This is an optimization exercise on Yosys and OpenROAD, whose aim is small area and a short achievable clock period, not a production implementation. At most, simulation tests tie the RTL to the original design; equivalence was not proved. Not every run is shown, and edits may drop behaviour that the tests do not exercise. Function not checked in runs 2 to 10: the RTL went through the layout flow alone.

Run 1, worst path highlighted:
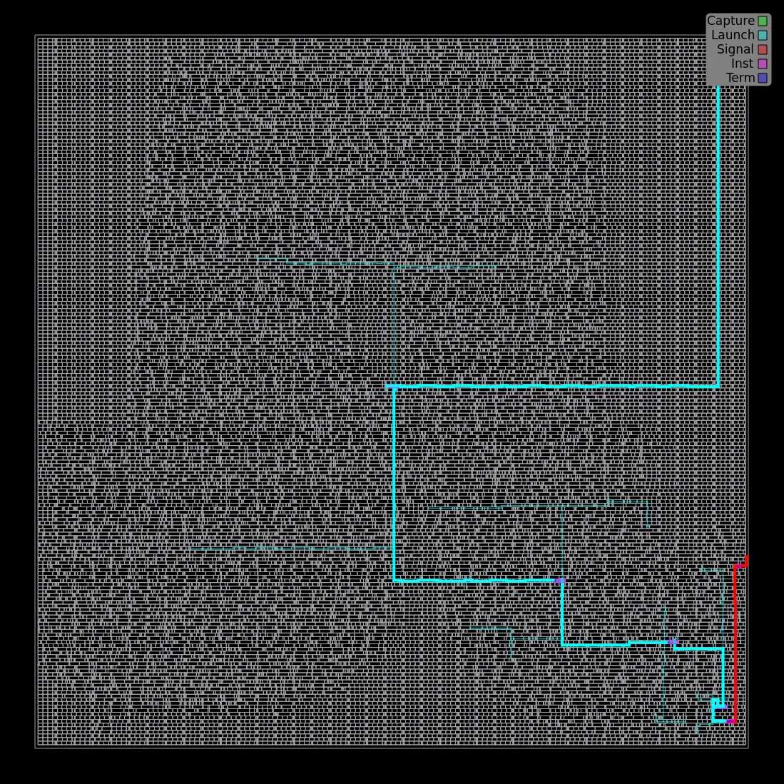
Run 1, register map, names as in the netlist:
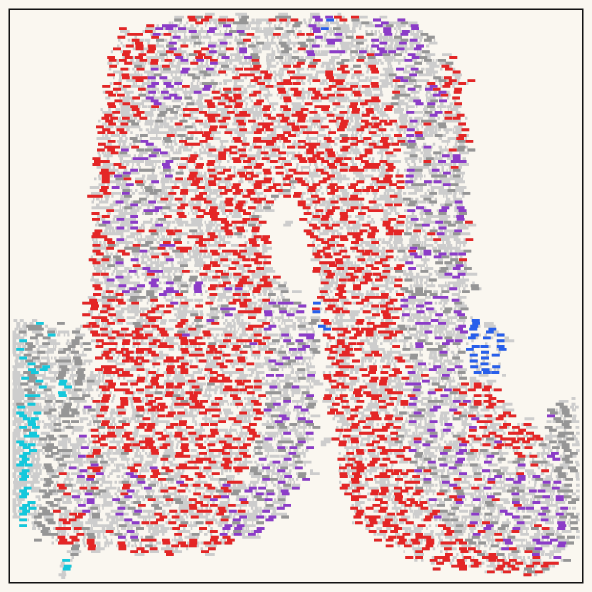
Run 1, metal 1:
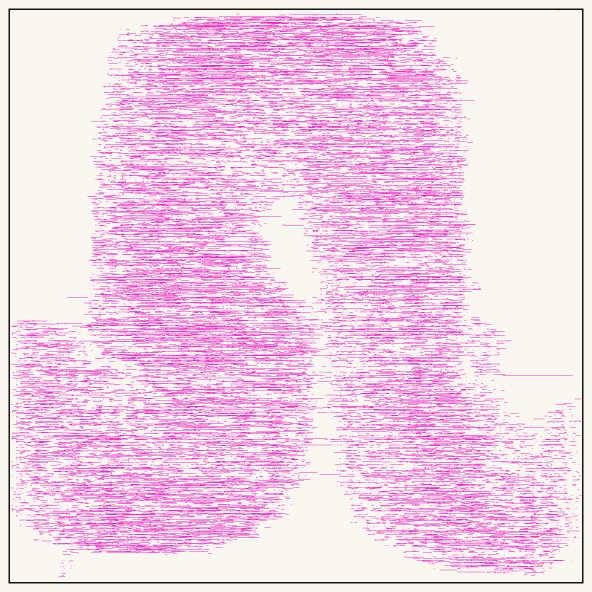
===== design/flow/config.mk =====
export PLATFORM = sky130hd
export DESIGN_NAME = simon32_64
export DESIGN_NICKNAME = simon32_64
export VERILOG_FILES = /design/flow/design.v
export SDC_FILE = /design/flow/constraint.sdc
export NUM_CORES = 4
export LEC_CHECK = 0
export CAP_MARGIN = 20
export CORE_MARGIN = 2
export CORE_UTILIZATION = 40
export SLEW_MARGIN = 20

===== design/flow/constraint.sdc =====
create_clock -name core_clock -period 2.5 [get_ports {clk}]
set_input_delay 0.5000 -clock core_clock [delete_from_list [all_inputs] [get_ports {clk}]]
set_output_delay 0.5000 -clock core_clock [all_outputs]
set_load 0.01 [all_outputs]

===== design/flow/design.v =====
module shifter #(
  parameter WIDTH = 16
)  
(
  input logic [WIDTH-1:0] shift_in,
  input logic direction,
  input logic [($clog2(WIDTH))-1:0] shift_amount,
  output logic [WIDTH-1:0] shift_out
);
  logic [WIDTH-1:0] temp ;
  always_comb begin
    if (direction == 1'b1)
      temp = (shift_in >> shift_amount) | (shift_in << (WIDTH - shift_amount));
    else
      temp = (shift_in << shift_amount) | (shift_in >> (WIDTH - shift_amount));
  end
  assign shift_out = temp;
endmodule
module round (
  input logic clk, reset,
  input logic [15:0] x_in, y_in, key_in,
  output logic [15:0] x_out, y_out
);
  logic [15:0] S1_sig, S2_sig, S8_sig;
  logic [15:0] x_temp, y_temp;
  shifter #(16) S1 (x_in, 1'b0, 4'd1, S1_sig);
  shifter #(16) S2 (x_in, 1'b0, 4'd8, S8_sig);
  shifter #(16) S3 (x_in, 1'b0, 4'd2, S2_sig);
  always_ff @(posedge clk) begin
	  if (reset) begin
		x_temp <= 16'h00;
		y_temp <= 16'h00;
	  end
	  else begin
		x_temp <= (S1_sig & S8_sig) ^ y_in ^ S2_sig ^ key_in;
		y_temp <= x_in;
	  end
  end
  assign x_out = x_temp;
  assign y_out = y_temp;
endmodule
module key_gen (
  input logic clk, reset,
  input logic [63:0] key_in,
  input logic [31:0] z_in,
  output logic [31:0] z_out,
  output logic [15:0] key_out,
  output logic [63:0] next_key 
);
  logic [15:0] k1;
  logic [15:0] k2;
  logic [15:0] k3;
  logic [15:0] k4;
  logic [15:0] encrypt_c, k4_shifted, temp_1_shifted, C_Z;  
  logic [15:0] temp_1, temp_2, temp_3, temp_4; 			    
  logic [31:0] z_shifted, z_temp;
  shifter #(16) S1 (k4, 1'b1, 4'd3, k4_shifted);
  shifter #(16) S2 (temp_1, 1'b1, 4'd1, temp_1_shifted); 
  shifter #(32) S3 (z_in, 1'b0, 5'd1, z_shifted); 
  always_comb begin
	k1 = key_in[15:0];
	k2 = key_in[31:16];
	k3 = key_in[47:32];
	k4 = key_in[63:48];
  end
  always_comb begin
	C_Z = {{15'd0},{z_in[31]}};
	temp_1 = k4_shifted ^ k2;
	temp_2 = (temp_1 ^ k1);
	temp_3 = temp_2 ^ temp_1_shifted;
	temp_4 = 16'hfffc ^ C_Z;
	encrypt_c = temp_3 ^ temp_4;
  end
  always_ff @(posedge clk) begin
	if (reset) begin
		next_key <= {64{1'b0}};
		z_temp <= {32{1'b0}};
	end
	else begin
		next_key <= {{encrypt_c},{k4},{k3},{k2}};
		z_temp <= z_shifted;
	end
  end
  assign z_out = z_temp;
  assign key_out = k1;
endmodule
module simon32_64 (
	input logic clk, reset,
	input logic in_valid,
	input logic [31:0] plaintext,
	input logic [63:0] key,
	output logic out_valid,
	output logic [31:0] ciphertext
);
	logic [15:0] round_xin, round_yin, round_xout, round_yout;
	logic [15:0] x_in, y_in;
	logic [31:0] plaintext_r, temp_out;
	logic [63:0] key_r;
	logic [511:0] xx_in, yy_in, key_out;
	logic [2047:0] next_key;
	logic [1023:0] z_values;
	logic [31:0] z_0;
	logic [33:0] valid_r;
	assign z_0 = 32'hFA2561CD;
	always_ff @(posedge clk) begin
		plaintext_r <= plaintext;
		key_r <= key;
	end
	assign x_in = plaintext_r[31:16];
	assign y_in = plaintext_r[15:0];
	round round_function_1 (clk, reset, x_in, y_in, key_out[15:0],
							xx_in[15:0], yy_in[15:0]);
	key_gen key_generator_1(clk, reset, key_r, z_0, z_values[31:0],
							key_out[15:0], next_key[63:0]);
	generate
		genvar i;
		for(i=1; i<32; i=i+1) begin : encryption
			round round_function (clk, reset, xx_in[(i-1)*16 +: 16], yy_in[(i-1)*16 +: 16], 
									key_out[i*16 +: 16], xx_in[i*16 +: 16], yy_in[i*16 +: 16]);
			key_gen key_generator(clk, reset, next_key[(i-1)*64 +: 64], z_values[(i-1)*32 +: 32], z_values[i*32 +: 32],
									key_out[i*16 +: 16], next_key[i*64 +: 64]);
		end
	endgenerate
	always_ff @(posedge clk) begin
		if (reset)
			temp_out <= {32{1'b0}};
		else
			temp_out <= {{xx_in[511:496]},{yy_in[511:496]}};			
	end
	assign ciphertext = temp_out;
	always_ff @(posedge clk) begin
		if (reset)
			valid_r <= {34{1'b0}};
		else
			valid_r <= {valid_r[32:0], in_valid};
	end
	assign out_valid = valid_r[33];
endmodule

===== design/flow/run.sh =====
#!/bin/bash
# synth_recipe.tcl (not shown) runs the flow's synth.tcl, then flattens the netlist and writes it again
# the make line also repeats each setting of config.mk as NAME=value (left out here)
make -C /OpenROAD-flow-scripts/flow DESIGN_CONFIG=/design/flow/config.mk WORK_HOME=/design/flow/orfs CLKGATE_MAP_FILE= SYNTH_SCRIPT=/design/flow/synth_recipe.tcl finish

==> run_results.csv, run 1 <==
group,metric,value,unit
outcome,outcome,"timing/DRC/antenna clean",
grt,antenna_found_initial,12,
critical_path,cp_slowest_cell,"clkdlybuf4s50_1",
clocking,holdBufCountCts,62,
grt,grt_pass1_wl,410000,um
routing,wl_met3,10200,um
cells_and_area,area_share_nonclk_buffers,0.0219,
critical_path,start_kind,"register",
yosys,synth_edf_count,0,
critical_path,required,2.00,ns
routing,drt-met1-wl,124000,um
yosys,synthDistinctLibCells,18,
grt,grt_usage,0.190,
place,port_buffers,131,
die,tap_cells,3762,
yosys,synth_xor_area_frac,0.264,
clocking,path_clk_slew,0.06,ns
cells_and_area,antenna_cells,4,
die,initial_core_util,0.401,
yosys,yosys.cell_count.top_type,"dfxtp_1",
cells_and_area,layout_common_cells,"dfxtp_1 (3099), nor2b_1 (2042), xnor3_1 (638)",
cells_and_area,largest_register_ffs,1824,
cells_and_area,clock_area_frac,0.0839,
die,die_area,290000,um2
critical_path,crit_type,"register to primary output",
job,drv_cap,0,
critical_path,critPathArrivalTime,1.87,ns
die,die_h,538,um
yosys,ys_warn_count,5,
min_path,min_to,"key_r[32]$_DFF_P_",
grt,grt_overflow,0,
cells_and_area,multiInputGateArea,50600,um2
sta,clock_skew,0.0606,ns
clocking,cts_tree,"yes",
cells_and_area,n_all_buffers,273,
critical_path,r2r-end,"encryption[9].round_function.x_temp[8]$_SDFF_PP0_",
cells_and_area,final_nets,9304,
place,gp_congestion,0.856,
grt,met3_usage,0.0228,
yosys,async_reset_ff_frac,0,
critical_path,cp.depth,1,
routing,totalWireLength,281000,um
yosys,ys.flop_type,"dfxtp_1",
sta,worst_pin_slew,0.760,ns
routing,antenna_left,0,
cells_and_area,clock_buffer_count,467,
clocking,h-tree-depth,5,
critical_path,worst_setup_path_end_kind,"primary output",
place,dp.cells,12578,
min_path,hold_start,"key[32]",
clocking,clk_path_buf_depth,4,
critical_path,startpoint,"temp_out[20]$_SDFF_PP0_",
yosys,synth_seq_area_share,0.543,
min_path,hold_depth,1,
critical_path,path_delay_family,"buffers and inverters",
yosys,synth_seq_cells,3099,
routing,avgViaCountPerCell,4.41,
sta,drv_slew,0,
clocking,clock_latency,0.91,ns
grt,grt_max_degree,150,
grt,use_met2,0.331,
sta,hold_ws,0.0661,ns
yosys,synthCells,8938,
clocking,cts_setup_buffers,0,
cells_and_area,layout.cells.largest_class,"registers",
cells_and_area,fill_cells,25313,
critical_path,r2r_start,"encryption[8].round_function.x_temp[6]$_SDFF_PP0_",
cells_and_area,regMostFlops,"encryption.key_generator.next_key",
grt,grt_use_met1,0.248,
cells_and_area,layout-drive-gt1-share,0.0766,
yosys,syn-cell-area,114000,um2
critical_path,worstPathCellList,"clkdlybuf4s50_1",
routing,vias,58320,
grt,busiest_layer,"met2",
cells_and_area,finalInstanceArea,131000,um2
grt,grt_pass1_vias,61869,
yosys,syn-num-nets,9037,
critical_path,cp-endpoint,"ciphertext[20]",
critical_path,cp.buffers_inverters,1,
sta,slew-limit-headroom,0.493,
routing,route.top_layer_used,"met4",
cells_and_area,nMultiInputCombCells,5505,
critical_path,r2r_slack,0.94,ns
die,std_cell_rows,196,
routing,wl_per_cell,21.2,um
yosys,synth_top_area_share,0.543,
sta,tns,0,ns
cells_and_area,multi_input_area_share,0.386,
sta,fin_crit_sh,0.947,
place,postPlaceCellArea,120000,um2
sta,setup_viol,0,
yosys,syn_area_per_cell,12.8,um2
routing,wl_met2,138000,um
place,place_ws,0.461,ns
cells_and_area,seq_area,62000,um2
yosys,synth.area.mux_share,0.00572,
die,core_area,285000,um2
Back to the opening pictures, 'worst path highlighted':
Final WS setup: 0.134 ns
min cycle time layout: 2.37 ns

Back to the opening pictures, 'register map, names as in the netlist':
Key: `valid_r` = blue [sequential cells 34, where right middle]; `encryption.round_function.x_temp` = purple [sequential cells 496, where all over the die]; `encryption.key_generator.next_key` = red [sequential cells 1824]; `key_r` = cyan [sequential cells 64, where bottom left]
Another 681 sequential cells are not coloured.

Back to the opening pictures, 'metal 1':
The longest straight run is 106 um. The layer carries 124 mm of wire. The wires run mostly horizontal. 8941 nets have wire on it.

Run 1, wiring by layer:
Bar = 200 um.
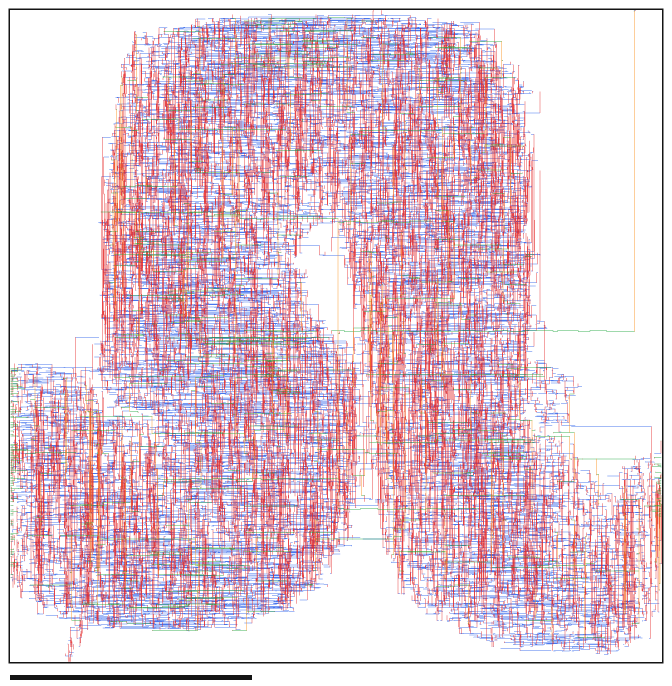

--- run 2 (diff from run 1) ---
==> design/flow/design.v (replaced) <==
module shifter #(
  parameter int AMOUNT = 1
) (
  input  logic [15:0] shift_in,
  output logic [15:0] shift_out
);
  assign shift_out = (shift_in << AMOUNT) | (shift_in >> (16 - AMOUNT));
endmodule
module round (
  input  logic [15:0] x_in, y_in, key_in,
  output logic [15:0] x_out, y_out
);
  logic [15:0] s1, s2, s8;
  shifter #(1) S1 (x_in, s1);
  shifter #(8) S8 (x_in, s8);
  shifter #(2) S2 (x_in, s2);
  assign x_out = (s1 & s8) ^ y_in ^ s2 ^ key_in;
  assign y_out = x_in;
endmodule
module key_gen (
  input  logic [63:0] key_in,
  input  logic        zbit,
  output logic [63:0] key_out
);
  logic [15:0] k3r3, t, tr1;
  shifter #(13) S3 (key_in[63:48], k3r3);    
  assign t = k3r3 ^ key_in[31:16];
  shifter #(15) S1 (t, tr1);                 
  assign key_out = {key_in[15:0] ^ t ^ tr1 ^ 16'hfffc ^ {15'd0, zbit}, key_in[63:16]};
endmodule
module simon32_64 (
  input  logic        clk, reset,
  input  logic        in_valid,
  input  logic [31:0] plaintext,
  input  logic [63:0] key,
  output logic        out_valid,
  output logic [31:0] ciphertext
);
  localparam logic [32:0] REG_AFTER = 33'h155555555;
  localparam int NREG = 17;
  localparam logic [31:0] Z0 = 32'hFA2561CD;
  logic [15:0] xc [0:32], yc [0:32], xs [0:32], ys [0:32];
  logic [63:0] kc [0:32], ks [0:32];
  assign xc[0] = plaintext[31:16];
  assign yc[0] = plaintext[15:0];
  assign kc[0] = key;
  genvar r;
  generate
    for (r = 0; r <= 32; r++) begin : st
      if (REG_AFTER[r]) begin : q
        logic [15:0] xq, yq;
        logic [63:0] kq;
        always_ff @(posedge clk) begin
          xq <= xc[r];
          yq <= yc[r];
          kq <= kc[r];
        end
        assign xs[r] = xq;
        assign ys[r] = yq;
        assign ks[r] = kq;
      end else begin : w
        assign xs[r] = xc[r];
        assign ys[r] = yc[r];
        assign ks[r] = kc[r];
      end
      if (r < 32) begin : rd
        round   R (xs[r], ys[r], ks[r][15:0], xc[r+1], yc[r+1]);
        key_gen K (ks[r], Z0[31-r], kc[r+1]);
      end
    end
  endgenerate
  assign ciphertext = {xs[32], ys[32]};
  logic [NREG-1:0] valid_r;
  always_ff @(posedge clk) begin
    if (reset)
      valid_r <= '0;
    else
      valid_r <= {valid_r, in_valid};
  end
  assign out_valid = valid_r[NREG-1];
endmodule
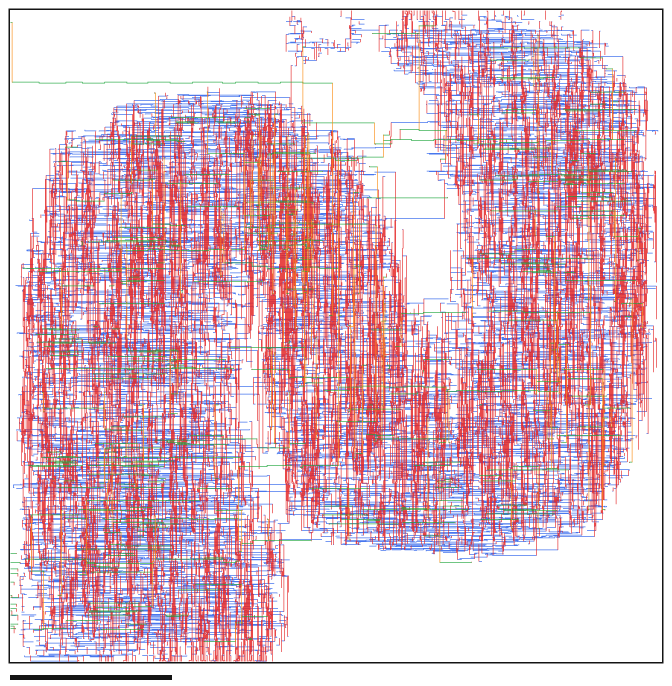
Run 2: wiring by layer
Bar = 100 um.
Key: metal 3 = green [wire length 7730 um]; metal 2 = red [wire length 93.8 mm]; metal 1 = blue [wire length 80.2 mm]; metal 4 = orange [wire length 5400 um]

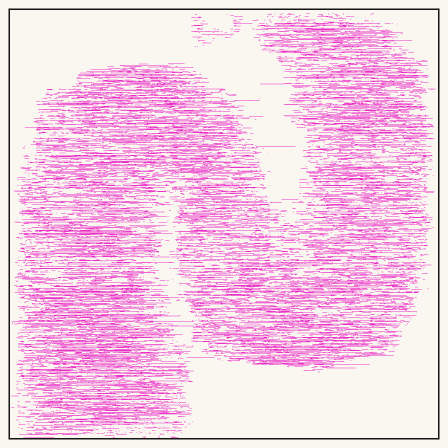
Run 2: metal 1
5044 nets have wire on it. The wires run mostly horizontal. The layer carries 80.2 mm of wire. The layer holds 43% of the routed length.

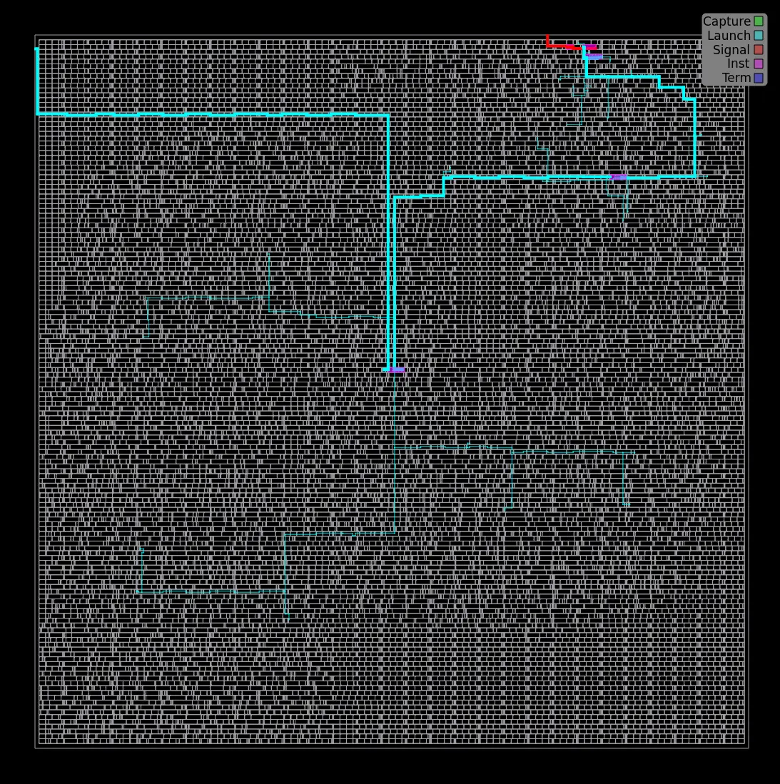
Run 2: worst path highlighted
Final WS setup: 0.346 ns
Final Non-Filler Cells: 7386
Final Util: 0.465
Setup TNS Final: 0 ns

==> run_results.csv, run 2 <==
group,metric,value,unit
cells_and_area,fill_cells,14300,
place,port_buffers,131,
place,gp_congestion,0.921,
critical_path,cp.depth,1,
grt,grt_pass1_wl,265000,um
cells_and_area,clock_area_frac,0.0798,
yosys,synth_edf_count,0,
routing,wl_per_cell,25.3,um
sta,worst_pin_slew,0.745,ns
min_path,hold_start,"key[0]",
clocking,holdBufCountCts,0,
critical_path,crit_type,"register to primary output",
critical_path,cp_slowest_cell,"clkdlybuf4s50_1",
grt,use_met2,0.409,
cells_and_area,multi_input_area_share,0.440,
clocking,h-tree-depth,4,
critical_path,start_kind,"register",
yosys,yosys.cell_count.top_type,"xnor2_1",
critical_path,required,2.00,ns
yosys,synth_seq_cells,1553,
outcome,outcome,"timing/DRC/antenna clean",
sta,final.min_clock_period,2.15,ns
yosys,synth_top_area_share,0.489,
cells_and_area,n_all_buffers,160,
sta,fmax,464,MHz
cells_and_area,regMostFlops,"st.q.kq",
cells_and_area,clock_buffer_count,235,
critical_path,startpoint,"st[32].q.xq[15]$_DFF_P_",
routing,route.top_layer_used,"met4",
die,die_area,162000,um2
sta,setup_viol,0,
routing,wl_met2,93800,um
critical_path,path_delay_family,"buffers and inverters",
yosys,synth_seq_area_share,0.489,
critical_path,worst_setup_path_end_kind,"primary output",
yosys,synthDistinctLibCells,15,
sta,clock_skew,0.0403,ns
cells_and_area,area_share_nonclk_buffers,0.0208,
place,place_ws,0.428,ns
sta,slew-limit-headroom,0.500,
grt,antenna_found_initial,2,
cells_and_area,nMultiInputCombCells,3291,
routing,avgViaCountPerCell,4.53,
yosys,ys.flop_type,"dfxtp_1",
min_path,min_to,"st[0].q.kq[0]$_DFF_P_",
grt,grt_max_degree,18,
yosys,syn-cell-area,63500,um2
min_path,hold_depth,1,
critical_path,r2r_start,"st[4].q.kq[17]$_DFF_P_",
yosys,synth_area_leaders,"dfxtp_1 (49%), xnor2_1 (23%), xnor3_1 (14%), xor2_1 (8.4%), nand2_1 (3.0%)",
die,std_cell_rows,146,
cells_and_area,layout.cells.largest_class,"multi-input gates",
clocking,path_clk_slew,0.06,ns
yosys,syn_area_per_cell,13.0,um2
yosys,syn-num-nets,4977,
place,postPlaceCellArea,67500,um2
cells_and_area,layout-drive-gt1-share,0.0638,
die,core_area,158000,um2
yosys,synth_xor_area_frac,0.477,
routing,vias,33448,
cells_and_area,largest_register_ffs,960,
grt,grt_usage,0.231,
routing,wl_met3,7730,um
clocking,clk_path_buf_depth,3,
critical_path,critPathArrivalTime,1.65,ns
clocking,cts_setup_buffers,0,
routing,antenna_left,0,
critical_path,r2r_slack,0.38,ns
clocking,cts_tree,"yes",
job,drv_cap,0,
place,dp.cells,7082,
routing,totalWireLength,187000,um
die,die_h,403,um
yosys,ys_warn_count,13,
die,initial_core_util,0.402,
yosys,synth.area.mux_share,0,
grt,grt_use_met1,0.293,
cells_and_area,finalInstanceArea,73400,um2
grt,grt_pass1_vias,36020,
cells_and_area,largest_registers,"st.q.kq x960, st.q.xq x272, st.q.yq x272",
sta,drv_slew,0,
yosys,synthCells,4878,
clocking,clock_latency,0.80,ns
grt,grt_overflow,0,
critical_path,r2r-end,"st[6].q.kq[60]$_DFF_P_",
critical_path,cp.buffers_inverters,1,
grt,busiest_layer,"met2",
cells_and_area,antenna_cells,1,
critical_path,cp-endpoint,"ciphertext[31]",
routing,drt-met1-wl,80200,um
cells_and_area,final_nets,5276,
cells_and_area,multiInputGateArea,32300,um2
cells_and_area,seq_area,31100,um2
yosys,async_reset_ff_frac,0,
cells_and_area,layout_common_cells,"xnor2_1 (1700), dfxtp_1 (1553), xor2_1 (608)",
sta,fin_crit_sh,0.862,
die,tap_cells,2072,
grt,met3_usage,0.0293,
Run 2, register map, names as in the netlist:
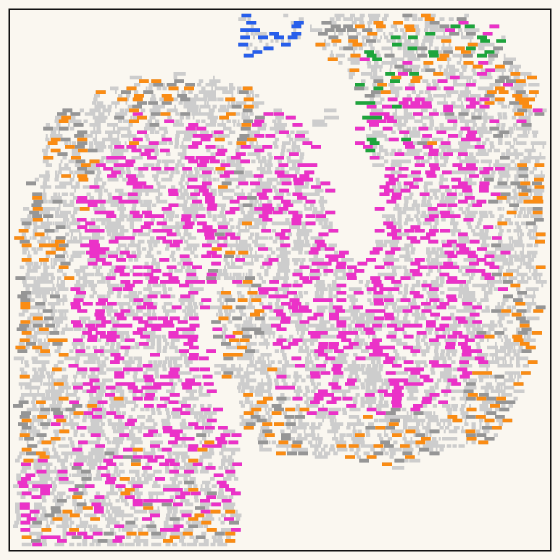

--- run 3 (diff from run 2) ---
--- a/design/flow/design.v
+++ b/design/flow/design.v
@@ -36,8 +36,8 @@
   output logic        out_valid,
   output logic [31:0] ciphertext
 );
-  localparam logic [32:0] REG_AFTER = 33'h155555555;
-  localparam int NREG = 17;
+  localparam logic [32:0] REG_AFTER = 33'h111111110;
+  localparam int NREG = 8;
   localparam logic [31:0] Z0 = 32'hFA2561CD;
   logic [15:0] xc [0:32], yc [0:32], xs [0:32], ys [0:32];
   logic [63:0] kc [0:32], ks [0:32];
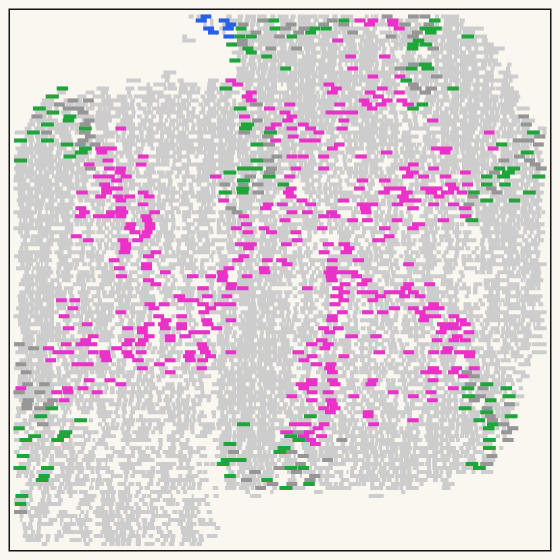
Run 3: register map, names as in the netlist
Key: `st.q.kq` = magenta [sequential cells 448]; `valid_r` = blue [sequential cells 8, where top middle]; `st.q.xq` = green [sequential cells 128, where all over the die]
sequential cell area share: 0.175
FF/Latch Area: 14700 um2

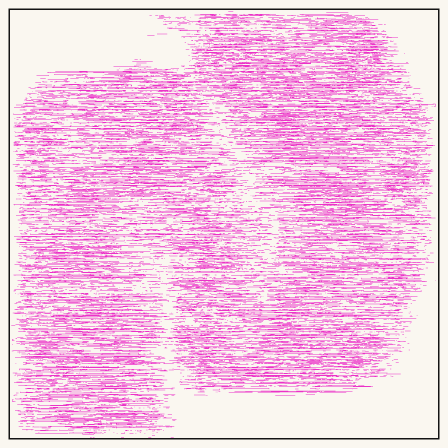
Run 3: metal 1
The longest straight run is 62.3 um. The layer carries 82.6 mm of wire.
routing usage on met1: 0.362
Vias: 39975
final wirelength: 204000 um

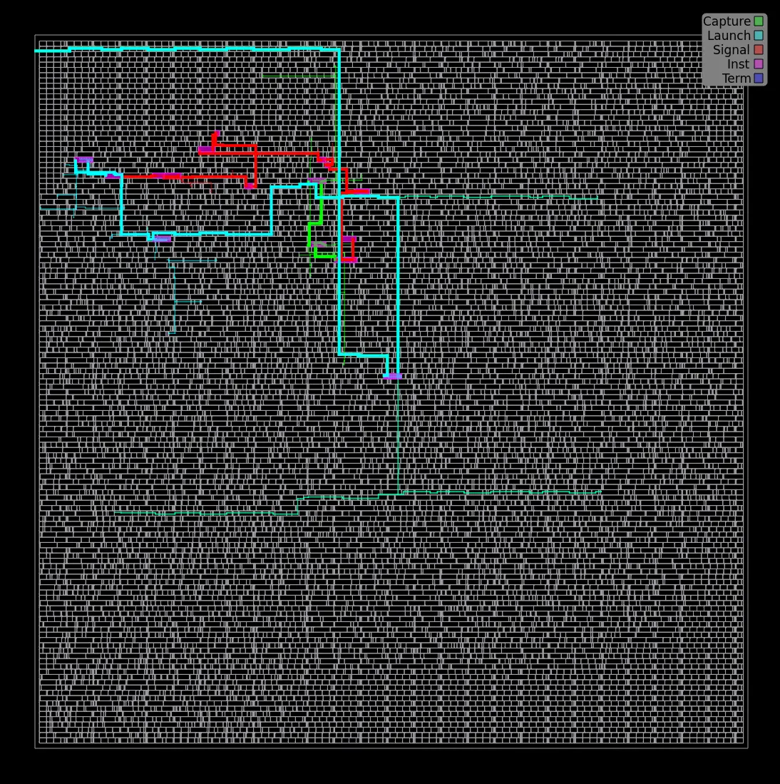
Run 3: worst path highlighted
Setup TNS Final: -23.07 ns
min cycle time layout: 2.83 ns
Final Non-Filler Cells: 8350
Final WS setup: -0.330 ns

==> run_results.csv, run 3 <==
group,metric,value,unit
yosys,syn-num-nets,4424,
die,initial_core_util,0.403,
grt,met3_usage,0.0292,
critical_path,cp_slowest_cell,"xnor3_2",
place,port_buffers,131,
cells_and_area,fill_cells,9668,
routing,avgViaCountPerCell,4.79,
sta,worst_pin_slew,0.581,ns
sta,drv_slew,0,
grt,antenna_found_initial,3,
sta,hold_ws,0.379,ns
cells_and_area,n_all_buffers,2244,
cells_and_area,final_nets,6624,
critical_path,start_kind,"register",
cells_and_area,layout.cells.largest_class,"multi-input gates",
cells_and_area,clock_buffer_count,109,
critical_path,worst_setup_path_end_kind,"register",
yosys,ys.flop_type,"dfxtp_1",
yosys,yosys.cell_count.top_type,"xnor2_1",
yosys,synthCells,4325,
yosys,synthDistinctLibCells,24,
clocking,cts_tree,"yes",
critical_path,cp-endpoint,"st[12].q.xq[14]$_DFF_P_",
clocking,path_clk_slew,0.07,ns
grt,grt_pass1_wl,291000,um
routing,wl_met2,105000,um
yosys,synth_xor_area_frac,0.645,
yosys,async_reset_ff_frac,0,
clocking,h-tree-depth,3,
grt,use_met2,0.535,
sta,fmax,353,MHz
yosys,synth_top_area_share,0.270,
grt,grt_overflow,0,
cells_and_area,multiInputGateArea,46100,um2
critical_path,r2r-end,"st[12].q.xq[14]$_DFF_P_",
grt,busiest_layer,"met2",
yosys,synth_seq_cells,712,
yosys,syn-cell-area,52900,um2
yosys,synth_area_leaders,"dfxtp_1 (27%), xnor3_1 (24%), xnor2_1 (20%), xor2_1 (9.7%), xnor2_2 (7.0%)",
critical_path,cp.depth,10,
clocking,clock_latency,0.71,ns
yosys,synth.area.mux_share,0,
cells_and_area,area_share_nonclk_buffers,0.215,
outcome,outcome,"failed layout checks",
sta,worst_slack,-0.330,ns
critical_path,path_delay_family,"XOR/XNOR gates",
cells_and_area,multi_input_area_share,0.547,
cells_and_area,clock_area_frac,0.0350,
sta,fin_crit_sh,1.13,
sta,clock_skew,0.0554,ns
place,gp_congestion,0.929,
place,postPlaceCellArea,69600,um2
cells_and_area,largest_registers,"st.q.kq x448, st.q.xq x128, st.q.yq x128",
cells_and_area,regMostFlops,"st.q.kq",
clocking,holdBufCountCts,0,
cells_and_area,antenna_cells,2,
routing,antenna_left,0,
die,die_h,368,um
die,die_area,135000,um2
critical_path,r2r_slack,-0.33,ns
yosys,synth_edf_count,0,
outcome,violatedChecks,"setup timing",
routing,wl_met3,7360,um
cells_and_area,fin_util,0.642,
cells_and_area,nMultiInputCombCells,3458,
sta,setup_viol,180,
Run 3, wiring by layer:
Bar = 100 um.
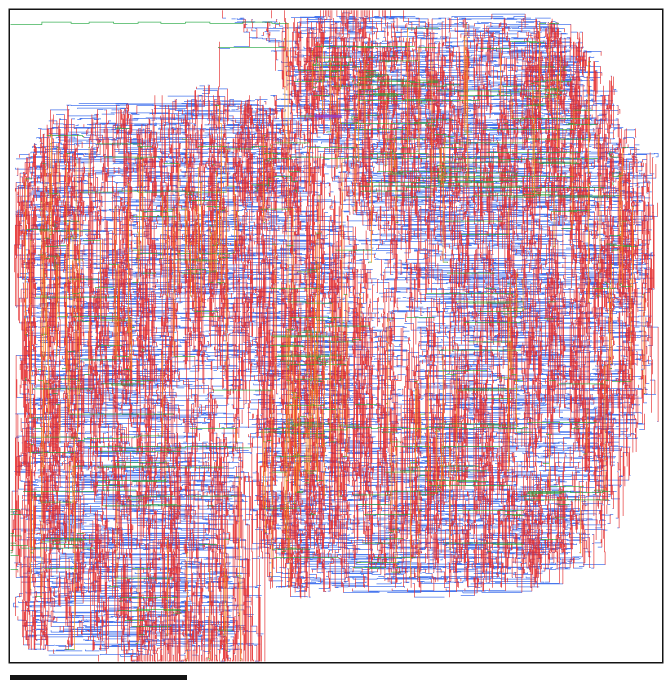

--- run 4 (diff from run 3) ---
--- a/design/flow/design.v
+++ b/design/flow/design.v
@@ -36,8 +36,8 @@
   output logic        out_valid,
   output logic [31:0] ciphertext
 );
-  localparam logic [32:0] REG_AFTER = 33'h111111110;
-  localparam int NREG = 8;
+  localparam logic [32:0] REG_AFTER = 33'h122108420;
+  localparam int NREG = 7;
   localparam logic [31:0] Z0 = 32'hFA2561CD;
   logic [15:0] xc [0:32], yc [0:32], xs [0:32], ys [0:32];
   logic [63:0] kc [0:32], ks [0:32];
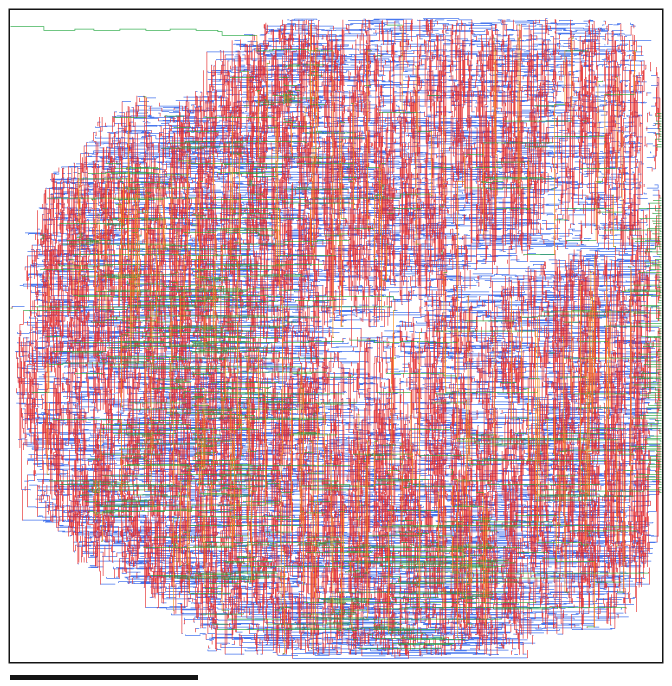
Run 4: wiring by layer
Bar = 100 um.
Key: metal 3 = green [wire length 13900 um]; metal 2 = red [wire length 101 mm]; metal 1 = blue [wire length 82.5 mm]; metal 4 = orange [wire length 9860 um]
final wirelength: 207000 um
overall routing resource usage: 0.316
Vias: 40405
Wirelength per Cell: 24.9 um

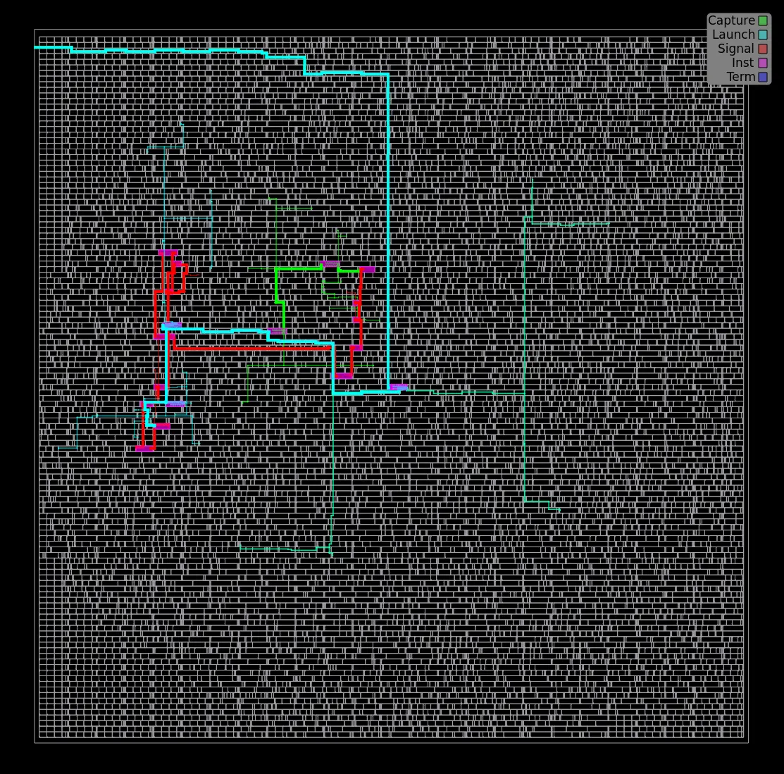
Run 4: worst path highlighted
Setup TNS Final: -92.95 ns
min cycle time layout: 3.22 ns
Final Non-Filler Cells: 8308
Final WS setup: -0.721 ns
Final Util: 0.733

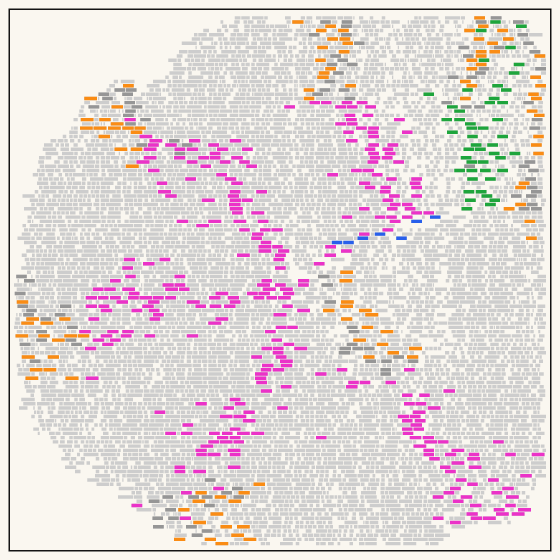
Run 4: register map, names as in the netlist
Key: `valid_r` = blue [sequential cells 7]; `st.q.xq` = orange [sequential cells 112, where all over the die]; `ks` = green [sequential cells 48, where top right]; `st.q.kq` = magenta [sequential cells 320]
Another 112 sequential cells are not coloured.

==> run_results.csv, run 4 <==
group,metric,value,unit
critical_path,cp_slowest_cell,"xor3_2",
clocking,cts_tree,"yes",
clocking,h-tree-depth,3,
cells_and_area,area_share_nonclk_buffers,0.245,
grt,grt_pass1_wl,276000,um
yosys,synthCells,4331,
sta,setup_viol,292,
sta,slew-limit-headroom,0.390,
place,postPlaceCellArea,66100,um2
routing,wl_met3,13900,um
critical_path,startpoint,"st[15].q.kq[55]$_DFF_P_",
min_path,min_to,"st[5].q.kq[3]$_DFF_P_",
yosys,ys_warn_count,13,
cells_and_area,finalInstanceArea,85100,um2
cells_and_area,final_nets,6829,
critical_path,path_delay_family,"XOR/XNOR gates",
yosys,yosys.cell_count.top_type,"xnor2_1",
cells_and_area,fill_cells,7201,
routing,route.top_layer_used,"met4",
routing,wl_met2,101000,um
clocking,holdBufCountCts,0,
grt,grt_max_degree,15,
yosys,synth_seq_cells,599,
outcome,outcome,"failed layout checks",
yosys,synth_seq_area_share,0.256,
grt,antenna_found_initial,2,
critical_path,worst_setup_path_end_kind,"register",
cells_and_area,seq_share,0.147,
cells_and_area,largest_register_ffs,320,
place,dp.cells,7612,
die,die_h,346,um
critical_path,cp.depth,11,
yosys,synth_area_leaders,"xnor2_1 (33%), dfxtp_1 (26%), xnor3_1 (15%), xor2_1 (11%), nand2_1 (2.4%)",
job,drv_cap,0,
cells_and_area,n_all_buffers,2435,
grt,grt_use_met1,0.403,
cells_and_area,largest_registers,"st.q.kq x320, st.q.xq x112, st.q.yq x112",
yosys,syn-cell-area,46900,um2
routing,antenna_left,0,
yosys,synth_edf_count,0,
critical_path,crit_type,"register to register",
critical_path,r2r-end,"st[20].q.kq[51]$_DFF_P_",
clocking,cts-resized-gates,1658,
cells_and_area,layout_common_cells,"buf_4 (1822), xnor2_1 (1089), xnor2_2 (488)",
sta,drv_slew,0,
yosys,async_reset_ff_frac,0,
critical_path,r2r_slack,-0.72,ns
die,die_area,120000,um2
clocking,cts_setup_buffers,420,
die,std_cell_rows,125,
sta,worst_slack,-0.721,ns
cells_and_area,nMultiInputCombCells,3535,
cells_and_area,antenna_cells,3,
critical_path,r2r_start,"st[15].q.kq[55]$_DFF_P_",
cells_and_area,clock_area_frac,0.0280,
yosys,syn_area_per_cell,10.8,um2
grt,met3_usage,0.0627,
die,initial_core_util,0.404,
cells_and_area,clock_buffer_count,94,
critical_path,critPathArrivalTime,3.79,ns
critical_path,start_kind,"register",
cells_and_area,layout.cells.largest_class,"multi-input gates",
yosys,synthDistinctLibCells,39,
yosys,synth_xor_area_frac,0.652,
cells_and_area,multiInputGateArea,47200,um2
min_path,hold_start,"key[19]",
grt,grt_pass1_vias,41074,
yosys,synth_top_area_share,0.330,
die,io_pins,132,
place,port_buffers,131,
cells_and_area,nonClockInverterCount,90,
grt,grt_overflow,0,
place,gp_congestion,0.999,
critical_path,worstPathCellList,"xnor3_1, xor2_2, xor2_2, buf_6, buf_6, xor3_2, xor2_4, xnor2_4, xnor2_2, xnor2_1, xnor2_1",
place,place_ws,-1.25,ns
cells_and_area,seq_area,12500,um2
critical_path,cp-endpoint,"st[20].q.kq[51]$_DFF_P_",
clocking,clk_path_buf_depth,3,
clocking,clock_latency,0.67,ns
sta,clock_skew,0.0403,ns
yosys,synth.area.mux_share,0,
cells_and_area,layout-drive-gt1-share,0.647,
sta,fin_crit_sh,1.29,
die,core_area,116000,um2
sta,worst_pin_slew,0.909,ns
outcome,violatedChecks,"setup timing",
Run 4, metal 1:
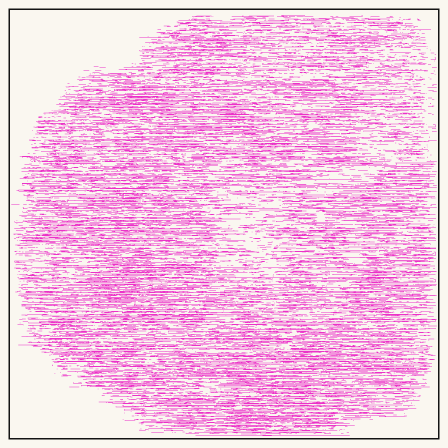

--- run 5 (diff from run 4) ---
--- a/design/flow/design.v
+++ b/design/flow/design.v
@@ -36,8 +36,8 @@
   output logic        out_valid,
   output logic [31:0] ciphertext
 );
-  localparam logic [32:0] REG_AFTER = 33'h122108420;
-  localparam int NREG = 7;
+  localparam logic [32:0] REG_AFTER = 33'h149249248;
+  localparam int NREG = 11;
   localparam logic [31:0] Z0 = 32'hFA2561CD;
   logic [15:0] xc [0:32], yc [0:32], xs [0:32], ys [0:32];
   logic [63:0] kc [0:32], ks [0:32];
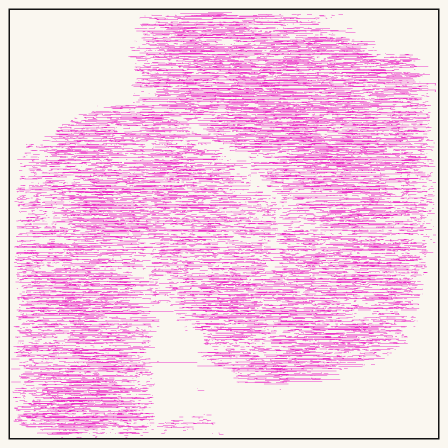
Run 5: metal 1
The wires run mostly horizontal. 4953 nets have wire on it. The layer carries 75.6 mm of wire. The layer holds 44% of the routed length. The longest straight run is 77.7 um.
final wirelength: 171000 um
routing usage on met1: 0.342

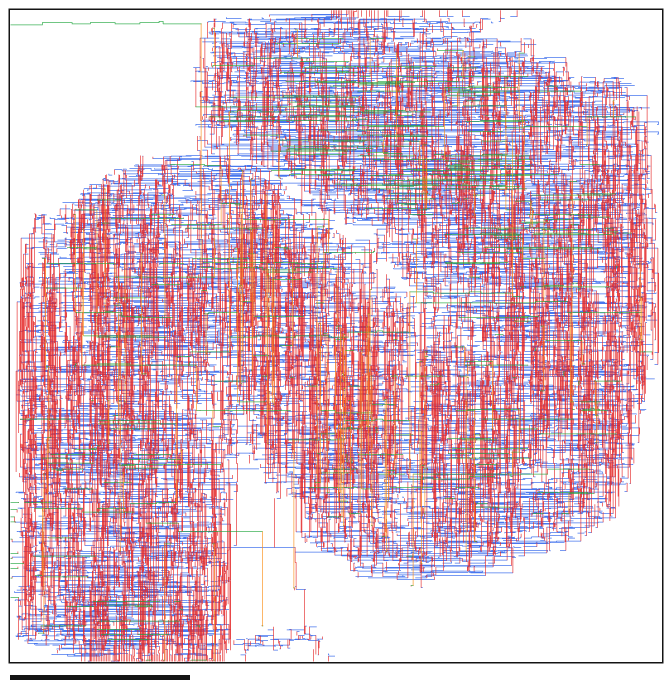
Run 5: wiring by layer
Bar = 100 um.
Key: metal 2 = red [wire length 81.8 mm]; metal 1 = blue [wire length 75.6 mm]; metal 4 = orange [wire length 5830 um]; metal 3 = green [wire length 7770 um]

==> run_results.csv, run 5 <==
group,metric,value,unit
critical_path,cp.buffers_inverters,0,
min_path,hold_depth,2,
die,core_area,128000,um2
die,std_cell_rows,131,
routing,wl_met2,81800,um
cells_and_area,largest_registers,"st.q.kq x576, st.q.xq x176, st.q.yq x176",
critical_path,worst_setup_path_end_kind,"register",
yosys,async_reset_ff_frac,0,
clocking,clk_path_buf_depth,3,
job,drv_cap,0,
sta,setup_viol,0,
grt,met3_usage,0.0297,
routing,avgViaCountPerCell,4.64,
routing,drt-met1-wl,75600,um
cells_and_area,seq_share,0.312,
cells_and_area,nonClockInverterCount,3,
sta,slew-limit-headroom,0.502,
routing,route.top_layer_used,"met4",
sta,fmax,412,MHz
yosys,syn-cell-area,51300,um2
clocking,holdBufCountCts,0,
sta,drv_slew,0,
sta,worst_pin_slew,0.741,ns
die,io_pins,132,
sta,final.min_clock_period,2.43,ns
yosys,synth.area.mux_share,0,
yosys,synth_seq_cells,971,
cells_and_area,layout-drive-gt1-share,0.139,
place,dp.cells,6697,
die,die_h,362,um
clocking,path_clk_slew,0.06,ns
yosys,synth-compound-area-share,0,
cells_and_area,fill_cells,11713,
yosys,synth-simple-area-share,0.0388,
place,port_buffers,131,
grt,grt_pass1_vias,33638,
yosys,synth_seq_area_share,0.379,
grt,antenna_found_initial,3,
clocking,cts_tree,"yes",
cells_and_area,clock_area_frac,0.0564,
yosys,yosys.cell_count.top_type,"xnor2_1",
routing,antenna_left,0,
grt,use_met2,0.442,
yosys,synth_area_leaders,"dfxtp_1 (38%), xnor2_1 (34%), xnor3_1 (13%), xor2_1 (9.0%), nand2_1 (3.7%)",
yosys,synth_xor_area_frac,0.581,
yosys,syn_area_per_cell,11.7,um2
cells_and_area,final_nets,5241,
routing,drtIter0Drc,2361,
grt,grt_pass1_wl,243000,um
critical_path,cp-endpoint,"st[27].q.kq[55]$_DFF_P_",
grt,grt_overflow,0,
min_path,min_to,"valid_r[0]$_SDFF_PP0_",
cells_and_area,n_all_buffers,657,
critical_path,start_kind,"register",
routing,wl_per_cell,24.8,um
cells_and_area,seq_area,19400,um2
critical_path,r2r_start,"st[24].q.kq[30]$_DFF_P_",
die,initial_core_util,0.403,
cells_and_area,nMultiInputCombCells,3404,
cells_and_area,regMostFlops,"st.q.kq",
die,die_area,131000,um2
clocking,h-tree-depth,3,
cells_and_area,finalInstanceArea,62200,um2
yosys,synthDistinctLibCells,15,
critical_path,startpoint,"st[24].q.kq[30]$_DFF_P_",
yosys,synth_top_area_share,0.379,
cells_and_area,area_share_nonclk_buffers,0.0847,
cells_and_area,multi_input_area_share,0.513,
critical_path,required,3.12,ns
routing,vias,31916,
critical_path,r2r_slack,0.07,ns
die,tap_cells,1662,
place,place_ws,-0.322,ns
critical_path,cp.depth,6,
cells_and_area,clock_buffer_count,146,
sta,worst_slack,0.0720,ns
clocking,clock_latency,0.75,ns
cells_and_area,layout.cells.largest_class,"multi-input gates",
outcome,outcome,"timing/DRC/antenna clean",
sta,clock_skew,0.0421,ns
yosys,synthCells,4401,
sta,hold_ws,0.333,ns
grt,grt_max_degree,17,
yosys,syn-num-nets,4500,
cells_and_area,fin_util,0.488,
critical_path,critPathArrivalTime,3.04,ns
critical_path,crit_type,"register to register",
cells_and_area,area_growth,21.2,%
critical_path,reg2reg_depth,6,
cells_and_area,largest_register_ffs,576,
critical_path,path_delay_family,"XOR/XNOR gates",
grt,grt_usage,0.260,
cells_and_area,antenna_cells,2,
cells_and_area,multiInputGateArea,31900,um2
yosys,ys_warn_count,13,
yosys,synth_edf_count,0,
routing,wl_met3,7770,um
min_path,hold_start,"in_valid",
yosys,ys.flop_type,"dfxtp_1",
critical_path,worstPathCellList,"xnor3_1, xor2_1, xnor2_1, xor3_1, xnor2_2, xnor2_1",
cells_and_area,layout_common_cells,"xnor2_1 (2011), dfxtp_1 (969), buf_4 (525)",
sta,fin_crit_sh,0.971,
place,gp_congestion,0.961,
place,postPlaceCellArea,58600,um2
clocking,cts_setup_buffers,0,
place,dp_hpwl,144000,um
clocking,cts-resized-gates,3,
critical_path,cp_slowest_cell,"xor3_1",
critical_path,r2r-end,"st[27].q.kq[55]$_DFF_P_",
grt,busiest_layer,"met2",
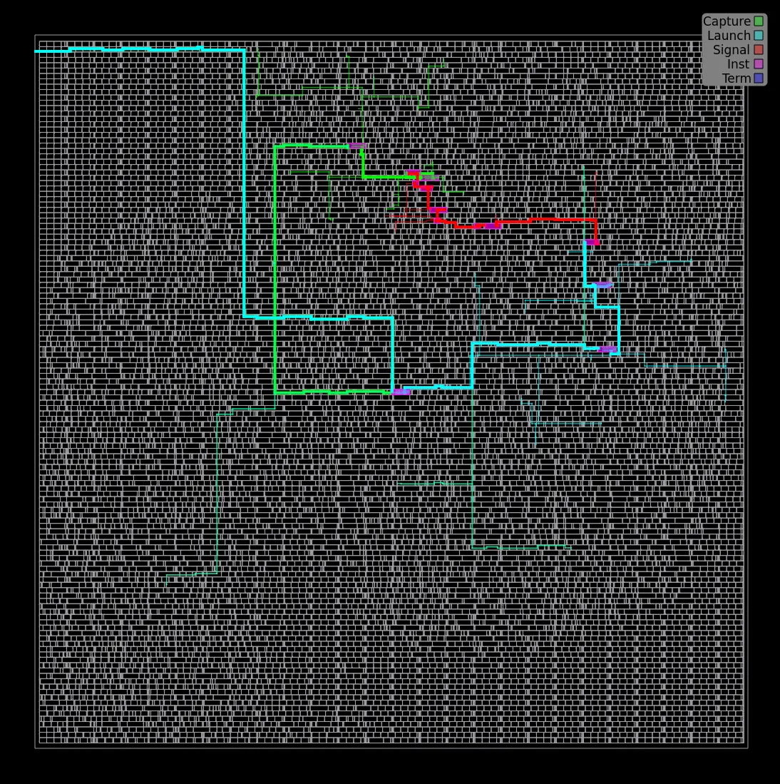
Run 5: worst path highlighted
Final Non-Filler Cells: 6885
Setup TNS Final: 0 ns

--- run 6 (diff from run 5) ---
--- a/design/flow/config.mk
+++ b/design/flow/config.mk
@@ -5,6 +5,7 @@
 export SDC_FILE = /design/flow/constraint.sdc
 export NUM_CORES = 4
 export LEC_CHECK = 0
+export ABC_CLOCK_PERIOD_IN_PS = 1700
 export CAP_MARGIN = 20
 export CORE_MARGIN = 2
 export CORE_UTILIZATION = 40
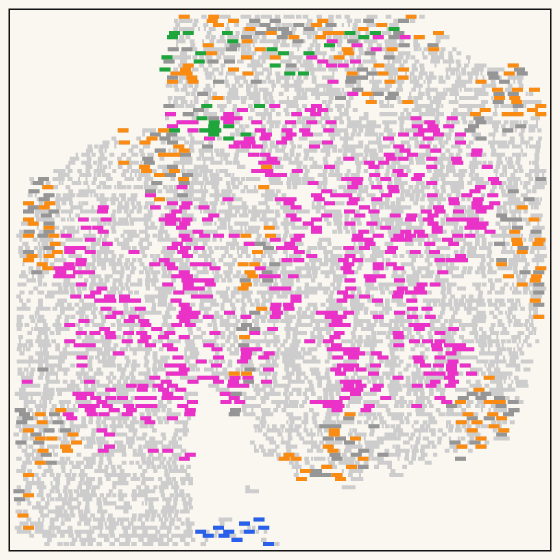
Run 6: register map, names as in the netlist
Key: `valid_r` = blue [sequential cells 11, where bottom middle]; `st.q.kq` = magenta [sequential cells 576]; `ks` = green [sequential cells 32]; `st.q.xq` = orange [sequential cells 176, where all over the die]
Another 176 sequential cells are not coloured.
sequential cell area share: 0.312
Final Util: 0.488

==> run_results.csv, run 6 <==
group,metric,value,unit
cells_and_area,area_share_nonclk_buffers,0.0847,
yosys,ys.flop_type,"dfxtp_1",
sta,hold_ws,0.333,ns
grt,busiest_layer,"met2",
cells_and_area,nMultiInputCombCells,3404,
yosys,syn-num-nets,4500,
cells_and_area,n_all_buffers,657,
place,place_ws,-0.322,ns
critical_path,r2r-end,"st[27].q.kq[55]$_DFF_P_",
cells_and_area,clock_area_frac,0.0564,
clocking,path_clk_slew,0.06,ns
routing,drt-met1-wl,75600,um
routing,totalWireLength,171000,um
sta,clock_skew,0.0421,ns
cells_and_area,largest_registers,"st.q.kq x576, st.q.xq x176, st.q.yq x176",
die,die_h,362,um
cells_and_area,finalInstanceArea,62200,um2
yosys,synth-simple-area-share,0.0388,
sta,worst_pin_slew,0.741,ns
min_path,min_to,"valid_r[0]$_SDFF_PP0_",
yosys,synth_seq_cells,971,
routing,drtIter0Drc,2361,
cells_and_area,nonClockInverterCount,3,
yosys,async_reset_ff_frac,0,
cells_and_area,fill_cells,11713,
grt,grt_overflow,0,
place,dp.cells,6697,
cells_and_area,largest_register_ffs,576,
cells_and_area,multi_input_area_share,0.513,
critical_path,reg2reg_depth,6,
cells_and_area,final_nets,5241,
yosys,synth.area.mux_share,0,
clocking,clk_path_buf_depth,3,
routing,route.top_layer_used,"met4",
yosys,ys_warn_count,13,
grt,met3_usage,0.0297,
sta,slew-limit-headroom,0.502,
yosys,syn-cell-area,51300,um2
clocking,cts-resized-gates,3,
die,tap_cells,1662,
grt,grt_usage,0.260,
routing,antenna_left,0,
die,die_area,131000,um2
critical_path,critPathArrivalTime,3.04,ns
yosys,synth_top_area_share,0.379,
routing,wl_met2,81800,um
cells_and_area,area_growth,21.2,%
place,dp_hpwl,144000,um
critical_path,cp_slowest_cell,"xor3_1",
min_path,hold_depth,2,
cells_and_area,layout.cells.largest_class,"multi-input gates",
yosys,synthCells,4401,
critical_path,startpoint,"st[24].q.kq[30]$_DFF_P_",
clocking,cts_setup_buffers,0,
outcome,outcome,"timing/DRC/antenna clean",
cells_and_area,seq_area,19400,um2
critical_path,crit_type,"register to register",
yosys,syn_area_per_cell,11.7,um2
yosys,yosys.cell_count.top_type,"xnor2_1",
critical_path,worst_setup_path_end_kind,"register",
cells_and_area,final_cells,6885,
clocking,holdBufCountCts,0,
grt,use_met2,0.442,
critical_path,r2r_slack,0.07,ns
cells_and_area,layout-drive-gt1-share,0.139,
cells_and_area,regMostFlops,"st.q.kq",
grt,grt_use_met1,0.342,
die,std_cell_rows,131,
die,core_area,128000,um2
cells_and_area,antenna_cells,2,
sta,setup_viol,0,
place,port_buffers,131,
routing,wl_per_cell,24.8,um
yosys,synth_seq_area_share,0.379,
sta,drv_slew,0,
job,drv_cap,0,
cells_and_area,layout_common_cells,"xnor2_1 (2011), dfxtp_1 (969), buf_4 (525)",
min_path,hold_start,"in_valid",
grt,antenna_found_initial,3,
cells_and_area,multiInputGateArea,31900,um2
critical_path,start_kind,"register",
routing,avgViaCountPerCell,4.64,
yosys,synth_edf_count,0,
place,gp_congestion,0.961,
yosys,synth-compound-area-share,0,
routing,wl_met3,7770,um
grt,grt_pass1_wl,243000,um
place,postPlaceCellArea,58600,um2
yosys,synth_area_leaders,"dfxtp_1 (38%), xnor2_1 (34%), xnor3_1 (13%), xor2_1 (9.0%), nand2_1 (3.7%)",
cells_and_area,clock_buffer_count,146,
sta,fmax,412,MHz
die,io_pins,132,
critical_path,cp.buffers_inverters,0,
yosys,synthDistinctLibCells,15,
grt,grt_max_degree,17,
critical_path,cp.depth,6,
clocking,clock_latency,0.75,ns
critical_path,required,3.12,ns
--- run 7 (diff from run 6) ---
==> design/flow/flow/run.sh (new file) <==
#!/bin/bash
# The standard layout, except that the output ports get a fast buffer (buf_4) instead of the
# default port buffer; the input ports keep the default. Everything else is standard.sh as is.
set -euo pipefail
here=$(pwd)
bash standard.sh DONT_BUFFER_PORTS=1 PRE_GLOBAL_PLACE_TCL="$here/flow/ports.tcl" finish > "$here/flow_standard.log" 2>&1
==> design/flow/flow/ports.tcl (new file) <==
# Port buffers, placed where global_place.tcl would put them: inputs with the default cell,
# outputs with a fast buffer.
buffer_ports -inputs
buffer_ports -outputs -buffer_cell sky130_fd_sc_hd__buf_4
==> design/flow/standard.sh (new file) <==
#!/bin/bash
# synth_recipe.tcl (not shown) runs the flow's synth.tcl, then flattens the netlist and writes it again
# the make line also repeats each setting of config.mk as NAME=value (left out here)
make -C /OpenROAD-flow-scripts/flow DESIGN_CONFIG=/design/flow/config.mk WORK_HOME=/design/flow/orfs CLKGATE_MAP_FILE= SYNTH_SCRIPT=/design/flow/synth_recipe.tcl "${@:-finish}"
--- a/design/flow/config.mk
+++ b/design/flow/config.mk
@@ -5,7 +5,6 @@
 export SDC_FILE = /design/flow/constraint.sdc
 export NUM_CORES = 4
 export LEC_CHECK = 0
-export ABC_CLOCK_PERIOD_IN_PS = 1700
 export CAP_MARGIN = 20
 export CORE_MARGIN = 2
 export CORE_UTILIZATION = 40
removed: design/flow/run.sh
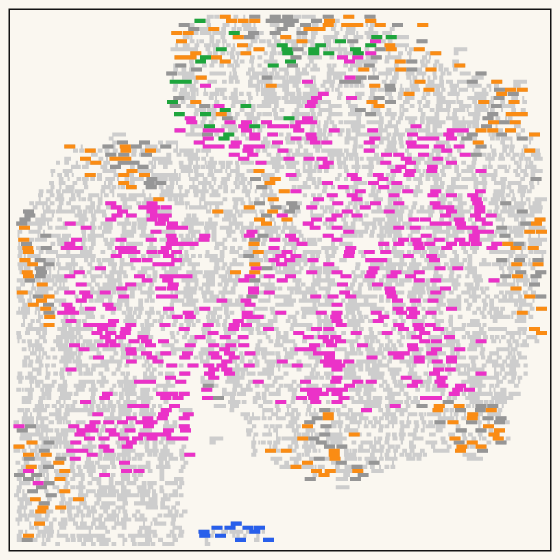
Run 7: register map, names as in the netlist
Key: `ks` = green [sequential cells 32, where top middle]; `valid_r` = blue [sequential cells 11, where bottom middle]; `st.q.kq` = magenta [sequential cells 576]; `st.q.xq` = orange [sequential cells 176, where all over the die]
Another 176 sequential cells are not coloured.
FF/Latch Area: 19400 um2
sequential cell area share: 0.322

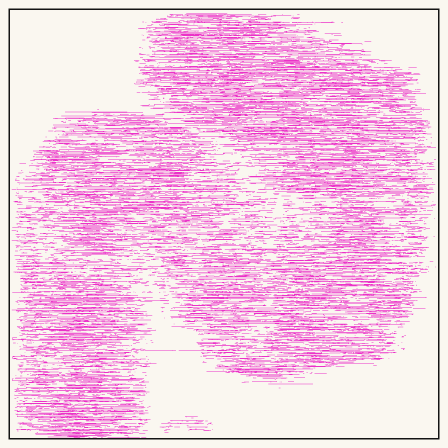
Run 7: metal 1
4738 nets have wire on it. The layer carries 74.0 mm of wire.
routing usage on met1: 0.341
Vias: 31219

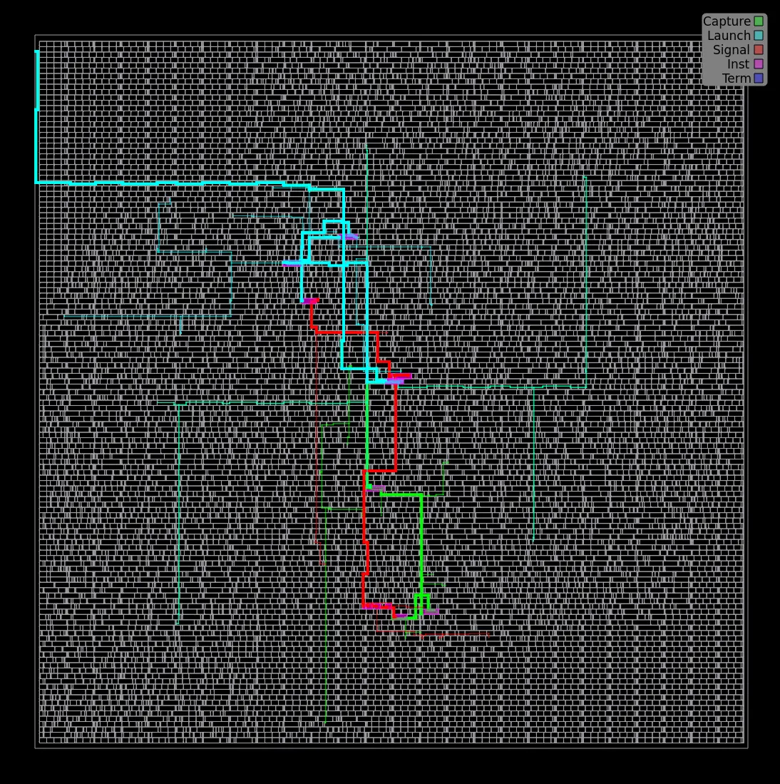
Run 7: worst path highlighted
Final Util: 0.474
min cycle time layout: 2.44 ns
Final Non-Filler Cells: 6645

==> run_results.csv, run 7 <==
group,metric,value,unit
critical_path,reg2reg_depth,6,
critical_path,required,3.10,ns
critical_path,r2r_slack,0.06,ns
critical_path,crit_type,"register to register",
routing,avgViaCountPerCell,4.70,
cells_and_area,largest_register_ffs,576,
yosys,syn-cell-area,51300,um2
routing,antenna_left,0,
die,tap_cells,1662,
place,gp_congestion,0.958,
routing,wl_met3,9290,um
grt,antenna_found_initial,2,
clocking,clock_latency,0.74,ns
sta,worst_slack,0.0566,ns
yosys,syn-num-nets,4500,
grt,met3_usage,0.0346,
clocking,clk_path_buf_depth,3,
yosys,synth-simple-area-share,0.0388,
outcome,outcome,"timing/DRC/antenna clean",
cells_and_area,area_growth,17.6,%
clocking,cts_tree,"yes",
routing,drt-met1-wl,74000,um
cells_and_area,clock_buffer_count,137,
critical_path,r2r_start,"st[12].q.xq[14]$_DFF_P_",
cells_and_area,largest_registers,"st.q.kq x576, st.q.xq x176, st.q.yq x176",
grt,grt_usage,0.259,
die,die_h,362,um
cells_and_area,layout-drive-gt1-share,0.117,
routing,wl_met2,80500,um
yosys,synth-compound-area-share,0,
die,io_pins,132,
grt,grt_pass1_wl,242000,um
yosys,async_reset_ff_frac,0,
clocking,h-tree-depth,3,
critical_path,cp_slowest_cell,"dfxtp_1",
cells_and_area,n_all_buffers,408,
critical_path,r2r-end,"st[15].q.xq[9]$_DFF_P_",
critical_path,critPathArrivalTime,3.04,ns
place,dp.cells,6412,
cells_and_area,layout_common_cells,"xnor2_1 (2010), dfxtp_1 (970), xor2_1 (522)",
grt,grt_pass1_vias,32817,
sta,clock_skew,0.0422,ns
yosys,synthDistinctLibCells,15,
cells_and_area,multi_input_area_share,0.528,
routing,route.top_layer_used,"met5",
clocking,cts-resized-gates,4,
yosys,synth_seq_cells,971,
yosys,yosys.cell_count.top_type,"xnor2_1",
yosys,ys_warn_count,13,
critical_path,worstPathCellList,"nand2_1, xnor3_1, nand2_1, xnor2_1, xnor2_1, xnor2_1",
job,drv_cap,0,
min_path,hold_start,"key[53]",
routing,drtIter0Drc,2532,
critical_path,path_delay_family,"XOR/XNOR gates",
critical_path,cp.buffers_inverters,0,
grt,use_met2,0.435,
yosys,synth_seq_area_share,0.379,
cells_and_area,nonClockInverterCount,3,
min_path,hold_depth,2,
yosys,synth_xor_area_frac,0.581,
sta,fmax,409,MHz
grt,busiest_layer,"met2",
clocking,path_clk_slew,0.07,ns
sta,tns,0,ns
sta,fin_crit_sh,0.977,
cells_and_area,nMultiInputCombCells,3404,
cells_and_area,clock_area_frac,0.0631,
cells_and_area,fill_cells,11869,
critical_path,worst_setup_path_end_kind,"register",
yosys,synth_top_area_share,0.379,
critical_path,start_kind,"register",
cells_and_area,final_nets,4993,
cells_and_area,antenna_cells,0,
grt,grt_overflow,0,
place,dp_hpwl,142000,um
min_path,min_to,"st[3].q.kq[52]$_DFF_P_",
critical_path,cp.depth,6,
place,postPlaceCellArea,56100,um2
Run 7, wiring by layer:
Bar = 100 um.
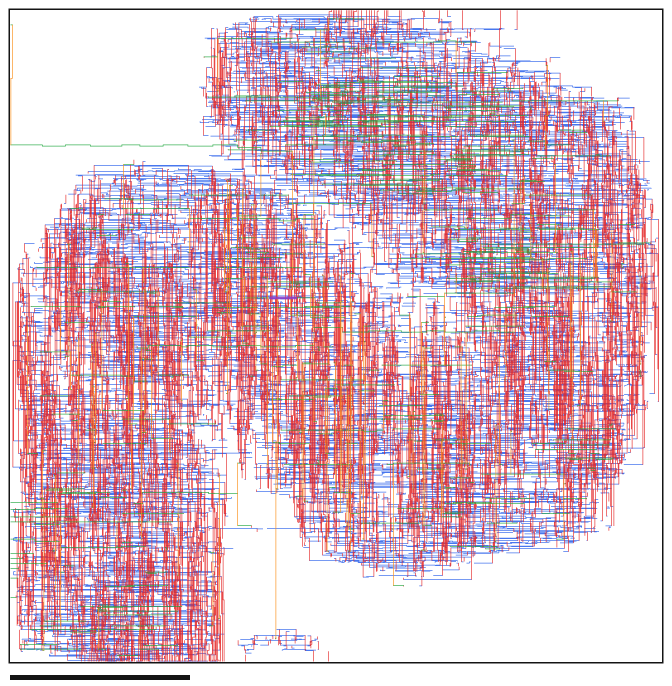

--- run 8 (changed files replaced; the others as in run 7) ---
==> design/flow/design.v <==
module g_xor2 (input logic a, b, output logic y);
  assign y = a ^ b;
endmodule
module g_xnor2 (input logic a, b, output logic y);
  assign y = ~(a ^ b);
endmodule
module g_nand2 (input logic a, b, output logic y);
  assign y = ~(a & b);
endmodule
module round #(
  parameter bit NEXT = 1
) (
  input  logic [15:0] x, w, kn,
  output logic [15:0] xn, wn
);
  genvar j;
  generate
    for (j = 0; j < 16; j++) begin : b
      logic q, p;
      g_nand2 Q (.a(x[(j+15)%16]), .b(x[(j+8)%16]), .y(q));
      g_xor2  P (.a(x[(j+14)%16]), .b(w[j]), .y(p));
      g_xnor2 X (.a(q), .b(p), .y(xn[j]));
      if (NEXT) begin : n
        g_xor2 W (.a(x[j]), .b(kn[j]), .y(wn[j]));
      end else begin : z
        assign wn[j] = 1'b0;
      end
    end
  endgenerate
endmodule
module key_d (
  input  logic [15:0] k,
  output logic [15:0] d
);
  genvar j;
  generate
    for (j = 0; j < 16; j++) begin : b
      g_xor2 D (.a(k[j]), .b(k[(j+1)%16]), .y(d[j]));
    end
  endgenerate
endmodule
module key_s #(
  parameter bit ZBIT = 0
) (
  input  logic [15:0] k0, d1,
  output logic [15:0] s
);
  localparam logic [15:0] C = 16'hfffc ^ {15'd0, ZBIT};
  genvar j;
  generate
    for (j = 0; j < 16; j++) begin : b
      if (C[j]) begin : one
        g_xnor2 S (.a(k0[j]), .b(d1[j]), .y(s[j]));
      end else begin : zero
        g_xor2  S (.a(k0[j]), .b(d1[j]), .y(s[j]));
      end
    end
  endgenerate
endmodule
module key_f (
  input  logic [15:0] s, d3,
  output logic [15:0] kn
);
  genvar j;
  generate
    for (j = 0; j < 16; j++) begin : b
      g_xor2 K (.a(s[j]), .b(d3[(j+3)%16]), .y(kn[j]));
    end
  endgenerate
endmodule
module simon32_64 (
  input  logic        clk, reset,
  input  logic        in_valid,
  input  logic [31:0] plaintext,
  input  logic [63:0] key,
  output logic        out_valid,
  output logic [31:0] ciphertext
);
  logic [15:0] w_0;
  logic [15:0] d1_r0;
  logic [15:0] s0_r0;
  logic [15:0] d3_r0;
  logic [15:0] k4;
  logic [15:0] x_1;
  logic [15:0] w_1;
  logic [15:0] d2_r1;
  logic [15:0] s1_r1;
  logic [15:0] d4_r1;
  logic [15:0] k5;
  logic [15:0] x_2;
  logic [15:0] w_2;
  logic [15:0] s2_r2;
  logic [15:0] d5_r2;
  logic [15:0] k6;
  logic [15:0] x_3;
  logic [15:0] w_3;
  logic [15:0] s3_r2;
  logic [15:0] xq3, wq3;
  logic [15:0] kq3_4;
  logic [15:0] kq3_5;
  logic [15:0] kq3_6;
  logic [15:0] sq3;
  logic [15:0] d6_r3;
  logic [15:0] k7;
  logic [15:0] x_4;
  logic [15:0] w_4;
  logic [15:0] d5_r4;
  logic [15:0] s4_r4;
  logic [15:0] d7_r4;
  logic [15:0] k8;
  logic [15:0] x_5;
  logic [15:0] w_5;
  logic [15:0] s5_r4;
  logic [15:0] xq5, wq5;
  logic [15:0] kq5_6;
  logic [15:0] kq5_7;
  logic [15:0] kq5_8;
  logic [15:0] sq5;
  logic [15:0] d8_r5;
  logic [15:0] k9;
  logic [15:0] x_6;
  logic [15:0] w_6;
  logic [15:0] d7_r6;
  logic [15:0] s6_r6;
  logic [15:0] d9_r6;
  logic [15:0] k10;
  logic [15:0] x_7;
  logic [15:0] w_7;
  logic [15:0] s7_r6;
  logic [15:0] xq7, wq7;
  logic [15:0] kq7_8;
  logic [15:0] kq7_9;
  logic [15:0] kq7_10;
  logic [15:0] sq7;
  logic [15:0] d10_r7;
  logic [15:0] k11;
  logic [15:0] x_8;
  logic [15:0] w_8;
  logic [15:0] d9_r8;
  logic [15:0] s8_r8;
  logic [15:0] d11_r8;
  logic [15:0] k12;
  logic [15:0] x_9;
  logic [15:0] w_9;
  logic [15:0] s9_r8;
  logic [15:0] xq9, wq9;
  logic [15:0] kq9_10;
  logic [15:0] kq9_11;
  logic [15:0] kq9_12;
  logic [15:0] sq9;
  logic [15:0] d12_r9;
  logic [15:0] k13;
  logic [15:0] x_10;
  logic [15:0] w_10;
  logic [15:0] d11_r10;
  logic [15:0] s10_r10;
  logic [15:0] d13_r10;
  logic [15:0] k14;
  logic [15:0] x_11;
  logic [15:0] w_11;
  logic [15:0] s11_r10;
  logic [15:0] xq11, wq11;
  logic [15:0] kq11_12;
  logic [15:0] kq11_13;
  logic [15:0] kq11_14;
  logic [15:0] sq11;
  logic [15:0] d14_r11;
  logic [15:0] k15;
  logic [15:0] x_12;
  logic [15:0] w_12;
  logic [15:0] d13_r12;
  logic [15:0] s12_r12;
  logic [15:0] d15_r12;
  logic [15:0] k16;
  logic [15:0] x_13;
  logic [15:0] w_13;
  logic [15:0] s13_r12;
  logic [15:0] xq13, wq13;
  logic [15:0] kq13_14;
  logic [15:0] kq13_15;
  logic [15:0] kq13_16;
  logic [15:0] sq13;
  logic [15:0] d16_r13;
  logic [15:0] k17;
  logic [15:0] x_14;
  logic [15:0] w_14;
  logic [15:0] d15_r14;
  logic [15:0] s14_r14;
  logic [15:0] d17_r14;
  logic [15:0] k18;
  logic [15:0] x_15;
  logic [15:0] w_15;
  logic [15:0] s15_r14;
  logic [15:0] xq15, wq15;
  logic [15:0] kq15_16;
  logic [15:0] kq15_17;
  logic [15:0] kq15_18;
  logic [15:0] sq15;
  logic [15:0] d18_r15;
  logic [15:0] k19;
  logic [15:0] x_16;
  logic [15:0] w_16;
  logic [15:0] d17_r16;
  logic [15:0] s16_r16;
  logic [15:0] d19_r16;
  logic [15:0] k20;
  logic [15:0] x_17;
  logic [15:0] w_17;
  logic [15:0] s17_r16;
  logic [15:0] xq17, wq17;
  logic [15:0] kq17_18;
  logic [15:0] kq17_19;
  logic [15:0] kq17_20;
  logic [15:0] sq17;
  logic [15:0] d20_r17;
  logic [15:0] k21;
  logic [15:0] x_18;
  logic [15:0] w_18;
  logic [15:0] d19_r18;
  logic [15:0] s18_r18;
  logic [15:0] d21_r18;
  logic [15:0] k22;
  logic [15:0] x_19;
  logic [15:0] w_19;
  logic [15:0] s19_r18;
  logic [15:0] xq19, wq19;
  logic [15:0] kq19_20;
  logic [15:0] kq19_21;
  logic [15:0] kq19_22;
  logic [15:0] sq19;
  logic [15:0] d22_r19;
  logic [15:0] k23;
  logic [15:0] x_20;
  logic [15:0] w_20;
  logic [15:0] d21_r20;
  logic [15:0] s20_r20;
  logic [15:0] d23_r20;
  logic [15:0] k24;
  logic [15:0] x_21;
  logic [15:0] w_21;
  logic [15:0] s21_r20;
  logic [15:0] xq21, wq21;
  logic [15:0] kq21_22;
  logic [15:0] kq21_23;
  logic [15:0] kq21_24;
  logic [15:0] sq21;
  logic [15:0] d24_r21;
  logic [15:0] k25;
  logic [15:0] x_22;
  logic [15:0] w_22;
  logic [15:0] d23_r22;
  logic [15:0] s22_r22;
  logic [15:0] d25_r22;
  logic [15:0] k26;
  logic [15:0] x_23;
  logic [15:0] w_23;
  logic [15:0] s23_r22;
  logic [15:0] xq23, wq23;
  logic [15:0] kq23_24;
  logic [15:0] kq23_25;
  logic [15:0] kq23_26;
  logic [15:0] sq23;
  logic [15:0] d26_r23;
  logic [15:0] k27;
  logic [15:0] x_24;
  logic [15:0] w_24;
  logic [15:0] d25_r24;
  logic [15:0] s24_r24;
  logic [15:0] d27_r24;
  logic [15:0] k28;
  logic [15:0] x_25;
  logic [15:0] w_25;
  logic [15:0] s25_r24;
  logic [15:0] xq25, wq25;
  logic [15:0] kq25_26;
  logic [15:0] kq25_27;
  logic [15:0] kq25_28;
  logic [15:0] sq25;
  logic [15:0] d28_r25;
  logic [15:0] k29;
  logic [15:0] x_26;
  logic [15:0] w_26;
  logic [15:0] d27_r26;
  logic [15:0] s26_r26;
  logic [15:0] d29_r26;
  logic [15:0] k30;
  logic [15:0] x_27;
  logic [15:0] w_27;
  logic [15:0] s27_r26;
  logic [15:0] xq27, wq27;
  logic [15:0] kq27_28;
  logic [15:0] kq27_29;
  logic [15:0] kq27_30;
  logic [15:0] sq27;
  logic [15:0] d30_r27;
  logic [15:0] k31;
  logic [15:0] x_28;
  logic [15:0] w_28;
  logic [15:0] x_29;
  logic [15:0] w_29;
  logic [15:0] xq29, wq29;
  logic [15:0] kq29_30;
  logic [15:0] kq29_31;
  logic [15:0] x_30;
  logic [15:0] w_30;
  logic [15:0] x_31;
  logic [15:0] w_31;
  logic [15:0] xq31, wq31;
  logic [15:0] x_32;
  logic [31:0] ct_q;
  for (genvar j = 0; j < 16; j++) begin : w0
    g_xor2 W (.a(plaintext[j]), .b(key[j]), .y(w_0[j]));
  end
  key_d D1_r0 (.k(key[31:16]), .d(d1_r0));
  key_s #(.ZBIT(1'b1)) S0_r0 (.k0(key[15:0]), .d1(d1_r0), .s(s0_r0));
  key_d D3_r0 (.k(key[63:48]), .d(d3_r0));
  key_f K4 (.s(s0_r0), .d3(d3_r0), .kn(k4));
  round #(.NEXT(1'b1)) R0 (.x(plaintext[31:16]), .w(w_0), .kn(key[31:16]), .xn(x_1), .wn(w_1));
  key_d D2_r1 (.k(key[47:32]), .d(d2_r1));
  key_s #(.ZBIT(1'b1)) S1_r1 (.k0(key[31:16]), .d1(d2_r1), .s(s1_r1));
  key_d D4_r1 (.k(k4), .d(d4_r1));
  key_f K5 (.s(s1_r1), .d3(d4_r1), .kn(k5));
  round #(.NEXT(1'b1)) R1 (.x(x_1), .w(w_1), .kn(key[47:32]), .xn(x_2), .wn(w_2));
  key_s #(.ZBIT(1'b1)) S2_r2 (.k0(key[47:32]), .d1(d3_r0), .s(s2_r2));
  key_d D5_r2 (.k(k5), .d(d5_r2));
  key_f K6 (.s(s2_r2), .d3(d5_r2), .kn(k6));
  round #(.NEXT(1'b1)) R2 (.x(x_2), .w(w_2), .kn(key[63:48]), .xn(x_3), .wn(w_3));
  key_s #(.ZBIT(1'b1)) S3_r2 (.k0(key[63:48]), .d1(d4_r1), .s(s3_r2));
  always_ff @(posedge clk) begin
    xq3 <= x_3;
    wq3 <= w_3;
    kq3_4 <= k4;
    kq3_5 <= k5;
    kq3_6 <= k6;
    sq3 <= s3_r2;
  end
  key_d D6_r3 (.k(kq3_6), .d(d6_r3));
  key_f K7 (.s(sq3), .d3(d6_r3), .kn(k7));
  round #(.NEXT(1'b1)) R3 (.x(xq3), .w(wq3), .kn(kq3_4), .xn(x_4), .wn(w_4));
  key_d D5_r4 (.k(kq3_5), .d(d5_r4));
  key_s #(.ZBIT(1'b1)) S4_r4 (.k0(kq3_4), .d1(d5_r4), .s(s4_r4));
  key_d D7_r4 (.k(k7), .d(d7_r4));
  key_f K8 (.s(s4_r4), .d3(d7_r4), .kn(k8));
  round #(.NEXT(1'b1)) R4 (.x(x_4), .w(w_4), .kn(kq3_5), .xn(x_5), .wn(w_5));
  key_s #(.ZBIT(1'b0)) S5_r4 (.k0(kq3_5), .d1(d6_r3), .s(s5_r4));
  always_ff @(posedge clk) begin
    xq5 <= x_5;
    wq5 <= w_5;
    kq5_6 <= kq3_6;
    kq5_7 <= k7;
    kq5_8 <= k8;
    sq5 <= s5_r4;
  end
  key_d D8_r5 (.k(kq5_8), .d(d8_r5));
  key_f K9 (.s(sq5), .d3(d8_r5), .kn(k9));
  round #(.NEXT(1'b1)) R5 (.x(xq5), .w(wq5), .kn(kq5_6), .xn(x_6), .wn(w_6));
  key_d D7_r6 (.k(kq5_7), .d(d7_r6));
  key_s #(.ZBIT(1'b1)) S6_r6 (.k0(kq5_6), .d1(d7_r6), .s(s6_r6));
  key_d D9_r6 (.k(k9), .d(d9_r6));
  key_f K10 (.s(s6_r6), .d3(d9_r6), .kn(k10));
  round #(.NEXT(1'b1)) R6 (.x(x_6), .w(w_6), .kn(kq5_7), .xn(x_7), .wn(w_7));
  key_s #(.ZBIT(1'b0)) S7_r6 (.k0(kq5_7), .d1(d8_r5), .s(s7_r6));
  always_ff @(posedge clk) begin
    xq7 <= x_7;
    wq7 <= w_7;
    kq7_8 <= kq5_8;
    kq7_9 <= k9;
    kq7_10 <= k10;
    sq7 <= s7_r6;
  end
  key_d D10_r7 (.k(kq7_10), .d(d10_r7));
  key_f K11 (.s(sq7), .d3(d10_r7), .kn(k11));
  round #(.NEXT(1'b1)) R7 (.x(xq7), .w(wq7), .kn(kq7_8), .xn(x_8), .wn(w_8));
  key_d D9_r8 (.k(kq7_9), .d(d9_r8));
  key_s #(.ZBIT(1'b0)) S8_r8 (.k0(kq7_8), .d1(d9_r8), .s(s8_r8));
  key_d D11_r8 (.k(k11), .d(d11_r8));
  key_f K12 (.s(s8_r8), .d3(d11_r8), .kn(k12));
  round #(.NEXT(1'b1)) R8 (.x(x_8), .w(w_8), .kn(kq7_9), .xn(x_9), .wn(w_9));
  key_s #(.ZBIT(1'b0)) S9_r8 (.k0(kq7_9), .d1(d10_r7), .s(s9_r8));
  always_ff @(posedge clk) begin
    xq9 <= x_9;
    wq9 <= w_9;
    kq9_10 <= kq7_10;
    kq9_11 <= k11;
    kq9_12 <= k12;
    sq9 <= s9_r8;
  end
  key_d D12_r9 (.k(kq9_12), .d(d12_r9));
  key_f K13 (.s(sq9), .d3(d12_r9), .kn(k13));
  round #(.NEXT(1'b1)) R9 (.x(xq9), .w(wq9), .kn(kq9_10), .xn(x_10), .wn(w_10));
  key_d D11_r10 (.k(kq9_11), .d(d11_r10));
  key_s #(.ZBIT(1'b1)) S10_r10 (.k0(kq9_10), .d1(d11_r10), .s(s10_r10));
  key_d D13_r10 (.k(k13), .d(d13_r10));
  key_f K14 (.s(s10_r10), .d3(d13_r10), .kn(k14));
  round #(.NEXT(1'b1)) R10 (.x(x_10), .w(w_10), .kn(kq9_11), .xn(x_11), .wn(w_11));
  key_s #(.ZBIT(1'b0)) S11_r10 (.k0(kq9_11), .d1(d12_r9), .s(s11_r10));
  always_ff @(posedge clk) begin
    xq11 <= x_11;
    wq11 <= w_11;
    kq11_12 <= kq9_12;
    kq11_13 <= k13;
    kq11_14 <= k14;
    sq11 <= s11_r10;
  end
  key_d D14_r11 (.k(kq11_14), .d(d14_r11));
  key_f K15 (.s(sq11), .d3(d14_r11), .kn(k15));
  round #(.NEXT(1'b1)) R11 (.x(xq11), .w(wq11), .kn(kq11_12), .xn(x_12), .wn(w_12));
  key_d D13_r12 (.k(kq11_13), .d(d13_r12));
  key_s #(.ZBIT(1'b0)) S12_r12 (.k0(kq11_12), .d1(d13_r12), .s(s12_r12));
  key_d D15_r12 (.k(k15), .d(d15_r12));
  key_f K16 (.s(s12_r12), .d3(d15_r12), .kn(k16));
  round #(.NEXT(1'b1)) R12 (.x(x_12), .w(w_12), .kn(kq11_13), .xn(x_13), .wn(w_13));
  key_s #(.ZBIT(1'b1)) S13_r12 (.k0(kq11_13), .d1(d14_r11), .s(s13_r12));
  always_ff @(posedge clk) begin
    xq13 <= x_13;
    wq13 <= w_13;
    kq13_14 <= kq11_14;
    kq13_15 <= k15;
    kq13_16 <= k16;
    sq13 <= s13_r12;
  end
  key_d D16_r13 (.k(kq13_16), .d(d16_r13));
  key_f K17 (.s(sq13), .d3(d16_r13), .kn(k17));
  round #(.NEXT(1'b1)) R13 (.x(xq13), .w(wq13), .kn(kq13_14), .xn(x_14), .wn(w_14));
  key_d D15_r14 (.k(kq13_15), .d(d15_r14));
  key_s #(.ZBIT(1'b0)) S14_r14 (.k0(kq13_14), .d1(d15_r14), .s(s14_r14));
  key_d D17_r14 (.k(k17), .d(d17_r14));
  key_f K18 (.s(s14_r14), .d3(d17_r14), .kn(k18));
  round #(.NEXT(1'b1)) R14 (.x(x_14), .w(w_14), .kn(kq13_15), .xn(x_15), .wn(w_15));
  key_s #(.ZBIT(1'b1)) S15_r14 (.k0(kq13_15), .d1(d16_r13), .s(s15_r14));
  always_ff @(posedge clk) begin
    xq15 <= x_15;
    wq15 <= w_15;
    kq15_16 <= kq13_16;
    kq15_17 <= k17;
    kq15_18 <= k18;
    sq15 <= s15_r14;
  end
  key_d D18_r15 (.k(kq15_18), .d(d18_r15));
  key_f K19 (.s(sq15), .d3(d18_r15), .kn(k19));
  round #(.NEXT(1'b1)) R15 (.x(xq15), .w(wq15), .kn(kq15_16), .xn(x_16), .wn(w_16));
  key_d D17_r16 (.k(kq15_17), .d(d17_r16));
  key_s #(.ZBIT(1'b0)) S16_r16 (.k0(kq15_16), .d1(d17_r16), .s(s16_r16));
  key_d D19_r16 (.k(k19), .d(d19_r16));
  key_f K20 (.s(s16_r16), .d3(d19_r16), .kn(k20));
  round #(.NEXT(1'b1)) R16 (.x(x_16), .w(w_16), .kn(kq15_17), .xn(x_17), .wn(w_17));
  key_s #(.ZBIT(1'b1)) S17_r16 (.k0(kq15_17), .d1(d18_r15), .s(s17_r16));
  always_ff @(posedge clk) begin
    xq17 <= x_17;
    wq17 <= w_17;
    kq17_18 <= kq15_18;
    kq17_19 <= k19;
    kq17_20 <= k20;
    sq17 <= s17_r16;
  end
  key_d D20_r17 (.k(kq17_20), .d(d20_r17));
  key_f K21 (.s(sq17), .d3(d20_r17), .kn(k21));
  round #(.NEXT(1'b1)) R17 (.x(xq17), .w(wq17), .kn(kq17_18), .xn(x_18), .wn(w_18));
  key_d D19_r18 (.k(kq17_19), .d(d19_r18));
  key_s #(.ZBIT(1'b1)) S18_r18 (.k0(kq17_18), .d1(d19_r18), .s(s18_r18));
  key_d D21_r18 (.k(k21), .d(d21_r18));
  key_f K22 (.s(s18_r18), .d3(d21_r18), .kn(k22));
  round #(.NEXT(1'b1)) R18 (.x(x_18), .w(w_18), .kn(kq17_19), .xn(x_19), .wn(w_19));
  key_s #(.ZBIT(1'b0)) S19_r18 (.k0(kq17_19), .d1(d20_r17), .s(s19_r18));
  always_ff @(posedge clk) begin
    xq19 <= x_19;
    wq19 <= w_19;
    kq19_20 <= kq17_20;
    kq19_21 <= k21;
    kq19_22 <= k22;
    sq19 <= s19_r18;
  end
  key_d D22_r19 (.k(kq19_22), .d(d22_r19));
  key_f K23 (.s(sq19), .d3(d22_r19), .kn(k23));
  round #(.NEXT(1'b1)) R19 (.x(xq19), .w(wq19), .kn(kq19_20), .xn(x_20), .wn(w_20));
  key_d D21_r20 (.k(kq19_21), .d(d21_r20));
  key_s #(.ZBIT(1'b0)) S20_r20 (.k0(kq19_20), .d1(d21_r20), .s(s20_r20));
  key_d D23_r20 (.k(k23), .d(d23_r20));
  key_f K24 (.s(s20_r20), .d3(d23_r20), .kn(k24));
  round #(.NEXT(1'b1)) R20 (.x(x_20), .w(w_20), .kn(kq19_21), .xn(x_21), .wn(w_21));
  key_s #(.ZBIT(1'b0)) S21_r20 (.k0(kq19_21), .d1(d22_r19), .s(s21_r20));
  always_ff @(posedge clk) begin
    xq21 <= x_21;
    wq21 <= w_21;
    kq21_22 <= kq19_22;
    kq21_23 <= k23;
    kq21_24 <= k24;
    sq21 <= s21_r20;
  end
  key_d D24_r21 (.k(kq21_24), .d(d24_r21));
  key_f K25 (.s(sq21), .d3(d24_r21), .kn(k25));
  round #(.NEXT(1'b1)) R21 (.x(xq21), .w(wq21), .kn(kq21_22), .xn(x_22), .wn(w_22));
  key_d D23_r22 (.k(kq21_23), .d(d23_r22));
  key_s #(.ZBIT(1'b0)) S22_r22 (.k0(kq21_22), .d1(d23_r22), .s(s22_r22));
  key_d D25_r22 (.k(k25), .d(d25_r22));
  key_f K26 (.s(s22_r22), .d3(d25_r22), .kn(k26));
  round #(.NEXT(1'b1)) R22 (.x(x_22), .w(w_22), .kn(kq21_23), .xn(x_23), .wn(w_23));
  key_s #(.ZBIT(1'b1)) S23_r22 (.k0(kq21_23), .d1(d24_r21), .s(s23_r22));
  always_ff @(posedge clk) begin
    xq23 <= x_23;
    wq23 <= w_23;
    kq23_24 <= kq21_24;
    kq23_25 <= k25;
    kq23_26 <= k26;
    sq23 <= s23_r22;
  end
  key_d D26_r23 (.k(kq23_26), .d(d26_r23));
  key_f K27 (.s(sq23), .d3(d26_r23), .kn(k27));
  round #(.NEXT(1'b1)) R23 (.x(xq23), .w(wq23), .kn(kq23_24), .xn(x_24), .wn(w_24));
  key_d D25_r24 (.k(kq23_25), .d(d25_r24));
  key_s #(.ZBIT(1'b1)) S24_r24 (.k0(kq23_24), .d1(d25_r24), .s(s24_r24));
  key_d D27_r24 (.k(k27), .d(d27_r24));
  key_f K28 (.s(s24_r24), .d3(d27_r24), .kn(k28));
  round #(.NEXT(1'b1)) R24 (.x(x_24), .w(w_24), .kn(kq23_25), .xn(x_25), .wn(w_25));
  key_s #(.ZBIT(1'b1)) S25_r24 (.k0(kq23_25), .d1(d26_r23), .s(s25_r24));
  always_ff @(posedge clk) begin
    xq25 <= x_25;
    wq25 <= w_25;
    kq25_26 <= kq23_26;
    kq25_27 <= k27;
    kq25_28 <= k28;
    sq25 <= s25_r24;
  end
  key_d D28_r25 (.k(kq25_28), .d(d28_r25));
  key_f K29 (.s(sq25), .d3(d28_r25), .kn(k29));
  round #(.NEXT(1'b1)) R25 (.x(xq25), .w(wq25), .kn(kq25_26), .xn(x_26), .wn(w_26));
  key_d D27_r26 (.k(kq25_27), .d(d27_r26));
  key_s #(.ZBIT(1'b0)) S26_r26 (.k0(kq25_26), .d1(d27_r26), .s(s26_r26));
  key_d D29_r26 (.k(k29), .d(d29_r26));
  key_f K30 (.s(s26_r26), .d3(d29_r26), .kn(k30));
  round #(.NEXT(1'b1)) R26 (.x(x_26), .w(w_26), .kn(kq25_27), .xn(x_27), .wn(w_27));
  key_s #(.ZBIT(1'b0)) S27_r26 (.k0(kq25_27), .d1(d28_r25), .s(s27_r26));
  always_ff @(posedge clk) begin
    xq27 <= x_27;
    wq27 <= w_27;
    kq27_28 <= kq25_28;
    kq27_29 <= k29;
    kq27_30 <= k30;
    sq27 <= s27_r26;
  end
  key_d D30_r27 (.k(kq27_30), .d(d30_r27));
  key_f K31 (.s(sq27), .d3(d30_r27), .kn(k31));
  round #(.NEXT(1'b1)) R27 (.x(xq27), .w(wq27), .kn(kq27_28), .xn(x_28), .wn(w_28));
  round #(.NEXT(1'b1)) R28 (.x(x_28), .w(w_28), .kn(kq27_29), .xn(x_29), .wn(w_29));
  always_ff @(posedge clk) begin
    xq29 <= x_29;
    wq29 <= w_29;
    kq29_30 <= kq27_30;
    kq29_31 <= k31;
  end
  round #(.NEXT(1'b1)) R29 (.x(xq29), .w(wq29), .kn(kq29_30), .xn(x_30), .wn(w_30));
  round #(.NEXT(1'b1)) R30 (.x(x_30), .w(w_30), .kn(kq29_31), .xn(x_31), .wn(w_31));
  always_ff @(posedge clk) begin
    xq31 <= x_31;
    wq31 <= w_31;
  end
  round #(.NEXT(1'b0)) R31 (.x(xq31), .w(wq31), .kn(16'd0), .xn(x_32), .wn());
  always_ff @(posedge clk) ct_q <= {x_32, xq31};
  assign ciphertext = ct_q;
  logic [15:0] valid_r;
  always_ff @(posedge clk) begin
    if (reset)
      valid_r <= '0;
    else
      valid_r <= {valid_r[14:0], in_valid};
  end
  assign out_valid = valid_r[15];
endmodule
==> design/flow/config.mk <==
export PLATFORM = sky130hd
export DESIGN_NAME = simon32_64
export DESIGN_NICKNAME = simon32_64
export VERILOG_FILES = /design/flow/design.v
export SDC_FILE = /design/flow/constraint.sdc
export NUM_CORES = 4
export LEC_CHECK = 0
export CAP_MARGIN = 20
export CORE_MARGIN = 2
export CORE_UTILIZATION = 65
export CTS_CLUSTER_DIAMETER = 80
export CTS_CLUSTER_SIZE = 30
export GPL_TIMING_DRIVEN = 0
export PLACE_DENSITY = 0.8
export SETUP_SLACK_MARGIN = 0.85
export SLEW_MARGIN = 20
export SYNTH_HIERARCHICAL = 1
export SYNTH_MINIMUM_KEEP_SIZE = 0
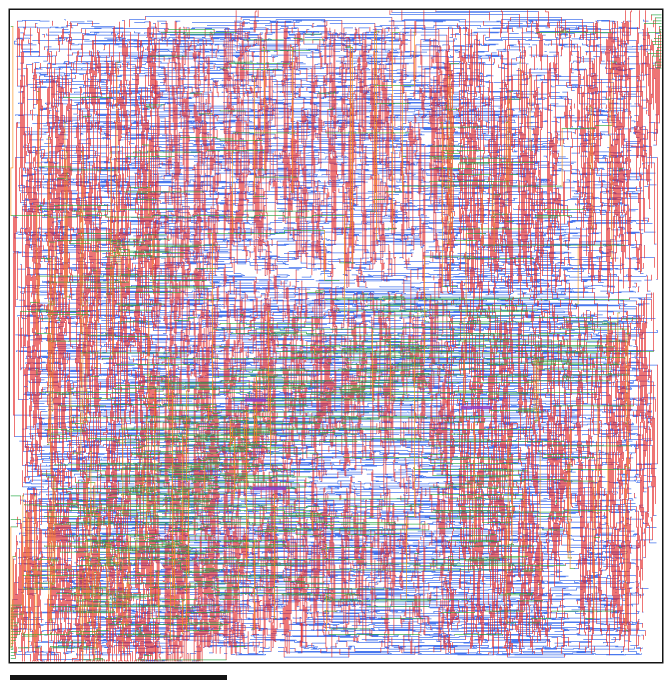
Run 8: wiring by layer
Bar = 100 um.
Key: metal 2 = red [wire length 77.9 mm]; metal 4 = orange [wire length 6410 um]; metal 1 = blue [wire length 75.2 mm]; metal 5 = purple [wire length 35.0 um]; metal 3 = green [wire length 14700 um]
final wirelength: 174000 um
Wirelength per Cell: 26.6 um
overall routing resource usage: 0.370
Vias: 34486

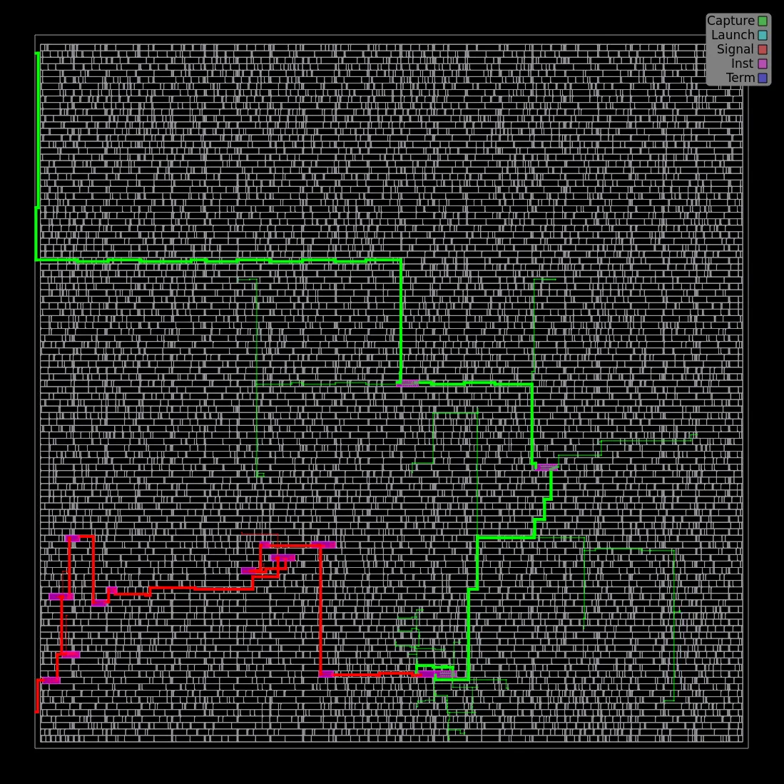
Run 8: worst path highlighted
min cycle time layout: 1.88 ns
Final WS setup: 0.618 ns

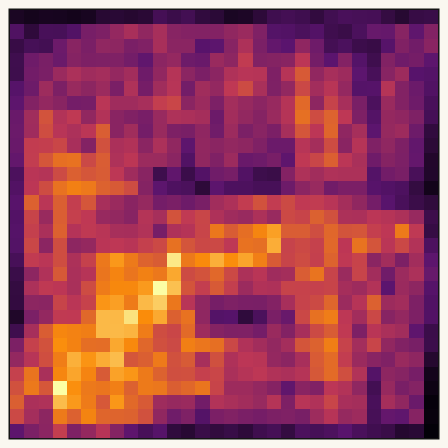
Run 8: wiring heat map
The die is cut into 30 by 30 equal tiles; black is low, pale yellow is high, scaled to the fullest tile. Values are wire area over tile area, all layers added.
0.20% of the tiles are nearly empty. 31% of the tiles are over half the peak. The fullest tile reaches 0.74. The mean over all tiles is 0.32. The densest ninth of the die: bottom left.

==> run_results.csv, run 8 <==
group,metric,value,unit
outcome,outcome,"timing/DRC/antenna clean",
cells_and_area,multiInputGateArea,34900,um2
clocking,cts_tree,"yes",
sta,clock_skew,0.0274,ns
sta,tns,0,ns
place,dp_hpwl,133000,um
cells_and_area,seq_share,0.409,
cells_and_area,regMostFlops,"ct_q",
cells_and_area,nonClockInverterCount,0,
sta,fmax,531,MHz
die,tap_cells,1155,
cells_and_area,final_cells,6547,
critical_path,slowest_delay,0.25,ns
critical_path,r2r-end,"xq15[14]$_DFF_P_",
critical_path,crit_type,"primary input to register",
critical_path,start_kind,"primary input",
cells_and_area,clock_area_frac,0.0235,
routing,avgViaCountPerCell,5.27,
critical_path,worst_setup_path_end_kind,"register",
die,std_cell_rows,108,
sta,drv_slew,0,
grt,grt_pass1_vias,34310,
sta,hold_ws,0.176,ns
grt,grt_use_met1,0.543,
place,dp.cells,6311,
sta,slew-limit-headroom,0.538,
clocking,path_clk_slew,0.12,ns
grt,busiest_layer,"met2",
critical_path,r2r_slack,0.77,ns
clocking,clock_latency,0.69,ns
grt,grt_max_degree,31,
cells_and_area,area_share_nonclk_buffers,0.0363,
cells_and_area,area_growth,19.8,%
clocking,cts-resized-gates,685,
clocking,holdBufCountCts,0,
min_path,min_to,"sq3[14]$_DFF_P_",
place,place_ws,-0.992,ns
grt,antenna_found_initial,8,
cells_and_area,final_nets,5467,
cells_and_area,nMultiInputCombCells,3632,
clocking,clk_path_buf_depth,3,
die,die_h,300,um
yosys,syn_area_per_cell,11.4,um2
routing,wl_met2,77900,um
grt,met3_usage,0.0610,
yosys,syn-num-nets,5124,
cells_and_area,n_all_buffers,287,
routing,antenna_left,0,
cells_and_area,fill_cells,5367,
grt,grt_pass1_wl,240000,um
cells_and_area,clock_buffer_count,60,
die,core_area,86900,um2
cells_and_area,layout-drive-gt1-share,0.193,
clocking,cts_setup_buffers,107,
yosys,synthCells,5025,
cells_and_area,layout.cells.largest_class,"multi-input gates",
clocking,h-tree-depth,2,
routing,drtIter0Drc,3642,
critical_path,cp.buffers_inverters,4,
critical_path,required,3.11,ns
grt,grt_overflow,0,
critical_path,cp-endpoint,"kq3_6[0]$_DFF_P_",
critical_path,cp.depth,11,
cells_and_area,layout_common_cells,"xor2_1 (1798), dfxtp_1 (1288), xnor2_1 (729)",
min_path,hold_start,"key[62]",
die,initial_core_util,0.657,
critical_path,reg2reg_depth,4,
routing,wl_met3,14700,um
die,io_pins,132,
min_path,hold_depth,2,
cells_and_area,largest_register_ffs,32,
critical_path,r2r_start,"xq13[10]$_DFF_P_",
place,port_buffers,131,
sta,worst_pin_slew,0.688,ns
die,die_area,90300,um2
routing,route.top_layer_used,"met5",
job,drv_cap,0,
Run 8, metal 1:
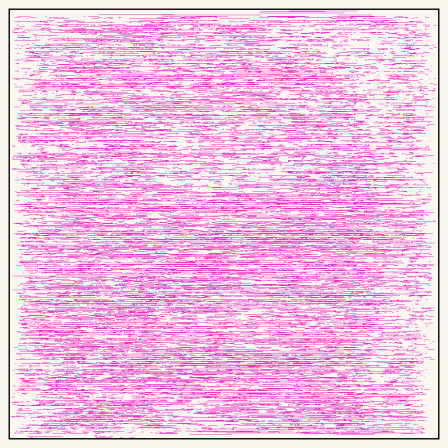

--- run 9 (diff from run 8) ---
==> design/flow/flow/run.sh (replaced) <==
#!/bin/bash
# The standard layout, except that the output ports get a fast buffer (buf_4) instead of the
# default port buffer; the input ports get buf_4 too. Everything else is standard.sh as is.
set -euo pipefail
here=$(pwd)
bash standard.sh DONT_BUFFER_PORTS=1 PRE_GLOBAL_PLACE_TCL="$here/flow/ports.tcl" finish > "$here/flow_standard.log" 2>&1
==> design/flow/flow/ports.tcl (replaced) <==
# Port buffers, placed where global_place.tcl would put them: a fast buffer (buf_4) on every
# input and output port instead of the default delay buffer.
buffer_ports -inputs -buffer_cell sky130_fd_sc_hd__buf_4
buffer_ports -outputs -buffer_cell sky130_fd_sc_hd__buf_4
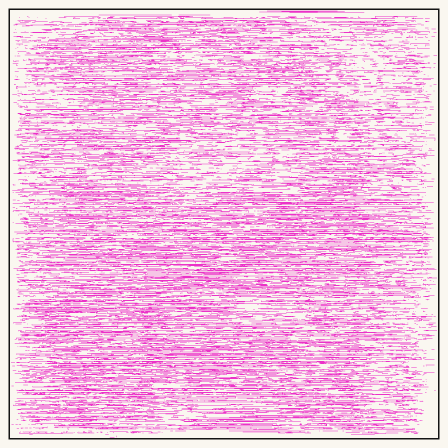
Run 9: metal 1
The wires run mostly horizontal. The layer holds 45% of the routed length. 5208 nets have wire on it. The longest straight run is 102 um. The layer carries 75.2 mm of wire.

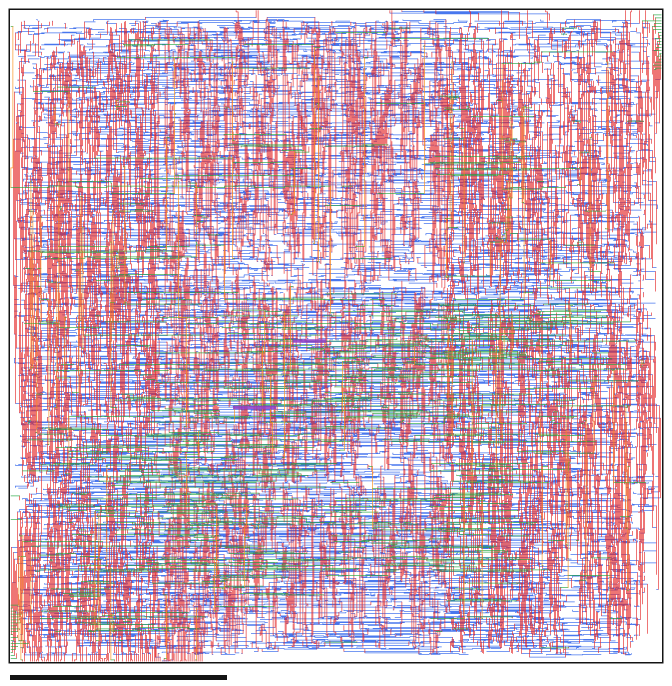
Run 9: wiring by layer
Bar = 100 um.
Key: metal 4 = orange [wire length 4370 um]; metal 2 = red [wire length 75.4 mm]; metal 5 = purple [wire length 32.2 um]; metal 1 = blue [wire length 75.2 mm]; metal 3 = green [wire length 13400 um]

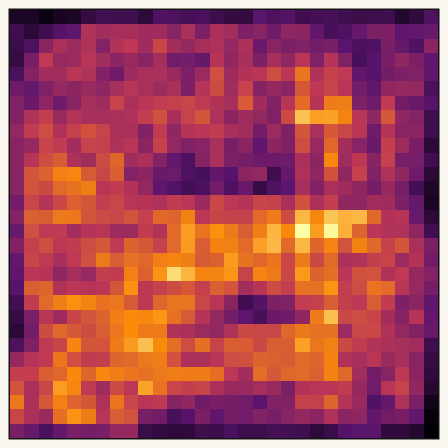
Run 9: wiring heat map
The die is cut into 30 by 30 equal tiles; black is low, pale yellow is high, scaled to the fullest tile. Values are wire area over tile area, all layers added.
The fullest tile reaches 0.66. The mean over all tiles is 0.30. 0.20% of the tiles are nearly empty.
Wirelength per Cell: 25.8 um
final wirelength: 168000 um
overall routing resource usage: 0.365
Vias: 33794

==> run_results.csv, run 9 <==
group,metric,value,unit
critical_path,worstPathCellList,"buf_12, xor2_2, xnor2_2, xor2_1, buf_4, xor2_4, xor2_2, xor2_1, xor2_1",
critical_path,r2r-end,"xq15[5]$_DFF_P_",
clocking,clock_latency,0.71,ns
grt,grt_overflow,0,
cells_and_area,clock_buffer_count,63,
yosys,ys_warn_count,7,
cells_and_area,seq_share,0.415,
cells_and_area,layout_common_cells,"xor2_1 (1829), dfxtp_1 (1293), xnor2_1 (741)",
grt,grt_use_met1,0.546,
critical_path,slowest_delay,0.31,ns
routing,antenna_left,0,
critical_path,reg2reg_depth,4,
grt,busiest_layer,"met2",
cells_and_area,antenna_cells,1,
place,postPlaceCellArea,59800,um2
grt,grt_pass1_vias,33695,
sta,setup_viol,0,
die,std_cell_rows,108,
critical_path,crit_type,"primary input to register",
sta,clock_skew,0.0225,ns
critical_path,cp_slowest_cell,"xor2_1",
yosys,synthCells,5025,
sta,worst_pin_slew,0.828,ns
cells_and_area,nMultiInputCombCells,3632,
yosys,syn_area_per_cell,11.4,um2
grt,antenna_found_initial,7,
critical_path,r2r_start,"xq13[2]$_DFF_P_",
cells_and_area,final_nets,5450,
grt,use_met2,0.560,
cells_and_area,layout.cells.largest_class,"multi-input gates",
place,gp_congestion,0.965,
place,place_ws,-0.485,ns
die,die_h,300,um
place,dp_hpwl,133000,um
cells_and_area,layout-drive-gt1-share,0.185,
critical_path,critPathArrivalTime,2.39,ns
die,initial_core_util,0.657,
sta,fmax,554,MHz
clocking,path_clk_slew,0.12,ns
clocking,h-tree-depth,2,
critical_path,start_kind,"primary input",
critical_path,required,3.08,ns
yosys,syn-num-nets,5124,
critical_path,cp.buffers_inverters,2,
cells_and_area,largest_register_ffs,32,
clocking,cts-resized-gates,343,
sta,final.min_clock_period,1.80,ns
outcome,outcome,"timing/DRC/antenna clean",
sta,worst_slack,0.696,ns
cells_and_area,fin_util,0.776,
place,port_buffers,131,
grt,grt_max_degree,31,
cells_and_area,n_all_buffers,269,
cells_and_area,seq_area,28000,um2
die,die_area,90300,um2
clocking,cts_buffers,56,
critical_path,cp-endpoint,"kq3_6[3]$_DFF_P_",
routing,drtIter0Drc,3592,
routing,drt-met1-wl,75200,um
min_path,min_to,"sq3[2]$_DFF_P_",
grt,met3_usage,0.0536,
cells_and_area,nonClockInverterCount,0,
grt,grt_pass1_wl,236000,um
routing,route.top_layer_used,"met5",
clocking,cts_setup_buffers,67,
cells_and_area,area_share_nonclk_buffers,0.0347,
sta,hold_ws,0.0716,ns
cells_and_area,fill_cells,5661,
cells_and_area,final_cells,6527,
sta,drv_slew,0,
critical_path,path_delay_family,"XOR/XNOR gates",
routing,wl_met3,13400,um
cells_and_area,multiInputGateArea,33900,um2
die,core_area,86900,um2
sta,slew-limit-headroom,0.444,
critical_path,r2r_slack,0.72,ns
routing,wl_met2,75400,um
yosys,syn-cell-area,57100,um2
cells_and_area,finalInstanceArea,67400,um2
sta,tns,0,ns
cells_and_area,clock_area_frac,0.0257,
die,io_pins,132,
clocking,cts_tree,"yes",
place,dp.cells,6311,
critical_path,startpoint,"key[26]",
die,tap_cells,1155,
clocking,holdBufCountCts,1,
clocking,clk_path_buf_depth,3,
critical_path,cp.depth,9,
min_path,hold_depth,2,
Run 9, sizing map:
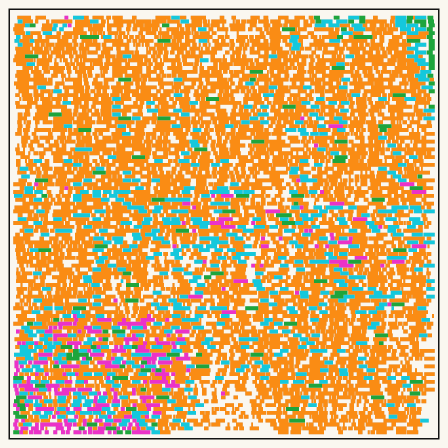

--- run 10 (diff from run 9) ---
--- a/design/flow/config.mk
+++ b/design/flow/config.mk
@@ -12,7 +12,7 @@
 export CTS_CLUSTER_SIZE = 30
 export GPL_TIMING_DRIVEN = 0
 export PLACE_DENSITY = 0.8
-export SETUP_SLACK_MARGIN = 0.85
+export SETUP_SLACK_MARGIN = 0.8
 export SLEW_MARGIN = 20
 export SYNTH_HIERARCHICAL = 1
 export SYNTH_MINIMUM_KEEP_SIZE = 0
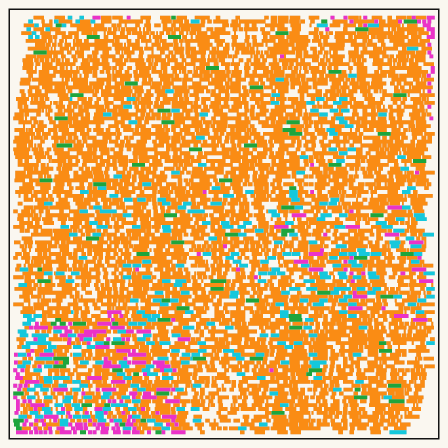
Run 10: sizing map
Key: _3 and _4 cells = magenta [cells 246, share 4.6%, most used buf_4]; _0 and _1 cells = orange [cells 4625, share 87%, most used xor2_1]; _6 and larger = green [cells 90, share 1.7%, most used clkbuf_16]; _2 cells = cyan [cells 361, share 6.8%, most used xor2_2]

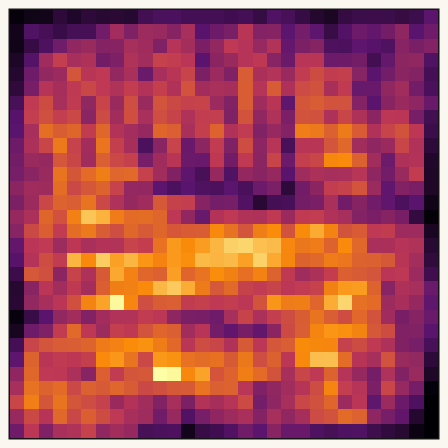
Run 10: wiring heat map
The die is cut into 30 by 30 equal tiles; black is low, pale yellow is high, scaled to the fullest tile. Values are wire area over tile area, all layers added.
43% of the tiles are over half the peak. The fullest tile reaches 0.64. 0.70% of the tiles are nearly empty. The mean over all tiles is 0.29.

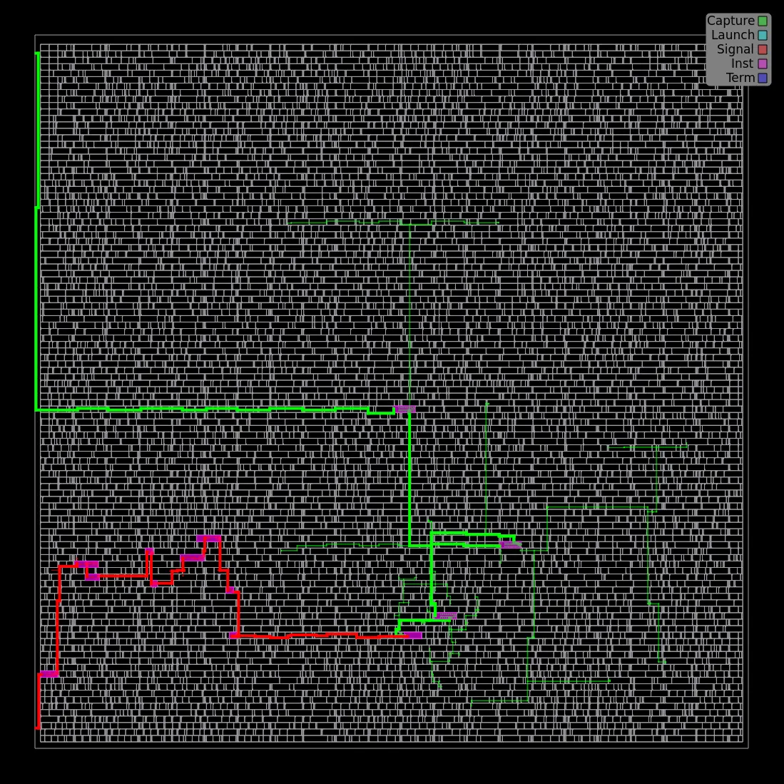
Run 10: worst path highlighted
Final WS setup: 0.651 ns
Final Util: 0.750
min cycle time layout: 1.85 ns
Final Non-Filler Cells: 6478

==> run_results.csv, run 10 <==
group,metric,value,unit
yosys,synthCells,5025,
cells_and_area,layout_common_cells,"xor2_1 (1954), dfxtp_1 (1356), xnor2_1 (798)",
die,io_pins,132,
cells_and_area,multi_input_area_share,0.496,
die,initial_core_util,0.657,
routing,drtIter0Drc,3338,
routing,totalWireLength,163000,um
routing,vias,33186,
sta,worst_pin_slew,0.871,ns
clocking,clk_path_buf_depth,3,
clocking,cts_buffers,56,
yosys,ys_warn_count,7,
grt,busiest_layer,"met2",
critical_path,startpoint,"key[25]",
yosys,syn-num-nets,5124,
cells_and_area,nonClockInverterCount,0,
critical_path,r2r_slack,0.68,ns
sta,drv_slew,0,
job,drv_cap,0,
place,postPlaceCellArea,59800,um2
cells_and_area,final_nets,5398,
critical_path,path_delay_family,"XOR/XNOR gates",
critical_path,cp-endpoint,"kq3_6[2]$_DFF_P_",
cells_and_area,seq_area,27900,um2
cells_and_area,regMostFlops,"ct_q",
cells_and_area,fill_cells,6082,
place,dp.cells,6311,
cells_and_area,finalInstanceArea,65200,um2
critical_path,cp.depth,9,
cells_and_area,antenna_cells,1,
cells_and_area,area_growth,14.1,%
yosys,syn_area_per_cell,11.4,um2
critical_path,reg2reg_depth,4,
die,std_cell_rows,108,
sta,hold_ws,0.0372,ns
sta,tns,0,ns
die,core_area,86900,um2
clocking,cts-resized-gates,178,
cells_and_area,clock_buffer_count,62,
outcome,outcome,"timing/DRC/antenna clean",
critical_path,critPathArrivalTime,2.41,ns
cells_and_area,multiInputGateArea,32400,um2
grt,use_met2,0.540,
place,port_buffers,131,
die,die_h,300,um
die,tap_cells,1155,
sta,clock_skew,0.0319,ns
critical_path,cp.buffers_inverters,2,
critical_path,r2r-end,"xq11[8]$_DFF_P_",
grt,antenna_found_initial,6,
grt,grt_overflow,0,
critical_path,cp_slowest_cell,"xor2_1",
grt,grt_max_degree,31,
place,gp_congestion,0.959,
cells_and_area,nMultiInputCombCells,3632,
min_path,hold_depth,2,
clocking,h-tree-depth,2,
critical_path,required,3.06,ns
routing,avgViaCountPerCell,5.12,
cells_and_area,clock_area_frac,0.0268,
cells_and_area,n_all_buffers,217,
place,dp_hpwl,132000,um
die,die_area,90300,um2
cells_and_area,layout.cells.largest_class,"multi-input gates",
clocking,cts_setup_buffers,52,
sta,fin_crit_sh,0.740,
cells_and_area,seq_share,0.428,
cells_and_area,layout-drive-gt1-share,0.131,
sta,slew-limit-headroom,0.415,
critical_path,start_kind,"primary input",
critical_path,worstPathCellList,"buf_12, xor2_4, xnor2_2, xor2_1, buf_4, xor2_4, xor2_4, xor2_1, xor2_1",
min_path,min_to,"valid_r[0]$_SDFF_PP0_",
critical_path,crit_type,"primary input to register",
sta,fmax,541,MHz
critical_path,slowest_delay,0.36,ns
critical_path,r2r_start,"xq9[14]$_DFF_P_",
yosys,syn-cell-area,57100,um2
grt,grt_pass1_wl,231000,um
routing,antenna_left,0,
clocking,path_clk_slew,0.11,ns
place,place_ws,-0.417,ns
grt,grt_use_met1,0.517,
routing,wl_met2,71400,um
grt,met3_usage,0.0817,
routing,wl_met3,13900,um
sta,setup_viol,0,
critical_path,worst_setup_path_end_kind,"register",
Run 10, wiring by layer:
Bar = 100 um.
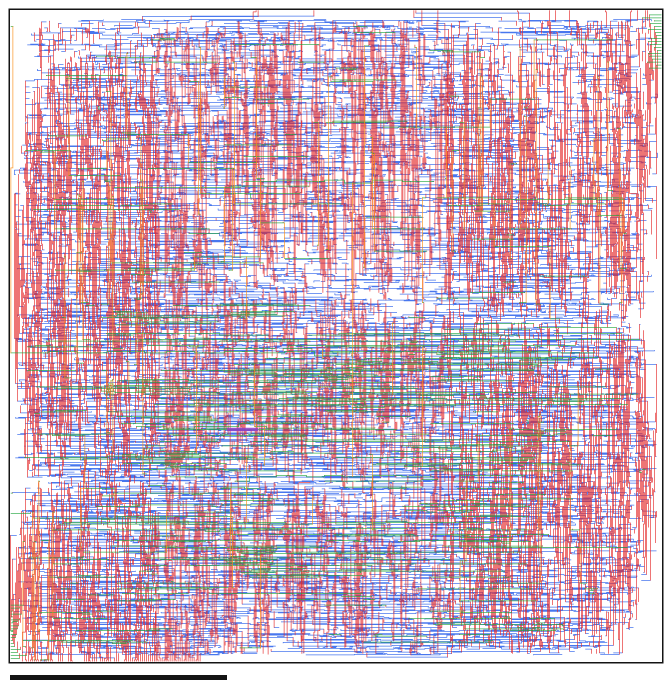

## Run 11: large edit since run 10, in outline
design/flow/design.v: 568 -> 574 lines; modules unchanged: 7
  simon32_64: edited, 498 -> 504 lines
==> design/flow/flow/run.sh (replaced) <==
#!/bin/bash
# The standard layout, except that the output ports get a fast buffer (buf_4) instead of the
# default port buffer; the input ports keep the default. Everything else is standard.sh as is.
set -euo pipefail
here=$(pwd)
bash standard.sh DONT_BUFFER_PORTS=1 PRE_GLOBAL_PLACE_TCL="$here/flow/ports.tcl" finish > "$here/flow_standard.log" 2>&1
==> design/flow/flow/ports.tcl (replaced) <==
# Port buffers, placed where global_place.tcl would put them: inputs with the default cell,
# outputs with a fast buffer.
buffer_ports -inputs
buffer_ports -outputs -buffer_cell sky130_fd_sc_hd__buf_4
--- a/design/flow/config.mk
+++ b/design/flow/config.mk
@@ -8,10 +8,7 @@
 export CAP_MARGIN = 20
 export CORE_MARGIN = 2
-export CORE_UTILIZATION = 65
-export CTS_CLUSTER_DIAMETER = 80
-export CTS_CLUSTER_SIZE = 30
+export CORE_UTILIZATION = 55
 export GPL_TIMING_DRIVEN = 0
-export PLACE_DENSITY = 0.8
-export SETUP_SLACK_MARGIN = 0.8
+export SETUP_SLACK_MARGIN = 1.0
 export SLEW_MARGIN = 20
 export SYNTH_HIERARCHICAL = 1
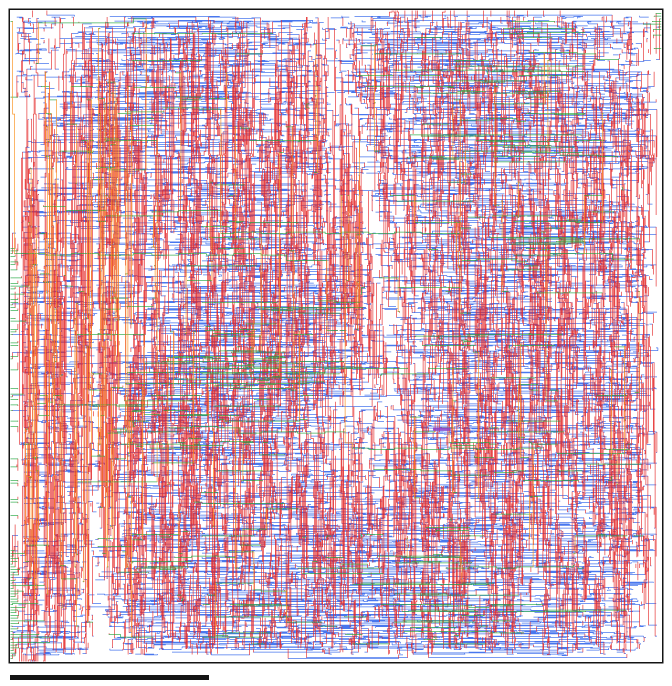
Run 11: wiring by layer
Bar = 100 um.
Key: metal 3 = green [wire length 7770 um]; metal 4 = orange [wire length 8360 um]; metal 5 = purple [wire length 7.40 um]; metal 1 = blue [wire length 74.2 mm]; metal 2 = red [wire length 90.3 mm]
Vias: 34549
final wirelength: 181000 um
overall routing resource usage: 0.330
Wirelength per Cell: 25.5 um

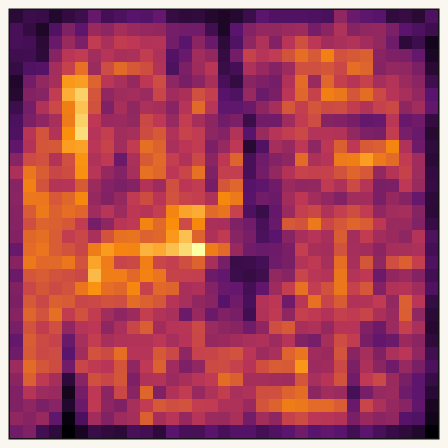
Run 11: wiring heat map
The die is cut into 33 by 33 equal tiles; black is low, pale yellow is high, scaled to the fullest tile. Values are wire area over tile area, all layers added.
36% of the tiles are over half the peak. The mean over all tiles is 0.27. 0.20% of the tiles are nearly empty.

==> run_results.csv, run 11 <==
group,metric,value,unit
outcome,outcome,"timing/DRC/antenna clean",
critical_path,required,2.00,ns
sta,clock_skew,0.0280,ns
grt,grt_pass1_vias,35818,
routing,avgViaCountPerCell,4.87,
clocking,cts_setup_buffers,123,
die,die_area,108000,um2
die,tap_cells,1391,
cells_and_area,layout.cells.largest_class,"multi-input gates",
sta,fin_crit_sh,0.680,
cells_and_area,nonClockInverterCount,0,
yosys,ys_warn_count,7,
cells_and_area,seq_area,29100,um2
clocking,path_clk_slew,0.06,ns
die,io_pins,132,
die,initial_core_util,0.552,
cells_and_area,regMostFlops,"ct_q",
critical_path,cp.buffers_inverters,1,
grt,busiest_layer,"met2",
sta,slew-limit-headroom,0.584,
min_path,hold_start,"key[61]",
cells_and_area,area_share_nonclk_buffers,0.0407,
cells_and_area,multi_input_area_share,0.493,
clocking,clock_latency,0.77,ns
clocking,clk_path_buf_depth,3,
sta,setup_viol,0,
critical_path,r2r_slack,0.88,ns
cells_and_area,finalInstanceArea,76900,um2
cells_and_area,largest_register_ffs,32,
critical_path,worstPathCellList,"buf_6",
cells_and_area,clock_buffer_count,215,
routing,wl_met3,7770,um
yosys,syn_area_per_cell,11.4,um2
critical_path,cp_slowest_cell,"dfxtp_2",
critical_path,r2r-end,"kq10_13[14]$_DFF_P_",
sta,drv_slew,0,
clocking,h-tree-depth,4,
clocking,cts-resized-gates,882,
yosys,syn-num-nets,5172,
critical_path,worst_setup_path_end_kind,"primary output",
grt,use_met2,0.569,
critical_path,startpoint,"ct_q[24]$_DFF_P_",
routing,drt-met1-wl,74200,um
cells_and_area,antenna_cells,1,
critical_path,r2r_start,"kq8_11[4]$_DFF_P_",
sta,fmax,589,MHz
grt,grt_overflow,0,
min_path,hold_depth,1,
sta,hold_ws,0.0229,ns
cells_and_area,nMultiInputCombCells,3648,
min_path,min_to,"kq2_3[13]$_DFF_P_",
place,place_ws,-0.537,ns
place,dp_hpwl,143000,um
sta,hold_viol,0,
cells_and_area,fill_cells,7146,
die,die_h,328,um
cells_and_area,final_nets,5676,
clocking,cts_buffers,147,
cells_and_area,clock_area_frac,0.0653,
clocking,cts_sinks,1424,
cells_and_area,multiInputGateArea,37900,um2
place,postPlaceCellArea,61000,um2
clocking,cts_tree,"yes",
grt,grt_max_degree,17,
job,drv_cap,0,
cells_and_area,n_all_buffers,356,
critical_path,path_delay_family,"flip-flops",
sta,tns,0,ns
cells_and_area,layout-drive-gt1-share,0.286,
critical_path,slowest_delay,0.33,ns
critical_path,cp-endpoint,"ciphertext[24]",
yosys,synthCells,5073,
critical_path,path_max_fanout,1,
routing,wl_met2,90300,um
routing,antenna_left,0,
routing,route.top_layer_used,"met5",
place,port_buffers,131,
critical_path,start_kind,"register",
grt,met3_usage,0.0400,
critical_path,reg2reg_depth,4,
grt,grt_use_met1,0.417,
die,std_cell_rows,119,
clocking,holdBufCountCts,0,
yosys,syn-cell-area,57900,um2
min_path,hold_path.class,"primary input to register",
place,gp_congestion,0.928,
critical_path,cp.depth,1,
critical_path,critPathArrivalTime,1.20,ns
die,core_area,105000,um2
cells_and_area,seq_share,0.378,
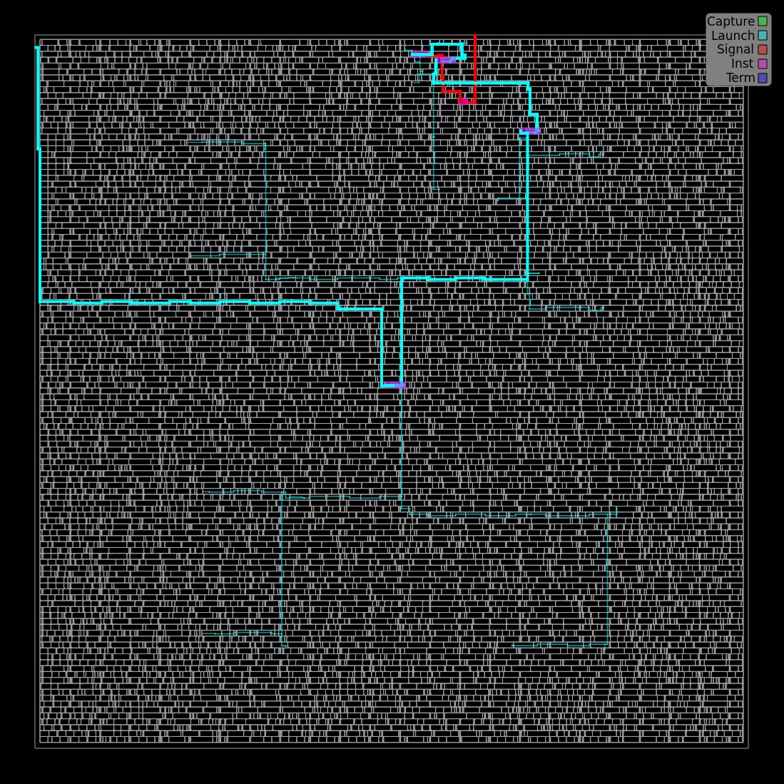
Run 11: worst path highlighted
Final Util: 0.734
min cycle time layout: 1.70 ns
Final Non-Filler Cells: 7088
Final WS setup: 0.801 ns

[static timing again, ports no longer ideal]
No port has a modelled driver above. Below, the same layouts with a new extraction and two added sets of constraints. Step 1: set_driving_cell puts a clkbuf_16 on clk and a buf_2 on each other input, an assumption about the parent block. Step 2 adds t to the input delays and takes it off the output delays; t is the mean of the earliest and latest rising clock arrival at the registers after step 1. Input paths then give back, and output paths get back, about the clock's delay inside the block. a / b / c = ideal / step 1 / step 2; a / b = the first two.
run | t (ns) | setup WS [ns] | worst hold slack (ns) | worst data-port slew with drivers (ns) | pins driven straight from the clock port
run 1 | 0.972 | 0.134 / 0.036 / -0.297 | 0.066 / -0.004 / 0.413 | 0.10 | 1
run 2 | 0.855 | 0.346 / 0.267 / 0.379 | 0.141 / 0.087 / 0.319 | 0.08 | 1
run 3 | 0.765 | -0.330 / -0.330 / -0.848 | 0.379 / 0.320 / 0.443 | 0.08 | 1
run 4 | 0.724 | -0.721 / -0.721 / -0.862 | 0.332 / 0.280 / 0.427 | 0.08 | 1
run 5 | 0.806 | 0.072 / 0.072 / -0.337 | 0.333 / 0.275 / 0.369 | 0.09 | 1
run 6 | 0.806 | 0.072 / 0.072 / -0.337 | 0.333 / 0.275 / 0.369 | 0.09 | 1
run 7 | 0.790 | 0.057 / 0.057 / 0.057 | 0.061 / 0.097 / 0.360 | 0.19 | 1
run 8 | 0.748 | 0.618 / 0.636 / -0.112 | 0.176 / 0.144 / 0.389 | 0.09 | 1
run 9 | 0.760 | 0.696 / 0.704 / -0.056 | 0.072 / 0.032 / 0.394 | 0.09 | 1
run 10 | 0.742 | 0.651 / 0.666 / -0.076 | 0.037 / 0.004 / 0.390 | 0.08 | 1
run 11 | 0.835 | 0.801 / 0.725 / 0.179 | 0.023 / -0.035 / 0.322 | 0.05 | 1
Met with ideal ports but missed after step 2: setup timing in 6 of these runs. The setup slack of run 9, which loses most, moves by +0.008 ns with the drivers and by -0.752 ns with both steps.
